Context: an optimization exercise on an open-source flow, tuned for small area and a short achievable clock period. The choices shown serve that exercise and are no tape-out recipe. At most, simulation tests tie the RTL to the original design; equivalence was not proved. The series may have gaps, and a smaller design here may also do less where the tests do not look. Only the layout flow was run in run 2; the RTL was not checked for function there. Power is estimated from default activity; no workload was simulated.

`config.mk`:
```
export PLATFORM = sky130hd
export DESIGN_NAME = RegisterUnit
export DESIGN_NICKNAME = RegisterUnit
export VERILOG_FILES = /design/flow/design.v
export SDC_FILE = /design/flow/constraint.sdc
export NUM_CORES = 4
export LEC_CHECK = 0
export CAP_MARGIN = 20
export CORE_MARGIN = 2
export CORE_UTILIZATION = 30
export SLEW_MARGIN = 20
```
`constraint.sdc`:
```
create_clock -name core_clock -period 8.0 [get_ports {clock_i}]
set_input_delay 1.6000 -clock core_clock [delete_from_list [all_inputs] [get_ports {clock_i}]]
set_output_delay 1.6000 -clock core_clock [all_outputs]
set_load 0.01 [all_outputs]
```
`run.sh`:
```
#!/bin/bash
# synth_recipe.tcl (not shown) runs the flow's synth.tcl, then flattens the netlist and writes it again
# the make line also repeats each setting of config.mk as NAME=value (left out here)
make -C /OpenROAD-flow-scripts/flow DESIGN_CONFIG=/design/flow/config.mk WORK_HOME=/design/flow/orfs CLKGATE_MAP_FILE= SYNTH_SCRIPT=/design/flow/synth_recipe.tcl finish
```
`design.v`:
```
`timescale 1ns / 1ps
module RegisterUnit(
   input wire clock_i, reset_i,
   input wire enableA_i, enableB_i,
	input wire pwriteA_i, preadA_i, sreadA_i, pwriteB_i, preadB_i, sreadB_i,
	input wire[1:0] functionTypeA_i, functionTypeB_i,
	input wire [6:0] opcodeA_i, opcodeB_i,
	input wire[4:0] primOperandA_i, primOperandB_i,
	input wire [15:0] secOperandA_i, secOperandB_i,
	input wire flushBack_i, 
	output reg enableA_o, enableB_o,
	output reg wbA_o, wbB_o, 
	output reg [6:0] opCodeA_o, opCodeB_o,
	output reg [4:0] regAddrA_o, regAddrB_o,
	output reg [15:0] primOperandA_o, primOperandB_o, 
	output reg [15:0] secOperandA_o, secOperandB_o,
	output reg [1:0] functionTypeA_o, functionTypeB_o,
	output reg [1:0] operationStatusA_o, operationStatusB_o,
	input wire wbA_i, wbB_i,
	input wire [4:0] wbAddrA_i, wbAddrB_i,
	input wire [15:0] wbValA_i, wbVAlB_i,
	input wire [1:0] operationStatusA_i, operationStatusB_i
    );
	parameter NUM_REGISTERS_PER_BANK = 32, NUM_REG_BANKS = 1;
	reg [15:0] regFile [(NUM_REGISTERS_PER_BANK * NUM_REG_BANKS)-1:0]; 
	reg [1:0] operationStatusA, operationStatusB; 
	reg [5:0] bankSelect;
	integer i;	
	reg enableA_ib, enableB_ib;
	reg pwriteA_ib, preadA_ib, sreadA_ib, pwriteB_ib, preadB_ib, sreadB_ib;
	reg [1:0] functionTypeA_ib, functionTypeB_ib;
	reg [6:0] opcodeA_ib, opcodeB_ib;
	reg [4:0] primOperandA_ib, primOperandB_ib;
	reg [15:0] secOperandA_ib, secOperandB_ib;
	reg wbA_ib, wbB_ib;
	reg [4:0] wbAddrA_ib, wbAddrB_ib;
	reg [15:0] wbValA_ib, wbVAlB_ib;
	reg [1:0] operationStatusA_ib, operationStatusB_ib;
	reg enableA_ob, enableB_ob;
	reg wbA_ob, wbB_ob;
	reg [6:0] opCodeA_ob, opCodeB_ob;
	reg [4:0] regAddrA_ob, regAddrB_ob;
	reg [15:0] primOperandA_ob, primOperandB_ob;
	reg [15:0] secOperandA_ob, secOperandB_ob;
	reg [1:0] functionTypeA_ob, functionTypeB_ob;
	always @(posedge clock_i)
	begin
		enableA_ib <= enableA_i; enableB_ib <= enableB_i;
		pwriteA_ib <= pwriteA_i; preadA_ib <= preadA_i; sreadA_ib <= sreadA_i; pwriteB_ib <= pwriteB_i; preadB_ib <= preadB_i; sreadB_ib <= sreadB_i;
		functionTypeA_ib <= functionTypeA_i; functionTypeB_ib <= functionTypeB_i;
		opcodeA_ib <= opcodeA_i; opcodeB_ib <= opcodeB_i;
		primOperandA_ib <= primOperandA_i; primOperandB_ib <= primOperandB_i;
		secOperandA_ib <= secOperandA_i; secOperandB_ib <= secOperandB_i;
		wbA_ib <= wbA_i; wbB_ib <= wbB_i;
		wbAddrA_ib <= wbAddrA_i; wbAddrB_ib <= wbAddrB_i;		
		wbValA_ib <= wbValA_i; wbVAlB_ib <= wbVAlB_i;
		operationStatusA_ib <= operationStatusA_i; operationStatusB_ib <= operationStatusB_i;
		if(reset_i == 1)
		begin
			bankSelect <= 0;
			for(i = 0; i < NUM_REGISTERS_PER_BANK * NUM_REG_BANKS; i = i + 1)
				regFile[i] <= 0;
		end
		if(wbA_ib) 
		begin
			regFile[wbAddrA_ib + (bankSelect * NUM_REGISTERS_PER_BANK)] <= wbValA_ib;
			operationStatusA <= operationStatusA_ib;
		end
		if(enableA_ib == 1) 
		begin
			if(functionTypeA_ib == 3 && opcodeA_ib == 20) 
			begin
				bankSelect <= bankSelect + 1; 
				enableA_ob <= 0; 
			end
			else if(functionTypeA_ib == 3 && opcodeA_ib == 21) 
			begin
				bankSelect <= bankSelect - 1; 
				enableA_ob <= 0; 
			end
			else if(functionTypeA_ib == 3 && opcodeA_ib == 24) 
			begin
				bankSelect <= secOperandA_ib;
				enableA_ob <= 0; 
			end
			else if(functionTypeA_ib == 1 && (opcodeA_ib == 10 || opcodeA_ib == 0) && pwriteA_ib)
			begin
				if(sreadA_ib) 
					regFile[primOperandA_ib + (bankSelect * NUM_REGISTERS_PER_BANK)] <= regFile[secOperandA_ib + (bankSelect * NUM_REGISTERS_PER_BANK)];
				else
					regFile[primOperandA_ib + (bankSelect * NUM_REGISTERS_PER_BANK)] <= secOperandA_ib;
				enableA_ob <= 0; 
			end
			else
			begin		
				if(preadA_ib) 
					primOperandA_ob <= regFile[primOperandA_ib + (bankSelect * NUM_REGISTERS_PER_BANK)];
				if(sreadA_ib) 
					secOperandA_ob <= regFile[secOperandA_ib + (bankSelect * NUM_REGISTERS_PER_BANK)];
				else if(sreadA_ib == 0) 
					secOperandA_ob <= secOperandA_ib;
				enableA_ob <= 1;
			end
		end
		if(wbB_ib) 
			regFile[wbAddrB_ib + (bankSelect * NUM_REGISTERS_PER_BANK)] <= wbVAlB_ib;
			operationStatusB <= operationStatusB_ib;
		if(enableB_ib == 1) 
		begin
			if(functionTypeB_ib == 3 && opcodeB_ib == 20) 
			begin
				bankSelect <= bankSelect + 1; 
				enableB_ob <= 0; 
			end
			else if(functionTypeB_ib == 3 && opcodeB_ib == 21) 
			begin
				bankSelect <= bankSelect - 1; 
				enableB_ob <= 0; 
			end
			else if(functionTypeB_ib == 3 && opcodeB_ib == 24) 
			begin
				bankSelect <= secOperandB_ib;
				enableB_ob <= 0; 
			end
			else if(functionTypeB_ib == 1 && (opcodeB_ib == 10 || opcodeB_ib == 0) && pwriteB_ib)
			begin
				if(sreadB_ib) 
					regFile[primOperandB_ib + (bankSelect * NUM_REGISTERS_PER_BANK)] <= regFile[secOperandB_ib + (bankSelect * NUM_REGISTERS_PER_BANK)];
				else
					regFile[primOperandB_ib + (bankSelect * NUM_REGISTERS_PER_BANK)] <= secOperandB_ib;
				enableB_ob <= 0; 
			end
			else
			begin		
				if(preadB_ib) 
					primOperandB_ob <= regFile[primOperandB_ib + (bankSelect * NUM_REGISTERS_PER_BANK)];
				if(sreadB_ib) 
					secOperandB_ob <= regFile[secOperandB_ib + (bankSelect * NUM_REGISTERS_PER_BANK)];
				else if(sreadB_ib == 0) 
					secOperandB_ob <= secOperandB_ib;
				enableB_ob <= 1;
			end			
		end
		wbA_ob <= pwriteA_ib; wbB_ob <= pwriteB_ib;
		opCodeA_ob <= opcodeA_ib; opCodeB_ob <= opcodeB_ib;	
		regAddrA_ob <= primOperandA_ib; regAddrB_ob <= primOperandB_ib;
		functionTypeA_ob <= functionTypeA_ib; functionTypeB_ob <= functionTypeB_ib;	
		enableA_o <= enableA_ob; enableB_o <= enableB_ob;
		wbA_o <= wbA_ob; wbB_o <= wbB_ob;
		opCodeA_o <= opCodeA_ob; opCodeB_o <= opCodeB_ob;
		regAddrA_o <= regAddrA_ob; regAddrB_o <= regAddrB_ob;
		primOperandA_o <= primOperandA_ob; primOperandB_o <= primOperandB_ob;
		secOperandA_o <= secOperandA_ob; secOperandB_o <= secOperandB_ob;
		functionTypeA_o <= functionTypeA_ob; functionTypeB_o <= functionTypeB_ob;
		operationStatusA_o <= operationStatusA; operationStatusB_o <= operationStatusB;
	end
endmodule
```
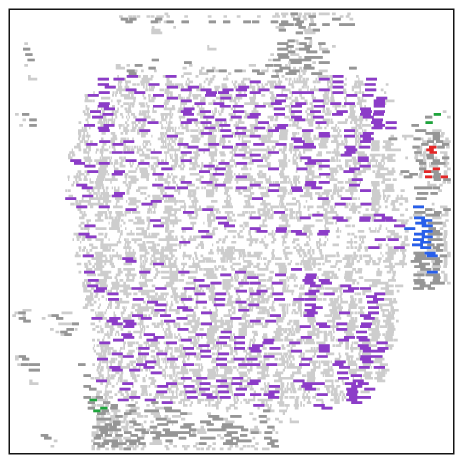
Run 1: register map, names as in the netlist
Scale: 1 px per um. Other sequential cells in the stronger grey, the rest of the logic in the fainter grey.
[red] opCodeB_ob | placed flops: 7
[blue] primOperandA_ob | placed flops: 16 | where: right middle
[purple] regFile | placed flops: 512
[green] regAddrB_o | placed flops: 5 | where: spread over the die
not coloured: 288

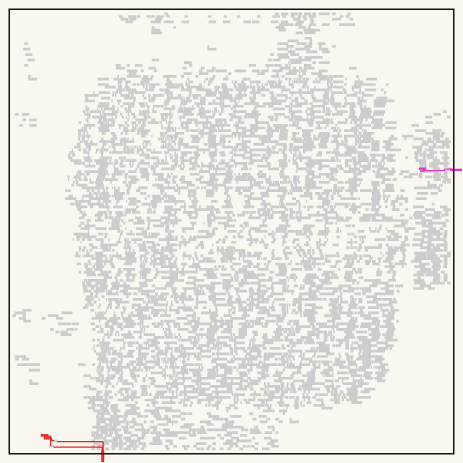
Run 1: port wiring
Scale: 1 px per um.
[red] operationStatusA_o | bits: 2 | direction: output | end cells: 2 | buffers: 2 | wire: 128 um
[magenta] pwriteB_i | bits: 1 | direction: input | end cells: 1 | buffers: 1 | wire: 40.6 um

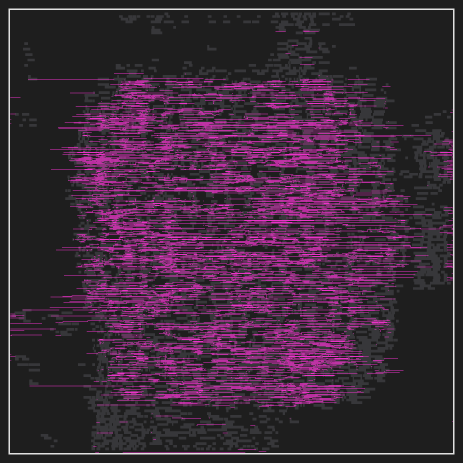
Run 1: M3 wires
Scale: 1 px per um.
main direction: horizontal
nets with wire on the layer: 1,237
wire length on this layer: 49.6 mm
Post-Route WL: 327 mm
via count: 57,700
GR Layer Usage met3: 11.1%

==> summary.txt, run 1 <==
- Status: timing/DRC/antenna clean
- Post-cts sizing count: 0
- Top Consumer: sequential cells
- Worst setup margin: 2920 ps
- Worst r2r src: secOperandB_ib[1]
- GRT Resource Usage Total: about a third
- Clock Power Share: between 40% and 50%
- Initial antenna violation count: 22
- Gpl congestion: 1.13
- CTS Buf Count: 103
- Main synth FF type: edfxtp_1
- Lkg Pwr: between 20 and 25 nW
- Sw power: approximately 3.9 mW
- Clock Latency Late Sink: 820 ps
- CTS tree: done
- Dpl ws: ~3100 ps
- Seq pwr share: a little over two fifths
- Layout area overhead: 13.9%
- Clock-net power: ~5.0 mW
- Final routed DRC violation total: 0
- Max incr delay on CP: 940 ps
- Critical path cell sequence: buf_4, mux4_2, mux2i_1, o22ai_1, a311oi_1, a21o_1, a2bb2oi_1, nand3_1
- Clk_skew: roughly 58 ps
- Worst relative slew slack: between 15 and 20%
- Crit path buffers/inverters: 1
- Commonest non-fill, non-tap cells in the layout: edfxtp_1, mux4_2, a21oi_1, o22ai_1, o21ai_0
-- run 1: flip-flops by register name, summed over array words and instances, names as in the netlist, 16 cells and up --
| name | cells |
|---|---|
| wbVAlB_ib | 16 |
| wbValA_ib | 16 |
| primOperandA_ob | 16 |
| primOperandA_o | 16 |
| secOperandB_ob | 16 |
| primOperandB_ob | 16 |
| secOperandA_o | 16 |
| secOperandA_ib | 16 |
| secOperandB_o | 16 |
| regFile | 512 |
| secOperandA_ob | 16 |
| secOperandB_ib | 16 |
| primOperandB_o | 16 |
-- run 1: final timing paths --
path                         to  slack (ps)  cells past startpoint
hold / removal     opCodeA_o[1]         320                      0
hold reg to reg    opCodeA_o[1]         320                      0
setup reg to reg  regFile[2][8]        2920                      8
setup / recovery  regFile[2][8]        2920                      8
-- run 1: final cells by class --
cell class / count / area [sq um]
multi-input cells: 3785 / 32600
diodes: 13 / 32.5
well taps: 2526 / 3160
repair buffers: 456 / 4040
clock buffers: 134 / 2960
flip-flops and latches: 828 / 22400
inverters: 15 / 56.3
fillers: 19000 / 126000
clock inverters: 61 / 583
-- run 1: cell usage after synthesis, types with 38 or more instances --
cell	instances	area, sq um
a21oi_1	360	1800
buf_4	38	285
mux2i_1	152	1520
o21ai_0	333	1670
nand2_1	265	995
a221oi_1	185	1620
a22oi_1	151	1130
a211oi_1	75	563
and2_1	69	432
nand3_1	51	255
a221o_1	273	2730
edfxtp_1	580	17400
a21o_1	64	480
clkbuf_1	467	1750
nor2_1	329	1230
buf_2	169	846
o32ai_1	41	359
o22ai_1	336	2100
nor3_1	121	606
dfxtp_1	248	4960
o211ai_1	46	345
mux2_2	62	698
mux4_2	449	10100
-- run 1: metal layers --
layer	wire length (um)	track usage, %	share of wire (%)	up-vias
met5	173	0.269	0.053	-
met4	34600	25.6	11	16
met3	49600	11.1	15	1545
met2	132000	45.5	40	6285
met1	111000	39.3	34	28000
li1	-	-	-	21800
-- run 1: stage by stage --
step	hold slack, ps	instance area, sq um	cells	util [%]
3_3_place_gp	310	62200	7606	32.4
2_1_floorplan	310	57800	5349	-
3_5_place_dp	312	62200	7607	32.4
4_1_cts	322	65700	7802	34.2
6_report	321	65900	7818	34.3
5_1_grt	330	65800	7807	34.3
-- run 1: cells by family after synthesis --
kind of cell	share of synthesized area, %
DFF	38.7
and+or+nand+nor	8.80
buffers and inverters	5.56
AOI/OAI and AO/OA	25.6
xor gates and xnor gates	0.0303
muxes	21.3
==> run 2: a larger rewrite; changed files in full <==
removed: run.sh
==> design.v <==
`timescale 1ns / 1ps
module RegisterUnit(
   input wire clock_i, reset_i,
   input wire enableA_i, enableB_i,
   input wire pwriteA_i, preadA_i, sreadA_i, pwriteB_i, preadB_i, sreadB_i,
   input wire [1:0] functionTypeA_i, functionTypeB_i,
   input wire [6:0] opcodeA_i, opcodeB_i,
   input wire [4:0] primOperandA_i, primOperandB_i,
   input wire [15:0] secOperandA_i, secOperandB_i,
   input wire flushBack_i,
   output reg enableA_o, enableB_o,
   output reg wbA_o, wbB_o,
   output reg [6:0] opCodeA_o, opCodeB_o,
   output reg [4:0] regAddrA_o, regAddrB_o,
   output reg [15:0] primOperandA_o, primOperandB_o,
   output reg [15:0] secOperandA_o, secOperandB_o,
   output reg [1:0] functionTypeA_o, functionTypeB_o,
   output reg [1:0] operationStatusA_o, operationStatusB_o,
   input wire wbA_i, wbB_i,
   input wire [4:0] wbAddrA_i, wbAddrB_i,
   input wire [15:0] wbValA_i, wbVAlB_i,
   input wire [1:0] operationStatusA_i, operationStatusB_i
   );
   reg enableA_ib, enableB_ib;
   reg pwriteA_ib, preadA_ib, sreadA_ib, pwriteB_ib, preadB_ib, sreadB_ib;
   reg [1:0] functionTypeA_ib, functionTypeB_ib;
   reg [6:0] opcodeA_ib, opcodeB_ib;
   reg [4:0] primOperandA_ib, primOperandB_ib;
   reg [15:0] secOperandA_ib, secOperandB_ib;
   reg wbA_ib, wbB_ib;
   reg [4:0] wbAddrA_ib, wbAddrB_ib;
   reg [15:0] wbValA_ib, wbVAlB_ib;
   reg [1:0] operationStatusA_ib, operationStatusB_ib;
   reg enableA_ob, enableB_ob;
   reg wbA_ob, wbB_ob;
   reg [6:0] opCodeA_ob, opCodeB_ob;
   reg [4:0] regAddrA_ob, regAddrB_ob;
   reg [15:0] primOperandA_ob, primOperandB_ob;
   reg [15:0] secOperandA_ob, secOperandB_ob;
   reg [1:0] functionTypeA_ob, functionTypeB_ob;
   reg [1:0] operationStatusA, operationStatusB;
   reg [15:0] regFile [0:31];
   wire frameA = functionTypeA_ib == 2'd3 &&
                 (opcodeA_ib == 7'd20 || opcodeA_ib == 7'd21 || opcodeA_ib == 7'd24);
   wire frameB = functionTypeB_ib == 2'd3 &&
                 (opcodeB_ib == 7'd20 || opcodeB_ib == 7'd21 || opcodeB_ib == 7'd24);
   wire moveA = enableA_ib && functionTypeA_ib == 2'd1 &&
                (opcodeA_ib == 7'd10 || opcodeA_ib == 7'd0) && pwriteA_ib;
   wire moveB = enableB_ib && functionTypeB_ib == 2'd1 &&
                (opcodeB_ib == 7'd10 || opcodeB_ib == 7'd0) && pwriteB_ib;
   wire normA = !frameA && !moveA;
   wire normB = !frameB && !moveB;
   wire [31:0] selPA, selSA, selPB, selSB;
   wire [15:0] rdPA, rdSA, rdPB, rdSB;
   genvar g, b;
   generate
      for (g = 0; g < 32; g = g + 1) begin : dec
         assign selPA[g] = primOperandA_ib == g;
         assign selSA[g] = sreadA_ib && secOperandA_ib[4:0] == g;
         assign selPB[g] = primOperandB_ib == g;
         assign selSB[g] = sreadB_ib && secOperandB_ib[4:0] == g;
      end
      for (b = 0; b < 16; b = b + 1) begin : col
         wire [31:0] c;
         for (g = 0; g < 32; g = g + 1) begin : cg
            assign c[g] = regFile[g][b];
         end
         ReadColumn uPA (.sel(selPA), .d(c), .y(rdPA[b]));
         ReadColumnX uSA (.sel(selSA), .d(c), .xs(!sreadA_ib), .x(secOperandA_ib[b]), .y(rdSA[b]));
         ReadColumn uPB (.sel(selPB), .d(c), .y(rdPB[b]));
         ReadColumnX uSB (.sel(selSB), .d(c), .xs(!sreadB_ib), .x(secOperandB_ib[b]), .y(rdSB[b]));
      end
   endgenerate
   wire [15:0] secValA = rdSA;
   wire [15:0] secValB = rdSB;
   generate
      for (g = 0; g < 32; g = g + 1) begin : row
         wire hWA = wbA_ib && wbAddrA_ib == g;
         wire hMA = moveA && primOperandA_ib == g;
         wire hWB = wbB_ib && wbAddrB_ib == g;
         wire hMB = moveB && primOperandB_ib == g;
         wire sMB = hMB;
         wire sWB = hWB && !hMB;
         wire sMA = hMA && !hWB && !hMB;
         wire sWA = hWA && !hMA && !hWB && !hMB;
         wire sH = !hWA && !hMA && !hWB && !hMB && !reset_i;
         wire [15:0] nxt;
         for (b = 0; b < 16; b = b + 1) begin : wbit
            WriteBit u (.s0(sWA), .d0(wbValA_ib[b]), .s1(sMA), .d1(secValA[b]),
                        .s2(sWB), .d2(wbVAlB_ib[b]), .s3(sMB), .d3(secValB[b]),
                        .s4(sH), .d4(regFile[g][b]), .y(nxt[b]));
         end
         always @(posedge clock_i)
            regFile[g] <= nxt;
      end
   endgenerate
   always @(posedge clock_i) begin
      enableA_ib <= enableA_i; enableB_ib <= enableB_i;
      pwriteA_ib <= pwriteA_i; preadA_ib <= preadA_i; sreadA_ib <= sreadA_i;
      pwriteB_ib <= pwriteB_i; preadB_ib <= preadB_i; sreadB_ib <= sreadB_i;
      functionTypeA_ib <= functionTypeA_i; functionTypeB_ib <= functionTypeB_i;
      opcodeA_ib <= opcodeA_i; opcodeB_ib <= opcodeB_i;
      primOperandA_ib <= primOperandA_i; primOperandB_ib <= primOperandB_i;
      secOperandA_ib <= secOperandA_i; secOperandB_ib <= secOperandB_i;
      wbA_ib <= wbA_i; wbB_ib <= wbB_i;
      wbAddrA_ib <= wbAddrA_i; wbAddrB_ib <= wbAddrB_i;
      wbValA_ib <= wbValA_i; wbVAlB_ib <= wbVAlB_i;
      operationStatusA_ib <= operationStatusA_i; operationStatusB_ib <= operationStatusB_i;
      if (wbA_ib) operationStatusA <= operationStatusA_ib;
      operationStatusB <= operationStatusB_ib;
      if (enableA_ib) begin
         enableA_ob <= normA;
         if (normA) begin
            if (preadA_ib) primOperandA_ob <= rdPA;
            secOperandA_ob <= secValA;
         end
      end
      if (enableB_ib) begin
         enableB_ob <= normB;
         if (normB) begin
            if (preadB_ib) primOperandB_ob <= rdPB;
            secOperandB_ob <= secValB;
         end
      end
      wbA_ob <= pwriteA_ib; wbB_ob <= pwriteB_ib;
      opCodeA_ob <= opcodeA_ib; opCodeB_ob <= opcodeB_ib;
      regAddrA_ob <= primOperandA_ib; regAddrB_ob <= primOperandB_ib;
      functionTypeA_ob <= functionTypeA_ib; functionTypeB_ob <= functionTypeB_ib;
      enableA_o <= enableA_ob; enableB_o <= enableB_ob;
      wbA_o <= wbA_ob; wbB_o <= wbB_ob;
      opCodeA_o <= opCodeA_ob; opCodeB_o <= opCodeB_ob;
      regAddrA_o <= regAddrA_ob; regAddrB_o <= regAddrB_ob;
      primOperandA_o <= primOperandA_ob; primOperandB_o <= primOperandB_ob;
      secOperandA_o <= secOperandA_ob; secOperandB_o <= secOperandB_ob;
      functionTypeA_o <= functionTypeA_ob; functionTypeB_o <= functionTypeB_ob;
      operationStatusA_o <= operationStatusA; operationStatusB_o <= operationStatusB;
   end
endmodule
module ReadColumn(input wire [31:0] sel, input wire [31:0] d, output wire y);
   wire [10:0] t;
   genvar i;
   generate
      for (i = 0; i < 10; i = i + 1) begin : g3
         AndOr3N u (.a0(d[3*i]), .s0(sel[3*i]), .a1(d[3*i+1]), .s1(sel[3*i+1]),
                    .a2(d[3*i+2]), .s2(sel[3*i+2]), .y(t[i]));
      end
   endgenerate
   assign t[10] = ~((d[30] & sel[30]) | (d[31] & sel[31]));
   assign y = ~(&t);
endmodule
module ReadColumnX(input wire [31:0] sel, input wire [31:0] d, input wire xs, x,
                  output wire y);
   wire [10:0] t;
   genvar i;
   generate
      for (i = 0; i < 10; i = i + 1) begin : g3
         AndOr3N u (.a0(d[3*i]), .s0(sel[3*i]), .a1(d[3*i+1]), .s1(sel[3*i+1]),
                    .a2(d[3*i+2]), .s2(sel[3*i+2]), .y(t[i]));
      end
   endgenerate
   AndOr3N u10 (.a0(d[30]), .s0(sel[30]), .a1(d[31]), .s1(sel[31]),
                .a2(x), .s2(xs), .y(t[10]));
   assign y = ~(&t);
endmodule
module AndOr3N(input wire a0, s0, a1, s1, a2, s2, output wire y);
   assign y = ~((a0 & s0) | (a1 & s1) | (a2 & s2));
endmodule
module WriteBit(input wire s0, d0, s1, d1, s2, d2, s3, d3, s4, d4, output wire y);
   assign y = (s0 & d0) | (s1 & d1) | (s2 & d2) | (s3 & d3) | (s4 & d4);
endmodule
==> flow/run.sh <==
#!/bin/bash
# Standard ORFS layout with small port buffers and a clock tree without dummy loads.
# Each make run's output goes to a log of its own in this folder; ORFS's per-step
# logs are under orfs/logs/.
set -euo pipefail
bash standard.sh \
  "BUFFER_PORTS_ARGS=-buffer_cell sky130_fd_sc_hd__buf_1" \
  "CTS_ARGS=-sink_clustering_enable -repair_clock_nets -dont_use_dummy_load -sink_clustering_size 30 -sink_clustering_max_diameter 80" \
  finish > make_finish.log 2>&1
==> standard.sh <==
#!/bin/bash
# synth_recipe.tcl (not shown) runs the flow's synth.tcl, then flattens the netlist and writes it again
# the make line also repeats each setting of config.mk as NAME=value (left out here)
make -C /OpenROAD-flow-scripts/flow DESIGN_CONFIG=/design/flow/config.mk WORK_HOME=/design/flow/orfs CLKGATE_MAP_FILE= SYNTH_SCRIPT=/design/flow/synth_recipe.tcl "${@:-finish}"
==> config.mk <==
export PLATFORM = sky130hd
export DESIGN_NAME = RegisterUnit
export DESIGN_NICKNAME = RegisterUnit
export VERILOG_FILES = /design/flow/design.v
export SDC_FILE = /design/flow/constraint.sdc
export NUM_CORES = 4
export LEC_CHECK = 0
export CAP_MARGIN = 0
export CORE_MARGIN = 2
export CORE_UTILIZATION = 50
export SETUP_SLACK_MARGIN = 5
export SLEW_MARGIN = 0
export SYNTH_HIERARCHICAL = 1
==> run 2 against run 1 <==
Effect of this change: the flow now stops in global routing; synthesized area down 31%; synthesized cell count down 26%.
==> summary.txt, run 2 <==
- Post-Synthesis Cells: 3,960
- Commonest cells post-synth: a222oi_1, dfxtp_1, nand2_1, a22oi_1, nor2_1
- Max H-tree Level: 2
- Largest net degree at the start of global routing: 33
- Main synth FF type: dfxtp_1
- Yosys cell types: between 50 and 60
- PortBufs: approximately 220
- Sink Count: a little over 800
- Syn_nets: 4,079
- Most frequent cell after synthesis: a222oi_1
- Buffer depth of the longest clock path: 3
- Post-synth EDFFs: 68
- Synth area leaders: dfxtp_1, a222oi_1, a22oi_1
- Yosys top cell area share: a little under two fifths
- Synth async-reset ratio: 0%
- CTS Buf Count: 46
- # hold bufs at CTS: 0
- Register area share after synthesis: between 40 and 50%
- Status: aborted with a tool error
- # rows: between 100 and 150
- Ports: roughly 220
- Hpwl dp: between 150 and 200 mm
- Run Error: [ERROR GRT-0232] Routing congestion too high. Check the congestion heatmap in the GUI.
- GRT Resource Usage Total: between 70% and 80%
- Syn Area/Cell: 10.1 sq um
- Ys Warns: 9
- Initial Util: roughly half
- Last flow stage reached: global routing
- Die X: between 200 and 300 um
- #FFs+latches synth: approximately 830
- Final global-route overflow total: 7
- Largest area contributor in the netlist: dfxtp_1
- Gpl congestion: about 1.2
- Root Buffer: clkbuf_16
- Die height: ~290 um
- Mapped Area: 40,000 sq um
run 2: cell count changes after synthesis, sizes merged, moves of 344 or more:
| cell | before | now |
|---|---|---|
| mux4 | 449 | 0 |
| clkbuf | 468 | 31 |
| a22oi | 152 | 512 |
| a222oi | 0 | 1184 |
| a21oi | 361 | 12 |
| edfxtp | 580 | 68 |
| nand2 | 265 | 609 |
| dfxtp | 248 | 760 |
run 2: repair_timing:
item	4_1_cts
gates resized for setup	519
buffers inserted	311
pin swaps	303
endpoints found under the setup margin	576
cloned	52
run 2: stage by stage:
step                hold slack (ps)  setup slack, ps  instances  cell area (sq um)  util [%]
floorplan                       310             4970       3960              40300         -
CTS                             337             4410       5861              51500      65.1
global placement                310             3260       5452              44700      56.5
detailed placement              313             3160       5452              44700      56.5
run 2: power groups by stage:
stage	registers, mW	clock network (mW)	logic [mW]
4_1_cts	4.59	2.43	1.16
3_3_place_gp	4.68	0	0.799
2_1_floorplan	4.58	0	0.328
3_5_place_dp	4.69	0	0.811
run 2: how the worst max path moves through the flow:
| stage | startpoint | endpoint | slack [ps] | cells past startpoint |
|---|---|---|---|---|
| CTS | secOperandB_ib[0] | regFile[7][7] | 4410 | 10 |
| detailed placement | secOperandB_ib[3] | regFile[27][7] | 3160 | 10 |
| global placement | secOperandB_ib[3] | regFile[27][7] | 3260 | 10 |
| floorplan | reset_i | regFile[20][0] | 4970 | 4 |
run 2: routing by layer:
| metal | track usage [%] | GRT overflow |
|---|---|---|
| met3 | 65.8 | 1 |
| met2 | 89.0 | 4 |
| met4 | 69.6 | 0 |
| met5 | 49.5 | 0 |
| met1 | 79.1 | 2 |
run 2: per-module statistics from Yosys (local to each module, per instance):
module	times used	cells inside	flops+latches	cell area [sq um]
RegisterUnit	1	1464	828	20500
ReadColumn	32	5	0	36.3
ReadColumnX	32	4	0	23.8
WriteBit	512	3	0	21.3
AndOr3N	672	1	0	10.0
run 2: cells by family after synthesis:
| logic type | after synthesis | synth area share [%] |
|---|---|---|
| AND/OR/NAND/NOR | 1301 | 15.6 |
| XOR/XNOR | 2 | 0.0625 |
| AO/OA/AOI/OAI | 1776 | 40.7 |
| flip-flops | 828 | 43.1 |
| buffers and inverters | 53 | 0.559 |
--- run 3 (changed files replaced; the others as in run 2) ---
==> design.v <==
`timescale 1ns / 1ps
module RegisterUnit(
   input wire clock_i, reset_i,
   input wire enableA_i, enableB_i,
   input wire pwriteA_i, preadA_i, sreadA_i, pwriteB_i, preadB_i, sreadB_i,
   input wire [1:0] functionTypeA_i, functionTypeB_i,
   input wire [6:0] opcodeA_i, opcodeB_i,
   input wire [4:0] primOperandA_i, primOperandB_i,
   input wire [15:0] secOperandA_i, secOperandB_i,
   input wire flushBack_i,
   output reg enableA_o, enableB_o,
   output reg wbA_o, wbB_o,
   output reg [6:0] opCodeA_o, opCodeB_o,
   output reg [4:0] regAddrA_o, regAddrB_o,
   output reg [15:0] primOperandA_o, primOperandB_o,
   output reg [15:0] secOperandA_o, secOperandB_o,
   output reg [1:0] functionTypeA_o, functionTypeB_o,
   output reg [1:0] operationStatusA_o, operationStatusB_o,
   input wire wbA_i, wbB_i,
   input wire [4:0] wbAddrA_i, wbAddrB_i,
   input wire [15:0] wbValA_i, wbVAlB_i,
   input wire [1:0] operationStatusA_i, operationStatusB_i
   );
   reg enableA_ib, enableB_ib;
   reg pwriteA_ib, preadA_ib, sreadA_ib, pwriteB_ib, preadB_ib, sreadB_ib;
   reg [1:0] functionTypeA_ib, functionTypeB_ib;
   reg [6:0] opcodeA_ib, opcodeB_ib;
   reg [4:0] primOperandA_ib, primOperandB_ib;
   reg [15:0] secOperandA_ib, secOperandB_ib;
   reg wbA_ib, wbB_ib;
   reg [4:0] wbAddrA_ib, wbAddrB_ib;
   reg [15:0] wbValA_ib, wbVAlB_ib;
   reg [1:0] operationStatusA_ib, operationStatusB_ib;
   reg [3:0] secLoA_ib, secLoB_ib;
   reg [7:0] secHiA_ib, secHiB_ib;
   reg enableA_ob, enableB_ob;
   reg wbA_ob, wbB_ob;
   reg [6:0] opCodeA_ob, opCodeB_ob;
   reg [4:0] regAddrA_ob, regAddrB_ob;
   reg [15:0] primOperandA_ob, primOperandB_ob;
   reg [15:0] secOperandA_ob, secOperandB_ob;
   reg [1:0] functionTypeA_ob, functionTypeB_ob;
   reg [1:0] operationStatusA, operationStatusB;
   reg [15:0] regFile [0:31];
   wire frameA = functionTypeA_ib == 2'd3 &&
                 (opcodeA_ib == 7'd20 || opcodeA_ib == 7'd21 || opcodeA_ib == 7'd24);
   wire frameB = functionTypeB_ib == 2'd3 &&
                 (opcodeB_ib == 7'd20 || opcodeB_ib == 7'd21 || opcodeB_ib == 7'd24);
   wire moveA = enableA_ib && functionTypeA_ib == 2'd1 &&
                (opcodeA_ib == 7'd10 || opcodeA_ib == 7'd0) && pwriteA_ib;
   wire moveB = enableB_ib && functionTypeB_ib == 2'd1 &&
                (opcodeB_ib == 7'd10 || opcodeB_ib == 7'd0) && pwriteB_ib;
   wire normA = !frameA && !moveA;
   wire normB = !frameB && !moveB;
   wire loadPA = enableA_ib && normA && preadA_ib;
   wire loadPB = enableB_ib && normB && preadB_ib;
   wire [31:0] selPA, selSA, selPB, selSB;
   wire [15:0] rdPA, rdSA, rdPB, rdSB;
   genvar g, b;
   generate
      for (g = 0; g < 32; g = g + 1) begin : dec
         assign selPA[g] = loadPA && primOperandA_ib == g;
         assign selSA[g] = secLoA_ib[g % 4] && secHiA_ib[g / 4];
         assign selPB[g] = loadPB && primOperandB_ib == g;
         assign selSB[g] = secLoB_ib[g % 4] && secHiB_ib[g / 4];
      end
      for (b = 0; b < 16; b = b + 1) begin : col
         wire [31:0] c;
         for (g = 0; g < 32; g = g + 1) begin : cg
            assign c[g] = regFile[g][b];
         end
         ReadColumnX uPA (.sel(selPA), .d(c), .xs(!loadPA), .x(primOperandA_ob[b]), .y(rdPA[b]));
         ReadColumnX uSA (.sel(selSA), .d(c), .xs(!sreadA_ib), .x(secOperandA_ib[b]), .y(rdSA[b]));
         ReadColumnX uPB (.sel(selPB), .d(c), .xs(!loadPB), .x(primOperandB_ob[b]), .y(rdPB[b]));
         ReadColumnX uSB (.sel(selSB), .d(c), .xs(!sreadB_ib), .x(secOperandB_ib[b]), .y(rdSB[b]));
      end
   endgenerate
   wire [15:0] secValA = rdSA;
   wire [15:0] secValB = rdSB;
   generate
      for (g = 0; g < 32; g = g + 1) begin : row
         wire hWA = wbA_ib && wbAddrA_ib == g;
         wire hMA = moveA && primOperandA_ib == g;
         wire hWB = wbB_ib && wbAddrB_ib == g;
         wire hMB = moveB && primOperandB_ib == g;
         wire sMB = hMB;
         wire sWB = hWB && !hMB;
         wire sMA = hMA && !hWB && !hMB;
         wire sWA = hWA && !hMA && !hWB && !hMB;
         wire sH = !hWA && !hMA && !hWB && !hMB && !reset_i;
         wire [15:0] nxt;
         for (b = 0; b < 16; b = b + 1) begin : wbit
            WriteBit u (.s0(sWA), .d0(wbValA_ib[b]), .s1(sMA), .d1(secValA[b]),
                        .s2(sWB), .d2(wbVAlB_ib[b]), .s3(sMB), .d3(secValB[b]),
                        .s4(sH), .d4(regFile[g][b]), .y(nxt[b]));
         end
         always @(posedge clock_i)
            regFile[g] <= nxt;
      end
   endgenerate
   always @(posedge clock_i) begin
      enableA_ib <= enableA_i; enableB_ib <= enableB_i;
      pwriteA_ib <= pwriteA_i; preadA_ib <= preadA_i; sreadA_ib <= sreadA_i;
      pwriteB_ib <= pwriteB_i; preadB_ib <= preadB_i; sreadB_ib <= sreadB_i;
      functionTypeA_ib <= functionTypeA_i; functionTypeB_ib <= functionTypeB_i;
      opcodeA_ib <= opcodeA_i; opcodeB_ib <= opcodeB_i;
      primOperandA_ib <= primOperandA_i; primOperandB_ib <= primOperandB_i;
      secOperandA_ib <= secOperandA_i; secOperandB_ib <= secOperandB_i;
      secLoA_ib <= 4'd1 << secOperandA_i[1:0];
      secLoB_ib <= 4'd1 << secOperandB_i[1:0];
      secHiA_ib <= sreadA_i ? 8'd1 << secOperandA_i[4:2] : 8'd0;
      secHiB_ib <= sreadB_i ? 8'd1 << secOperandB_i[4:2] : 8'd0;
      wbA_ib <= wbA_i; wbB_ib <= wbB_i;
      wbAddrA_ib <= wbAddrA_i; wbAddrB_ib <= wbAddrB_i;
      wbValA_ib <= wbValA_i; wbVAlB_ib <= wbVAlB_i;
      operationStatusA_ib <= operationStatusA_i; operationStatusB_ib <= operationStatusB_i;
      if (wbA_ib) operationStatusA <= operationStatusA_ib;
      operationStatusB <= operationStatusB_ib;
      if (enableA_ib) begin
         enableA_ob <= normA;
         if (normA) begin
            secOperandA_ob <= secValA;
         end
      end
      if (enableB_ib) begin
         enableB_ob <= normB;
         if (normB) begin
            secOperandB_ob <= secValB;
         end
      end
      wbA_ob <= pwriteA_ib; wbB_ob <= pwriteB_ib;
      opCodeA_ob <= opcodeA_ib; opCodeB_ob <= opcodeB_ib;
      regAddrA_ob <= primOperandA_ib; regAddrB_ob <= primOperandB_ib;
      functionTypeA_ob <= functionTypeA_ib; functionTypeB_ob <= functionTypeB_ib;
      primOperandA_ob <= rdPA; primOperandB_ob <= rdPB;
      enableA_o <= enableA_ob; enableB_o <= enableB_ob;
      wbA_o <= wbA_ob; wbB_o <= wbB_ob;
      opCodeA_o <= opCodeA_ob; opCodeB_o <= opCodeB_ob;
      regAddrA_o <= regAddrA_ob; regAddrB_o <= regAddrB_ob;
      primOperandA_o <= primOperandA_ob; primOperandB_o <= primOperandB_ob;
      secOperandA_o <= secOperandA_ob; secOperandB_o <= secOperandB_ob;
      functionTypeA_o <= functionTypeA_ob; functionTypeB_o <= functionTypeB_ob;
      operationStatusA_o <= operationStatusA; operationStatusB_o <= operationStatusB;
   end
endmodule
module ReadColumnX(input wire [31:0] sel, input wire [31:0] d, input wire xs, x,
                   output wire y);
   wire [7:0] t;
   wire [3:0] n;
   genvar i;
   generate
      for (i = 0; i < 7; i = i + 1) begin : g4
         AndOr4 u (.d(d[4*i+3:4*i]), .s(sel[4*i+3:4*i]), .y(t[i]));
      end
      for (i = 0; i < 4; i = i + 1) begin : g2
         Nor2 u (.a(t[2*i]), .b(t[2*i+1]), .y(n[i]));
      end
   endgenerate
   AndOr4X u7 (.d(d[31:28]), .s(sel[31:28]), .x(x), .xs(xs), .y(t[7]));
   Nand4 uy (.a(n), .y(y));
endmodule
module AndOr4(input wire [3:0] d, s, output wire y);
   assign y = ~(~((d[0] & s[0]) | (d[1] & s[1])) & ~((d[2] & s[2]) | (d[3] & s[3])));
endmodule
module AndOr4X(input wire [3:0] d, s, input wire x, xs, output wire y);
   assign y = ~(~((d[0] & s[0]) | (d[1] & s[1])) & ~((d[2] & s[2]) | (d[3] & s[3])) &
                ~(x & xs));
endmodule
module Nor2(input wire a, b, output wire y);
   assign y = ~(a | b);
endmodule
module Nand4(input wire [3:0] a, output wire y);
   assign y = ~(&a);
endmodule
module AndOr3N(input wire a0, s0, a1, s1, a2, s2, output wire y);
   assign y = ~((a0 & s0) | (a1 & s1) | (a2 & s2));
endmodule
module WriteBit(input wire s0, d0, s1, d1, s2, d2, s3, d3, s4, d4, output wire y);
   assign y = (s0 & d0) | (s1 & d1) | (s2 & d2) | (s3 & d3) | (s4 & d4);
endmodule
==> config.mk <==
export PLATFORM = sky130hd
export DESIGN_NAME = RegisterUnit
export DESIGN_NICKNAME = RegisterUnit
export VERILOG_FILES = /design/flow/design.v
export SDC_FILE = /design/flow/constraint.sdc
export NUM_CORES = 4
export LEC_CHECK = 0
export CAP_MARGIN = 0
export CELL_PAD_IN_SITES_DETAIL_PLACEMENT = 1
export CELL_PAD_IN_SITES_GLOBAL_PLACEMENT = 1
export CORE_MARGIN = 2
export CORE_UTILIZATION = 33
export PLACE_DENSITY = 0.42
export SETUP_SLACK_MARGIN = 5
export SLEW_MARGIN = 0
export SYNTH_HIERARCHICAL = 1
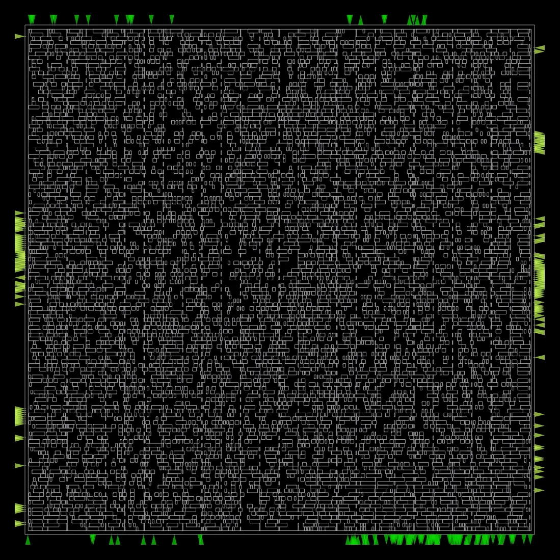
Run 3: placement view
Seq cells: 852
# rows: 132
fraction of area in registers: 33.1%
final non-filler cell total: 7,267
Filler Cells Inserted: 15,000

==> run 3 against run 2 <==
Effect of this change: synthesized area up 7.3%; synthesized cell count grew 23%; the run now finishes clean.
==> summary.txt, run 3 <==
- Lkg Pwr: between 20 and 25 nW
- Commonest cells post-synth: a22oi_1, nand2_1, dfxtp_1, a222oi_1, nor2_1
- Sw power: between 2 and 3 mW
- Clock Latency Late Sink: approximately 780 ps
- Die height: between 300 and 400 um
- Hpwl dp: 225 mm
- Initial Util: ~33%
- Largest net degree at the start of global routing: 34
- Worst relative slew slack: 15.2%
- Max incr delay on CP: between 500 and 600 ps
- Largest register by flop count: regFile
- Most frequent cell after synthesis: a22oi_1
- CTS tree: done
- Register area share after synthesis: approximately two fifths
- Main synth FF type: dfxtp_1
- Die X: approximately 360 um
- Syn_nets: between 4,000 and 5,000
- CTS Buf Count: 60
- Yosys top cell area share: between 30% and 40%
- Post-Route WL: 343 mm
- Layout area overhead: 23.0%
- Sink Count: approximately 850
- Clk_skew: roughly 110 ps
- Commonest non-fill, non-tap cells in the layout: a22oi_1, nand2_1, dfxtp_1, a222oi_1, buf_4
- Area share of xor/xnor cells in the synthesized design: less than 1%
- Buffer depth of the longest clock path: 3
- Crit path buffers/inverters: 2
- Mux contribution to synthesized area: 0%
- Max H-tree Level: 2
- Worst r2r src: secLoA_ib[3]
- GRT Resource Usage Total: between 40% and 50%
- Yosys cell types: 47
- Cells on Worst Hold Path: 0
- Post-Synthesis Cells: approximately 4,900
- Gpl congestion: 1.06
- Max reg flops: about 510
- Simple-gate share of the synthesized area: a little under a fifth
- Cell count of the worst reg-to-reg path: 9
- Largest family of logic cells by synthesized area: compound AO/OA/AOI/OAI gates
- Via count: approximately 56,000
- #FFs+latches synth: 852
- Reg-to-Reg End: regFile[5][8]
- Complex-gate fraction of the synthesized area: around two fifths
- Status: timing/DRC/antenna clean
- Ys Warns: 9
- Clock Power Share: roughly a third
- Hold endpoint: secOperandB_o[1]
- Syn Area/Cell: 8.81 sq um
- Root Buffer: clkbuf_16
- Post-Synth Adder-Cell Area: 0%
- Synth async-reset ratio: 0%
- Mapped Area: ~43,000 sq um
- Dpl ws: between 3000 and 4000 ps
- Largest area contributor in the netlist: dfxtp_1
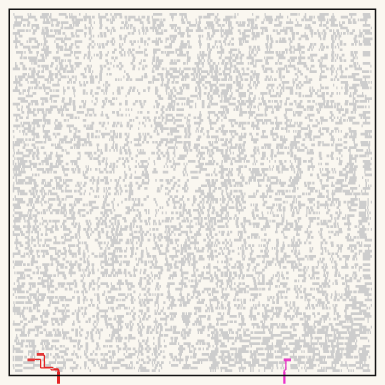
Run 3: port wiring
Scale: 1 px per um.
[magenta] pwriteB_i | bits: 1 | direction: input | end cells: 1 | buffers: 1 | wire: 15.0 um
[red] operationStatusA_o | bits: 2 | direction: output | end cells: 2 | buffers: 2 | wire: 69.1 um
PortBufs: 217
Ports: 219

run 3: worst max-delay path by stage:
stage	startpoint	to	depth (start not counted)
4_1_cts	enableB_ib	primOperandB_ob[7]	10
5_1_grt	opcodeA_ib[1]	regFile[31][14]	10
6_report	secLoA_ib[3]	regFile[5][8]	9
3_3_place_gp	enableB_ib	primOperandB_ob[7]	11
2_1_floorplan	reset_i	regFile[22][0]	4
3_5_place_dp	enableB_ib	primOperandB_ob[7]	11
run 3: power by group through the flow:
stage	clock (mW)	combinational [mW]	sequential, mW
6_report	2.96	1.12	4.66
5_1_grt	3.13	1.09	4.67
4_1_cts	2.98	1.01	4.64
3_5_place_dp	0	0.985	4.73
3_3_place_gp	0	0.977	4.73
2_1_floorplan	0	0.306	4.69
run 3: final cells by class:
| cell class | instances | share of cell area, % |
|---|---|---|
| flip-flops and latches | 852 | 33.1 |
| repair buffers | 617 | 8.02 |
| multi-input cells | 3975 | 51.8 |
| inverters | 6 | 0.0426 |
| diodes | 15 | 0.0710 |
| clock buffers | 60 | 2.84 |
| well taps | 1742 | 4.12 |
run 3: layer usage:
metal,global-route usage (%),wire length (um)
met1,62.4,128000
met2,65.2,131000
met3,19.8,51300
met4,39.2,32600
met5,1.71,442
run 3: stage by stage:
| stage | area [sq um] | util, % | instances | total power [mW] | hold slack, ps |
|---|---|---|---|---|---|
| detailed placement | 49300 | 38.1 | 7102 | 5.72 | 314 |
| CTS | 52100 | 40.3 | 7229 | 8.62 | 295 |
| global placement | 49300 | 38.1 | 7102 | 5.70 | 310 |
| floorplan | 43000 | - | 4878 | 4.99 | 310 |
| global route | 52800 | 40.9 | 7253 | 8.88 | 308 |
| finish | 52900 | 40.9 | 7267 | 8.74 | 293 |
run 3: per-module statistics from Yosys (local to each module, per instance), excerpt:
module	cells	area (sq um)	copies in the design	flops+latches
RegisterUnit	1486	20900	1	852
AndOr4X	3	21.3	64	0
WriteBit	3	21.3	512	0
AndOr4	3	18.8	448	0
Nand4	1	6.26	64	0
Nor2	1	3.75	256	0
run 3: timing repair:
action                                  4_1_cts  5_1_grt
resized for setup                           200      119
cloned                                        1        1
pin swaps                                    49       18
endpoints found under the setup margin      577      516
hold buffers                                  0        0
setup buffers                                66       22
Run 3, M3 wires:
Scale: 1 px per um.
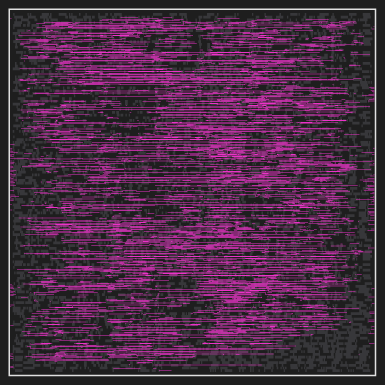

==> inputs of run 4 (changes only) <==
==> flow/run.sh (replaced) <==
#!/bin/bash
# Standard ORFS layout with small port buffers, a clock tree without dummy loads,
# and timing repair aimed 5.1 ns below the clock period.
# The make run's output goes to make_finish.log in this folder; ORFS's per-step
# logs are under orfs/logs/.
set -euo pipefail
bash standard.sh \
  "BUFFER_PORTS_ARGS=-buffer_cell sky130_fd_sc_hd__buf_1" \
  "CTS_ARGS=-sink_clustering_enable -repair_clock_nets -dont_use_dummy_load -sink_clustering_size 24 -sink_clustering_max_diameter 70" \
  "SETUP_SLACK_MARGIN=5.1" \
  finish > make_finish.log 2>&1
--- a/config.mk
+++ b/config.mk
@@ -5,12 +5,11 @@
 export SDC_FILE = /design/flow/constraint.sdc
 export NUM_CORES = 4
 export LEC_CHECK = 0
-export CAP_MARGIN = 0
+export CAP_MARGIN = 10
 export CELL_PAD_IN_SITES_DETAIL_PLACEMENT = 1
 export CELL_PAD_IN_SITES_GLOBAL_PLACEMENT = 1
 export CORE_MARGIN = 2
 export CORE_UTILIZATION = 33
 export PLACE_DENSITY = 0.42
-export SETUP_SLACK_MARGIN = 5
-export SLEW_MARGIN = 0
+export SLEW_MARGIN = 10
 export SYNTH_HIERARCHICAL = 1
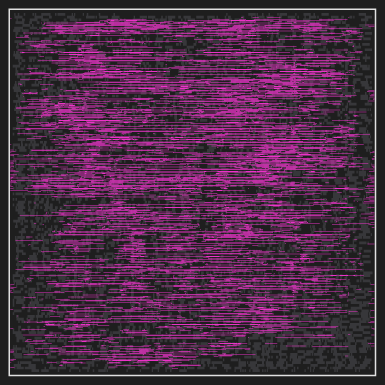
Run 4: M3 wires
Scale: 1 px per um.
nets with wire on the layer: 1,246
share of all routed wire: 15%

==> run 4 against run 3 <==
Effect of this change: via count up 3.0%; die area unchanged; sequential cell count unchanged; first-iteration DRC count up 6.2%; worst setup slack better by 47 ps; routed wire length up 3.4%; register-to-register slack better by 50 ps; worst hold slack better by 23 ps; clock power up 28%; non-clock buffer count up 47; critical path type unchanged; largest power group unchanged.
==> summary.txt, run 4 <==
- Hold endpoint: opCodeB_o[4]
- Required time of the critical path: 8550 ps
- Final global-route overflow total: 0
- Cells on Worst Hold Path: 0
- Yosys top cell area share: 38.0%
- GRT Resource Usage Total: 50.9%
- Fin util: 41.9%
- Status: timing/DRC/antenna clean
- Crit path buffers/inverters: 1
- Largest net degree at the start of global routing: 36
- Post-Synthesis Cells: 4,878
- Yosys cell types: 47
- # rows: between 100 and 150
- R2R setup slack: between 4000 and 5000 ps
- Clk_skew: ~120 ps
- Hold slack: about 320 ps
- Vias per cell: between 7 and 8
- Max incr delay on CP: about 550 ps
- Post-synth EDFFs: 36
- Synth area leaders: dfxtp_1, a22oi_1, a222oi_1
- Hpwl dp: between 200 and 250 mm
- Initial Util: 33.2%
- Ys Warns: 9
- WP depth: 8
- Worst r2r src: primOperandA_ib[3]
- PortBufs: between 200 and 250
- Syn_nets: ~5,000
- Ports: approximately 220
- Buffer depth of the longest clock path: 3
- Cell count of the worst reg-to-reg path: 8
- Root Buffer: clkbuf_16
- Max reg flops: a little over 500
- Final non-filler cell total: around 7,300
- Gpl congestion: approximately 1.1
- # hold bufs at CTS: 0
- Worst relative slew slack: between 20% and 30%
- CP Capture Point: primOperandA_ob[8]
- Initial antenna violation count: 33
- #FFs+latches synth: around 850
- Largest area contributor in the netlist: dfxtp_1
- Largest register by flop count: regFile
- Layout area overhead: 26.1%
- Synth async-reset ratio: 0%
- Final routed DRC violation total: 0
- Total power: about 9.6 mW
- DP Cell Count: ~7,100
- Syn Area/Cell: approximately 8.8 sq um
- Mapped Area: 43,000 sq um
- Slowest stage cell on the critical path: dfxtp_2
- Max H-tree Level: 3
- Reg-to-Reg End: primOperandA_ob[8]
- Commonest cells post-synth: a22oi_1, nand2_1, dfxtp_1, a222oi_1, nor2_1
- Lkg Pwr: roughly 22 nW
- Most frequent cell after synthesis: a22oi_1
- Post-Route WL: 354 mm
- Commonest non-fill, non-tap cells in the layout: a22oi_1, nand2_1, dfxtp_1, a222oi_1, buf_4
- Register area share after synthesis: between 40% and 50%
- Sink Count: 852
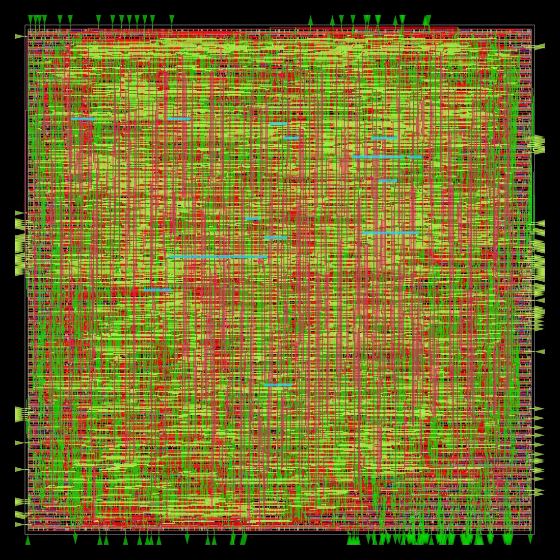
Run 4: the routed nets
via count: 57,300
wl on met1: 130 mm
wire length on met2: 135 mm

-- run 4: cell types whose count changed in the layout (fill, tap and decap cells not counted), moves of 10 or more --
cell	change
buf_4	+33
clkbuf_16	+32
buf_6	+18
nor3_2	+18
dfxtp_4	+17
nor2_2	+17
nor3_4	-12
buf_12	-11
dfxtp_1	-11
nand2_1	-10
nor2_1	-10
-- run 4: worst register-to-register path, delay by kind of cell (launching register included) --
family,cells,cell delay [ps]
compound gates,1,220
buf+inv,1,240
flops,1,550
simple gates,6,1830
-- run 4: cell families after synthesis --
kind of cell / Yosys count / synth area share, %
AOI/OAI and AO/OA: 2084 / 39.7
buffers and inverters: 52 / 0.594
and+or+nand+nor: 1888 / 19.1
xor gates and xnor gates: 2 / 0.0583
DFF: 852 / 40.5
-- run 4: layout make-up --
type | instances | area, sq um
sequential | 852 | 17500
multi-input combinational | 3975 | 27600
timing repair buffer | 664 | 4600
antenna | 14 | 35.0
inverter | 6 | 22.5
tap | 1742 | 2180
fill | 15000 | 75100
clock buffer | 90 | 2250
-- run 4: layer usage --
layer  global-route usage (%)  up-vias  share of wire (%)
li1                         -    22000                  -
met1                     63.6    28700                 37
met4                     39.5       28                9.7
met3                     22.7     1279                 15
met5                    0.581        -              0.079
met2                     67.2     5214                 38
-- run 4: stage by stage --
| stage | worst slack (ps) | cell area (sq um) |
|---|---|---|
| finish | 4940 | 54200 |
| global route | 5040 | 54200 |
| CTS | 5100 | 53000 |
| detailed placement | 3750 | 49400 |
| global placement | 3820 | 49400 |
| floorplan | 4970 | 43100 |
-- run 4: Yosys stat by module, one instance, submodules excluded, excerpt --
module        cell area [sq um]  cells  flops+latches
WriteBit                   21.3      3              0
AndOr4X                    21.3      3              0
AndOr4                     18.8      3              0
Nor2                       3.75      1              0
Nand4                      6.26      1              0
RegisterUnit              20900   1486            852
-- run 4: where the power goes --
| part | leakage (nW) | switching [mW] | total [mW] | internal (mW) |
|---|---|---|---|---|
| sequential | 7.05 | 0.339 | 4.78 | 4.44 |
| clock | 1.11 | 1.83 | 3.79 | 1.96 |
| combinational | 13.5 | 0.851 | 1.08 | 0.228 |
-- run 4: what timing repair did --
item	in CTS	in global routing
setup buffers	55	44
resized for setup	212	206
setup endpoints to repair	571	502
cloned	3	7
pin swaps	44	49
==> inputs of run 5 (changes only) <==
--- a/design.v
+++ b/design.v
@@ -42,18 +42,27 @@
    reg [1:0] functionTypeA_ob, functionTypeB_ob;
    reg [1:0] operationStatusA, operationStatusB;
    reg [15:0] regFile [0:31];
-   wire frameA = functionTypeA_ib == 2'd3 &&
-                 (opcodeA_ib == 7'd20 || opcodeA_ib == 7'd21 || opcodeA_ib == 7'd24);
-   wire frameB = functionTypeB_ib == 2'd3 &&
-                 (opcodeB_ib == 7'd20 || opcodeB_ib == 7'd21 || opcodeB_ib == 7'd24);
-   wire moveA = enableA_ib && functionTypeA_ib == 2'd1 &&
-                (opcodeA_ib == 7'd10 || opcodeA_ib == 7'd0) && pwriteA_ib;
-   wire moveB = enableB_ib && functionTypeB_ib == 2'd1 &&
-                (opcodeB_ib == 7'd10 || opcodeB_ib == 7'd0) && pwriteB_ib;
-   wire normA = !frameA && !moveA;
-   wire normB = !frameB && !moveB;
-   wire loadPA = enableA_ib && normA && preadA_ib;
-   wire loadPB = enableB_ib && normB && preadB_ib;
+   wire frameA_i = functionTypeA_i == 2'd3 &&
+                   (opcodeA_i == 7'd20 || opcodeA_i == 7'd21 || opcodeA_i == 7'd24);
+   wire frameB_i = functionTypeB_i == 2'd3 &&
+                   (opcodeB_i == 7'd20 || opcodeB_i == 7'd21 || opcodeB_i == 7'd24);
+   wire moveA_i = functionTypeA_i == 2'd1 && (opcodeA_i == 7'd10 || opcodeA_i == 7'd0) &&
+                  pwriteA_i;
+   wire moveB_i = functionTypeB_i == 2'd1 && (opcodeB_i == 7'd10 || opcodeB_i == 7'd0) &&
+                  pwriteB_i;
+   reg moveA, moveB;      
+   reg issueA, issueB;    
+   reg loadPA, loadPB;    
+   wire issueA_i = enableA_i && !frameA_i && !moveA_i;
+   wire issueB_i = enableB_i && !frameB_i && !moveB_i;
+   always @(posedge clock_i) begin
+      moveA <= enableA_i && moveA_i;
+      moveB <= enableB_i && moveB_i;
+      issueA <= issueA_i;
+      issueB <= issueB_i;
+      loadPA <= issueA_i && preadA_i;
+      loadPB <= issueB_i && preadB_i;
+   end
    wire [31:0] selPA, selSA, selPB, selSB;
    wire [15:0] rdPA, rdSA, rdPB, rdSB;
    genvar g, b;
@@ -116,18 +125,10 @@
       operationStatusA_ib <= operationStatusA_i; operationStatusB_ib <= operationStatusB_i;
       if (wbA_ib) operationStatusA <= operationStatusA_ib;
       operationStatusB <= operationStatusB_ib;
-      if (enableA_ib) begin
-         enableA_ob <= normA;
-         if (normA) begin
-            secOperandA_ob <= secValA;
-         end
-      end
-      if (enableB_ib) begin
-         enableB_ob <= normB;
-         if (normB) begin
-            secOperandB_ob <= secValB;
-         end
-      end
+      if (enableA_ib) enableA_ob <= issueA;
+      if (issueA) secOperandA_ob <= secValA;
+      if (enableB_ib) enableB_ob <= issueB;
+      if (issueB) secOperandB_ob <= secValB;
       wbA_ob <= pwriteA_ib; wbB_ob <= pwriteB_ib;
       opCodeA_ob <= opcodeA_ib; opCodeB_ob <= opcodeB_ib;
       regAddrA_ob <= primOperandA_ib; regAddrB_ob <= primOperandB_ib;
==> flow/run.sh (replaced) <==
#!/bin/bash
# Standard ORFS layout with small port buffers, a clock tree without dummy loads,
# and timing repair aimed 5.3 ns below the clock period.
# The make run's output goes to make_finish.log in this folder; ORFS's per-step
# logs are under orfs/logs/.
set -euo pipefail
bash standard.sh \
  "BUFFER_PORTS_ARGS=-buffer_cell sky130_fd_sc_hd__buf_1" \
  "CTS_ARGS=-sink_clustering_enable -repair_clock_nets -dont_use_dummy_load -sink_clustering_size 22 -sink_clustering_max_diameter 60" \
  "SETUP_SLACK_MARGIN=5.3" \
  finish > make_finish.log 2>&1
--- a/config.mk
+++ b/config.mk
@@ -5,11 +5,11 @@
 export SDC_FILE = /design/flow/constraint.sdc
 export NUM_CORES = 4
 export LEC_CHECK = 0
-export CAP_MARGIN = 10
+export CAP_MARGIN = 20
 export CELL_PAD_IN_SITES_DETAIL_PLACEMENT = 1
 export CELL_PAD_IN_SITES_GLOBAL_PLACEMENT = 1
 export CORE_MARGIN = 2
 export CORE_UTILIZATION = 33
 export PLACE_DENSITY = 0.42
-export SLEW_MARGIN = 10
+export SLEW_MARGIN = 20
 export SYNTH_HIERARCHICAL = 1
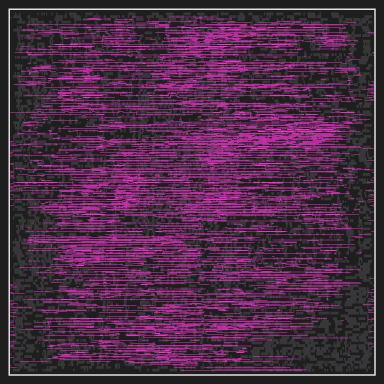
Run 5: M3 wires
Scale: 1 px per um.
wire length on this layer: 52.6 mm
nets with wire on the layer: 1,184
longest straight run: 287 um
main direction: horizontal

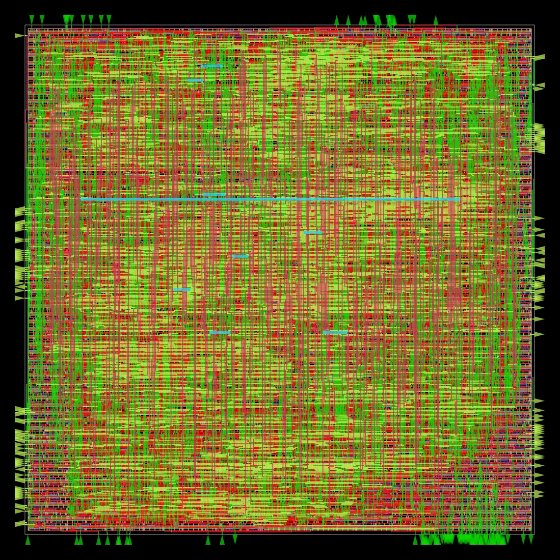
Run 5: the routed nets
Post-Route WL: 344 mm
wl on met1: 123 mm
DR WL/cell: 46.8 um

==> run 5 against run 4 <==
Effect of this change: non-clock buffer count up 61; sequential cell count grew 4; highest routed layer unchanged; clock power rose by 5.5%; total power increased by 3.4%; critical endpoint is now regFile[4][15]; via count is 1.7% lower; largest power group unchanged; worst setup slack better by 78 ps; routed wire length down 2.8%; core utilization up 1.9 points; first-iteration DRC count shrank 5.4%.
==> summary.txt, run 5 <==
- Yosys cell types: 38
- Complex-gate fraction of the synthesized area: 39.9%
- Status: timing/DRC/antenna clean
- Largest family of logic cells by synthesized area: compound AO/OA/AOI/OAI gates
- Main synth FF type: dfxtp_1
- Synth async-reset ratio: 0%
- Die height: roughly 360 um
- Register area share after synthesis: between 40% and 50%
- Max reg flops: roughly 510
- Reg-to-Reg End: regFile[4][15]
- Mapped Area: around 43,000 sq um
- Final global-route overflow total: 0
- # hold bufs at CTS: 0
- Required time of the critical path: approximately 8600 ps
- Via count: approximately 56,000
- Post-cts sizing count: about 470
- Initial antenna violation count: 20
- Syn Area/Cell: between 8 and 9 sq um
- Area share of xor/xnor cells in the synthesized design: less than 1%
- GRT Resource Usage Total: between 40% and 50%
- Post-Synthesis Cells: between 4,000 and 5,000
- Buffer depth of the longest clock path: 3
- Final routed DRC violation total: 0
- CTS Buf Count: 100
- Yosys top cell area share: approximately two fifths
- Max H-tree Level: 3
- Ports: 219
- Synth area leaders: dfxtp_1, a22oi_1, a222oi_1
- Worst r2r src: secLoB_ib[3]
- Die X: between 300 and 400 um
- Largest register by flop count: regFile
- Post-CTS Setup Bufs: between 100 and 150
- Most frequent cell after synthesis: a22oi_1
- Syn_nets: roughly 5,000
- #FFs+latches synth: 856
- CTS tree: done
- Clock Latency Late Sink: approximately 800 ps
- Post-Synth Adder-Cell Area: 0%
- # rows: 132
- Hpwl dp: ~220 mm
- Largest area contributor in the netlist: dfxtp_1
- Ys Warns: 9
- Lkg Pwr: roughly 23 nW
- Mux contribution to synthesized area: 0%
- Worst relative slew slack: between 10% and 20%
- Simple-gate share of the synthesized area: 18.3%
- Commonest cells post-synth: a22oi_1, nand2_1, dfxtp_1, a222oi_1, nor2_1
- PortBufs: around 220
- Hold endpoint: opCodeA_ob[3]
- Post-synth EDFFs: 36
- Sink Count: around 860
- Layout area overhead: 32.2%
- R2R setup slack: roughly 5000 ps
- Critical Path Start: secLoB_ib[3]
- Fin util: 43.8%
- Clk_skew: 109 ps
- Filler Cells Inserted: 14,700
run 5: logic make-up (layout without fill, tap and decap cells):
kind of cell | count (synthesis) | after routing
flops | 856 | 856
compound gates | 2082 | 2082
other cells | 0 | 12
simple gates | 1830 | 1830
xor+xnor | 2 | 2
buf+inv | 77 | 829
run 5: area by class of cell:
type / instances / area [sq um] / area share (%)
antenna: 12 / 30.0 / 0.0530
inverter: 4 / 15.0 / 0.0265
clock buffer: 100 / 2500 / 4.42
timing repair buffer: 725 / 6590 / 11.6
tap: 1742 / 2180 / 3.85
multi-input combinational: 3914 / 27600 / 48.8
sequential: 856 / 17700 / 31.2
run 5: critical path, stage by stage, from the launching register on:
cell	delay [ps]
dfxtp_4	380
and2_4	180
buf_12	160
a222oi_1	440
nand2_1	220
nor2_4	340
nand4_1	210
buf_12	240
buf_16	200
a222oi_1	280
nand2_1	90
run 5: through the flow:
step,instances,total power [mW],setup WS [ps],cell area (sq um),hold slack [ps]
after floorplan,4847,5.03,5300,43300,310
after global placement,7032,5.70,3590,49100,310
after detailed placement,7035,5.72,3600,49200,313
after CTS,7255,9.75,5140,54500,315
after global routing,7345,10.1,5020,56600,316
final,7353,9.97,5020,56600,316
run 5: report_power, final:
part | internal (mW) | switching, mW | total (mW)
clock | 2.17 | 1.83 | 4.00
combinational | 0.340 | 0.934 | 1.27
sequential | 4.46 | 0.236 | 4.70
run 5: per-module statistics from Yosys (local to each module, per instance), a selection:
module        flip-flops and latches  area [sq um]
Nand4                              0          6.26
AndOr4                             0          18.8
AndOr4X                            0          21.3
WriteBit                           0          21.3
Nor2                               0          3.75
RegisterUnit                     856         20800
run 5: worst max-delay path by stage:
| stage | endpoint | slack (ps) |
|---|---|---|
| after floorplan | regFile[19][0] | 5300 |
| after global placement | regFile[11][10] | 3590 |
| after detailed placement | regFile[13][10] | 3600 |
| after CTS | regAddrA_o[0] | 5140 |
| after global routing | regFile[29][13] | 5020 |
| final | regFile[4][15] | 5020 |
run 5: per-layer routing:
layer | GRT usage (%) | share of wire (%) | vias up | wire length [um]
met2 | 67.0 | 39 | 4917 | 135000
met3 | 21.3 | 15 | 1221 | 52600
li1 | - | - | 21900 | -
met4 | 38.5 | 9.8 | 18 | 33800
met1 | 58.3 | 36 | 28200 | 123000
met5 | 0.399 | 0.11 | - | 364
==> inputs of run 6 (changes only) <==
--- a/design.v
+++ b/design.v
@@ -78,9 +78,9 @@
          for (g = 0; g < 32; g = g + 1) begin : cg
             assign c[g] = regFile[g][b];
          end
-         ReadColumnX uPA (.sel(selPA), .d(c), .xs(!loadPA), .x(primOperandA_ob[b]), .y(rdPA[b]));
+         ReadColumnS uPA (.sel(selPA), .d(c), .xs(!loadPA), .x(primOperandA_ob[b]), .y(rdPA[b]));
          ReadColumnX uSA (.sel(selSA), .d(c), .xs(!sreadA_ib), .x(secOperandA_ib[b]), .y(rdSA[b]));
-         ReadColumnX uPB (.sel(selPB), .d(c), .xs(!loadPB), .x(primOperandB_ob[b]), .y(rdPB[b]));
+         ReadColumnS uPB (.sel(selPB), .d(c), .xs(!loadPB), .x(primOperandB_ob[b]), .y(rdPB[b]));
          ReadColumnX uSB (.sel(selSB), .d(c), .xs(!sreadB_ib), .x(secOperandB_ib[b]), .y(rdSB[b]));
       end
    endgenerate
@@ -173,6 +173,20 @@
 module Nand4(input wire [3:0] a, output wire y);
    assign y = ~(&a);
 endmodule
+module ReadColumnS(input wire [31:0] sel, input wire [31:0] d, input wire xs, x,
+                   output wire y);
+   wire [10:0] t;
+   genvar i;
+   generate
+      for (i = 0; i < 10; i = i + 1) begin : g3
+         AndOr3N u (.a0(d[3*i]), .s0(sel[3*i]), .a1(d[3*i+1]), .s1(sel[3*i+1]),
+                    .a2(d[3*i+2]), .s2(sel[3*i+2]), .y(t[i]));
+      end
+   endgenerate
+   AndOr3N u10 (.a0(d[30]), .s0(sel[30]), .a1(d[31]), .s1(sel[31]),
+                .a2(x), .s2(xs), .y(t[10]));
+   assign y = ~(&t);
+endmodule
 module AndOr3N(input wire a0, s0, a1, s1, a2, s2, output wire y);
    assign y = ~((a0 & s0) | (a1 & s1) | (a2 & s2));
 endmodule
==> flow/run.sh (replaced) <==
#!/bin/bash
# Standard ORFS layout with small port buffers and a clock tree without dummy loads.
# Each make run's output goes to a log of its own in this folder; ORFS's per-step
# logs are under orfs/logs/.
set -euo pipefail
bash standard.sh \
  "BUFFER_PORTS_ARGS=-buffer_cell sky130_fd_sc_hd__buf_1" \
  "CTS_ARGS=-sink_clustering_enable -repair_clock_nets -dont_use_dummy_load -sink_clustering_size 24 -sink_clustering_max_diameter 70" \
  finish > make_finish.log 2>&1
--- a/config.mk
+++ b/config.mk
@@ -5,11 +5,12 @@
 export SDC_FILE = /design/flow/constraint.sdc
 export NUM_CORES = 4
 export LEC_CHECK = 0
-export CAP_MARGIN = 20
+export CAP_MARGIN = 10
 export CELL_PAD_IN_SITES_DETAIL_PLACEMENT = 1
 export CELL_PAD_IN_SITES_GLOBAL_PLACEMENT = 1
 export CORE_MARGIN = 2
 export CORE_UTILIZATION = 33
 export PLACE_DENSITY = 0.42
-export SLEW_MARGIN = 20
+export SETUP_SLACK_MARGIN = 5
+export SLEW_MARGIN = 10
 export SYNTH_HIERARCHICAL = 1
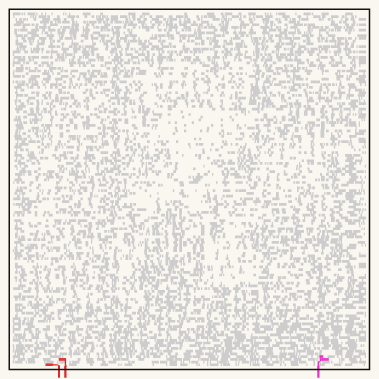
Run 6: port wiring
Scale: 1 px per um.
[magenta] pwriteB_i | bits: 1 | direction: input | end cells: 2 | buffers: 1 | wire: 15.8 um
[red] operationStatusA_o | bits: 2 | direction: output | end cells: 2 | buffers: 2 | wire: 18.1 um

==> run 6 against run 5 <==
Effect of this change: critical path type unchanged; synthesized cell count down 9.2%; die area down 3.0%; still clean; total power down 6.4%.
==> summary.txt, run 6 <==
- Largest family of logic cells by synthesized area: compound AO/OA/AOI/OAI gates
- Lkg Pwr: approximately 20 nW
- Gpl congestion: 1.15
- Yosys cell types: 38
- Critical Path Start: primOperandA_ib[1]
- Layout area overhead: 23.7%
- GR Util met2: 74.2%
- Final routed DRC violation total: 0
- Wl on met1: 122 mm
- Synth async-reset ratio: 0%
- Wire length on met2: 143 mm
- Hold slack: about 310 ps
- Hpwl dp: between 200 and 250 mm
- Via count: between 50,000 and 60,000
- Status: timing/DRC/antenna clean
- Max H-tree Level: 3
- Area share of xor/xnor cells in the synthesized design: 0.0422%
- Clk_skew: 85.5 ps
- Mapped Area: a little over 40,000 sq um
- #FFs+latches synth: around 860
- Largest register by flop count: regFile
- CTS Buf Count: between 70 and 80
- Vias per cell: approximately 8.3
- Largest net degree at the start of global routing: 34
- Critical path cell sequence: buf_12, or2_4, buf_12, or3_4, nor3_4, buf_6, a222oi_1, nand4_1, or3_1
- Main synth FF type: dfxtp_1
- Worst relative slew slack: just over 6%
- Post-Synth Adder-Cell Area: 0%
- Crit path buffers/inverters: 3
- Commonest cells post-synth: a22oi_1, a222oi_1, dfxtp_1, nand2_1, nor2_1
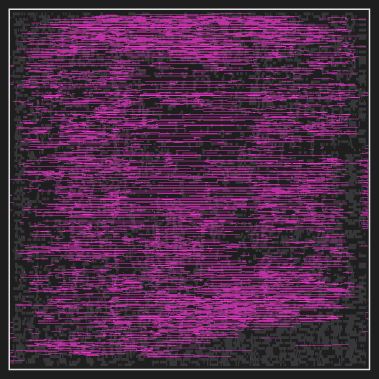
Run 6: M3 wires
Scale: 1 px per um.
nets with wire on the layer: 1,298
longest straight run: 265 um
share of all routed wire: 15%

[run 6: cell count changes after synthesis, sizes merged]
cell / before / now
a22oi: 1472 / 992
a222oi: 576 / 896
nand2: 1038 / 782
nor2: 418 / 290
nand3: 4 / 36
nand4: 70 / 102
or3: 4 / 36
buf: 46 / 45
clkbuf: 27 / 28
[run 6: per-stage QoR]
step                      area (sq um)  utilization, %  cells
after floorplan                  41600               -   4399
after global placement           47000            37.5   6467
after detailed placement         47000            37.5   6467
after CTS                        50100            40.0   6601
after global routing             51400            41.0   6697
final                            51400            41.0   6711
[run 6: logic make-up after synthesis]
kind of cell           Yosys count
AND/OR/NAND/NOR               1542
XOR/XNOR                         2
buffers and inverters           77
flip-flops                     856
AO/OA/AOI/OAI                 1922
[run 6: timing repair]
action	in CTS	in global routing
buffers inserted	56	74
endpoints found under the setup margin	568	519
gates cloned	1	8
pin swaps	89	88
gates resized for setup	200	144
hold buffers	0	0
[run 6: worst max-delay path by stage]
stage	endpoint	cells past startpoint	slack, ps
global placement	primOperandA_ob[5]	9	3830
floorplan	regFile[16][0]	4	4620
finish	primOperandA_ob[5]	9	4540
global route	primOperandA_ob[0]	10	4790
CTS	primOperandA_ob[2]	8	4850
detailed placement	primOperandA_ob[5]	9	3830
[run 6: per-module statistics from Yosys, one instance, submodules excluded, a selection]
module / cells inside / times used / area, sq um / flops+latches
AndOr3N: 1 / 352 / 10.0 / 0
AndOr4: 3 / 224 / 18.8 / 0
AndOr4X: 3 / 32 / 21.3 / 0
Nand4: 1 / 32 / 6.26 / 0
Nor2: 1 / 128 / 3.75 / 0
ReadColumnS: 4 / 32 / 23.8 / 0
RegisterUnit: 1455 / 1 / 20800 / 856
WriteBit: 3 / 512 / 21.3 / 0
[run 6: final cells by class]
class | count | area (sq um)
diodes | 24 | 60.1
repair buffers | 633 | 4440
clock buffers | 77 | 1930
fillers | 14200 | 73800
well taps | 1650 | 2060
inverters | 4 | 18.8
flip-flops and latches | 856 | 17600
multi-input cells | 3467 | 25300
[run 6: report_power, final]
group | total (mW) | internal (mW) | switching (mW) | leakage (nW)
Sequential | 4.71 | 4.46 | 0.252 | 7.08
Clock | 3.42 | 1.69 | 1.74 | 0.949
Combinational | 1.20 | 0.240 | 0.962 | 11.5
Total | 9.34 | 6.39 | 2.95 | 19.5

==> gallery <==
Cells by drive strength.
panel A
Scale: 2 px per um.
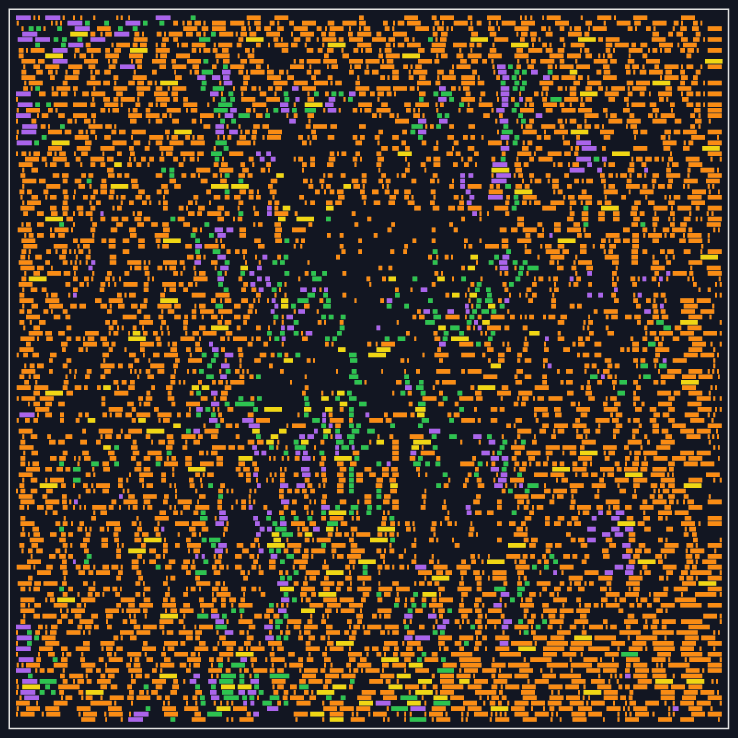
panel B
Scale: 2 px per um.
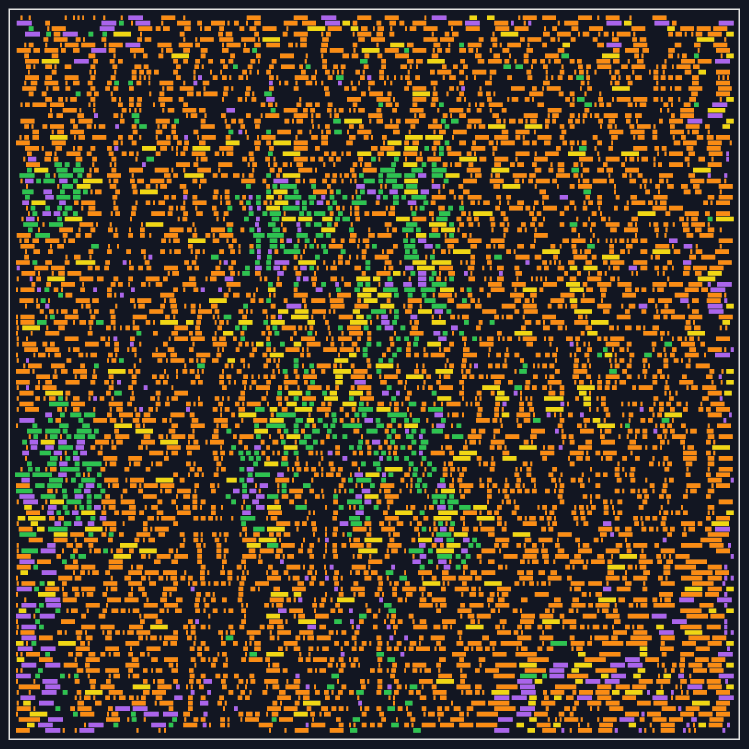
panel C
Scale: 2 px per um.
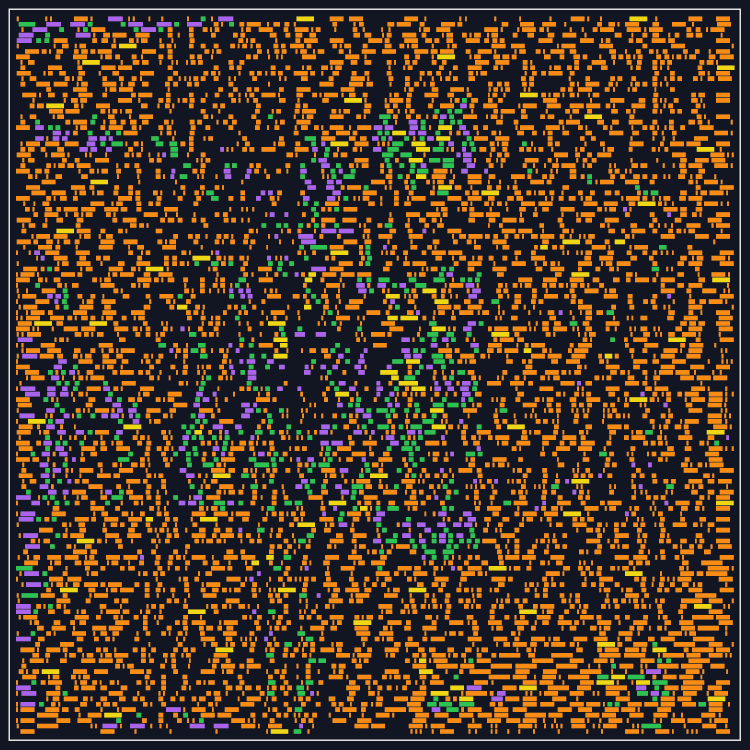
panel D
Scale: 1.5 px per um.
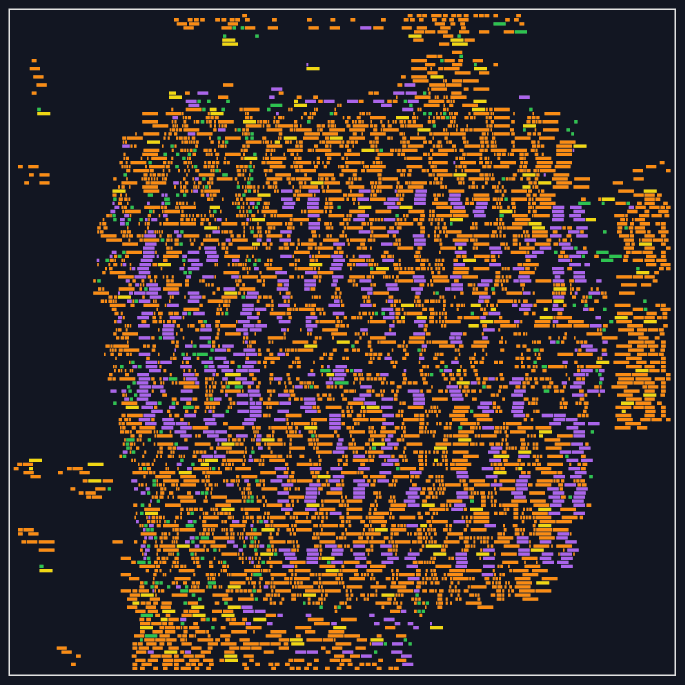
Of these, largest die: panel D
Run 3 is panel C.
Run 6 is panel A.
Run 5 is panel B.
Run 1 is panel D.

Key to panel B:
[green] _3 and _4 cells | cells: 574
[orange] _0 and _1 cells | cells: 4,378
[yellow] _6 and larger | cells: 287
[purple] _2 cells | cells: 360


==> gallery <==
The routed nets.
Plate I
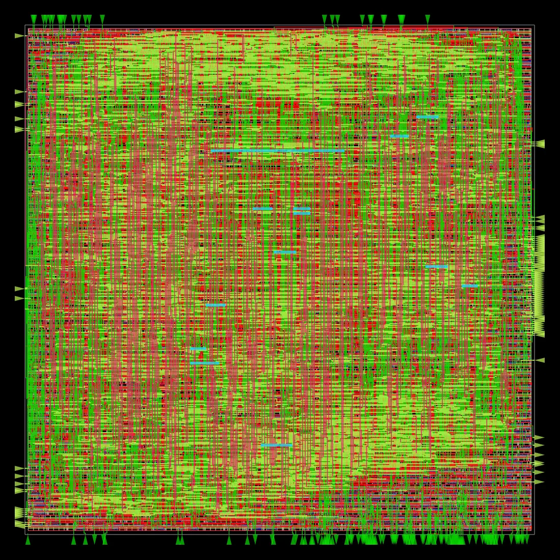
Plate II
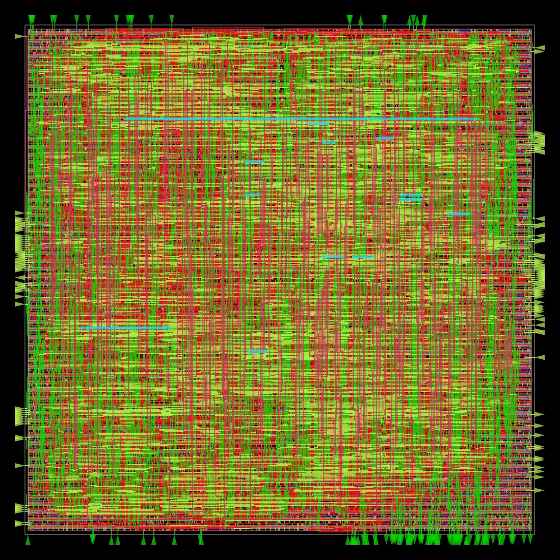
Plate III
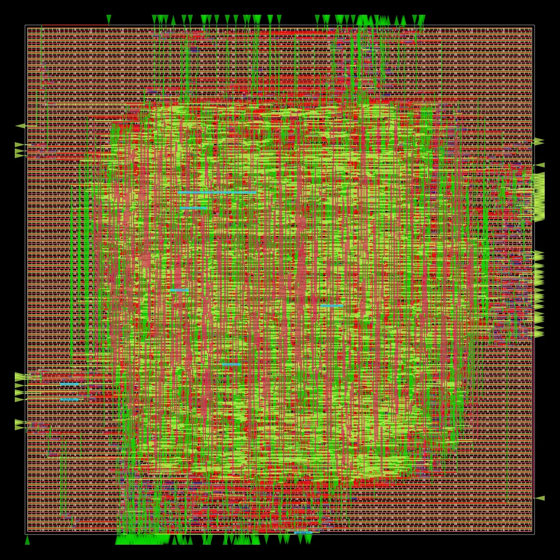
The one with the lowest track usage is Plate III.
Plate III: run 1
Plate I: run 6
Plate II: run 3

==> re-timing with driven ports <==
In the flow no input, the clock included, has a driving cell. The finished layouts below were timed again as built, in two steps.
Step 1: set_driving_cell puts a clkbuf_16 on clock_i and a buf_2 on each other input, an assumption about the parent block.
Step 2 also shifts input and output timing later by t, the mid clock arrival at the registers, as if the neighbouring blocks saw the same clock.
a / b / c = ideal ports / drivers / drivers and shift; a / b = the first two.
| run | t (ns) | setup WS [ns] | hold WS [ns] |
|---|---|---|---|
| run 1 | 0.884 | 2.920 / 2.920 / 2.920 | 0.321 / 0.321 / 0.321 |
| run 3 | 0.806 | 4.896 / 4.896 / 4.420 | 0.293 / 0.293 / 0.293 |
| run 4 | 0.797 | 4.943 / 4.943 / 4.451 | 0.316 / 0.316 / 0.316 |
| run 5 | 0.811 | 5.020 / 5.020 / 4.586 | 0.316 / 0.316 / 0.316 |
| run 6 | 0.778 | 4.542 / 4.542 / 4.255 | 0.314 / 0.314 / 0.314 |
After both steps every run listed still meets setup and hold. The setup slack of run 4, which loses most, moves by 0.000 ns with the drivers and by -0.492 ns with both steps.
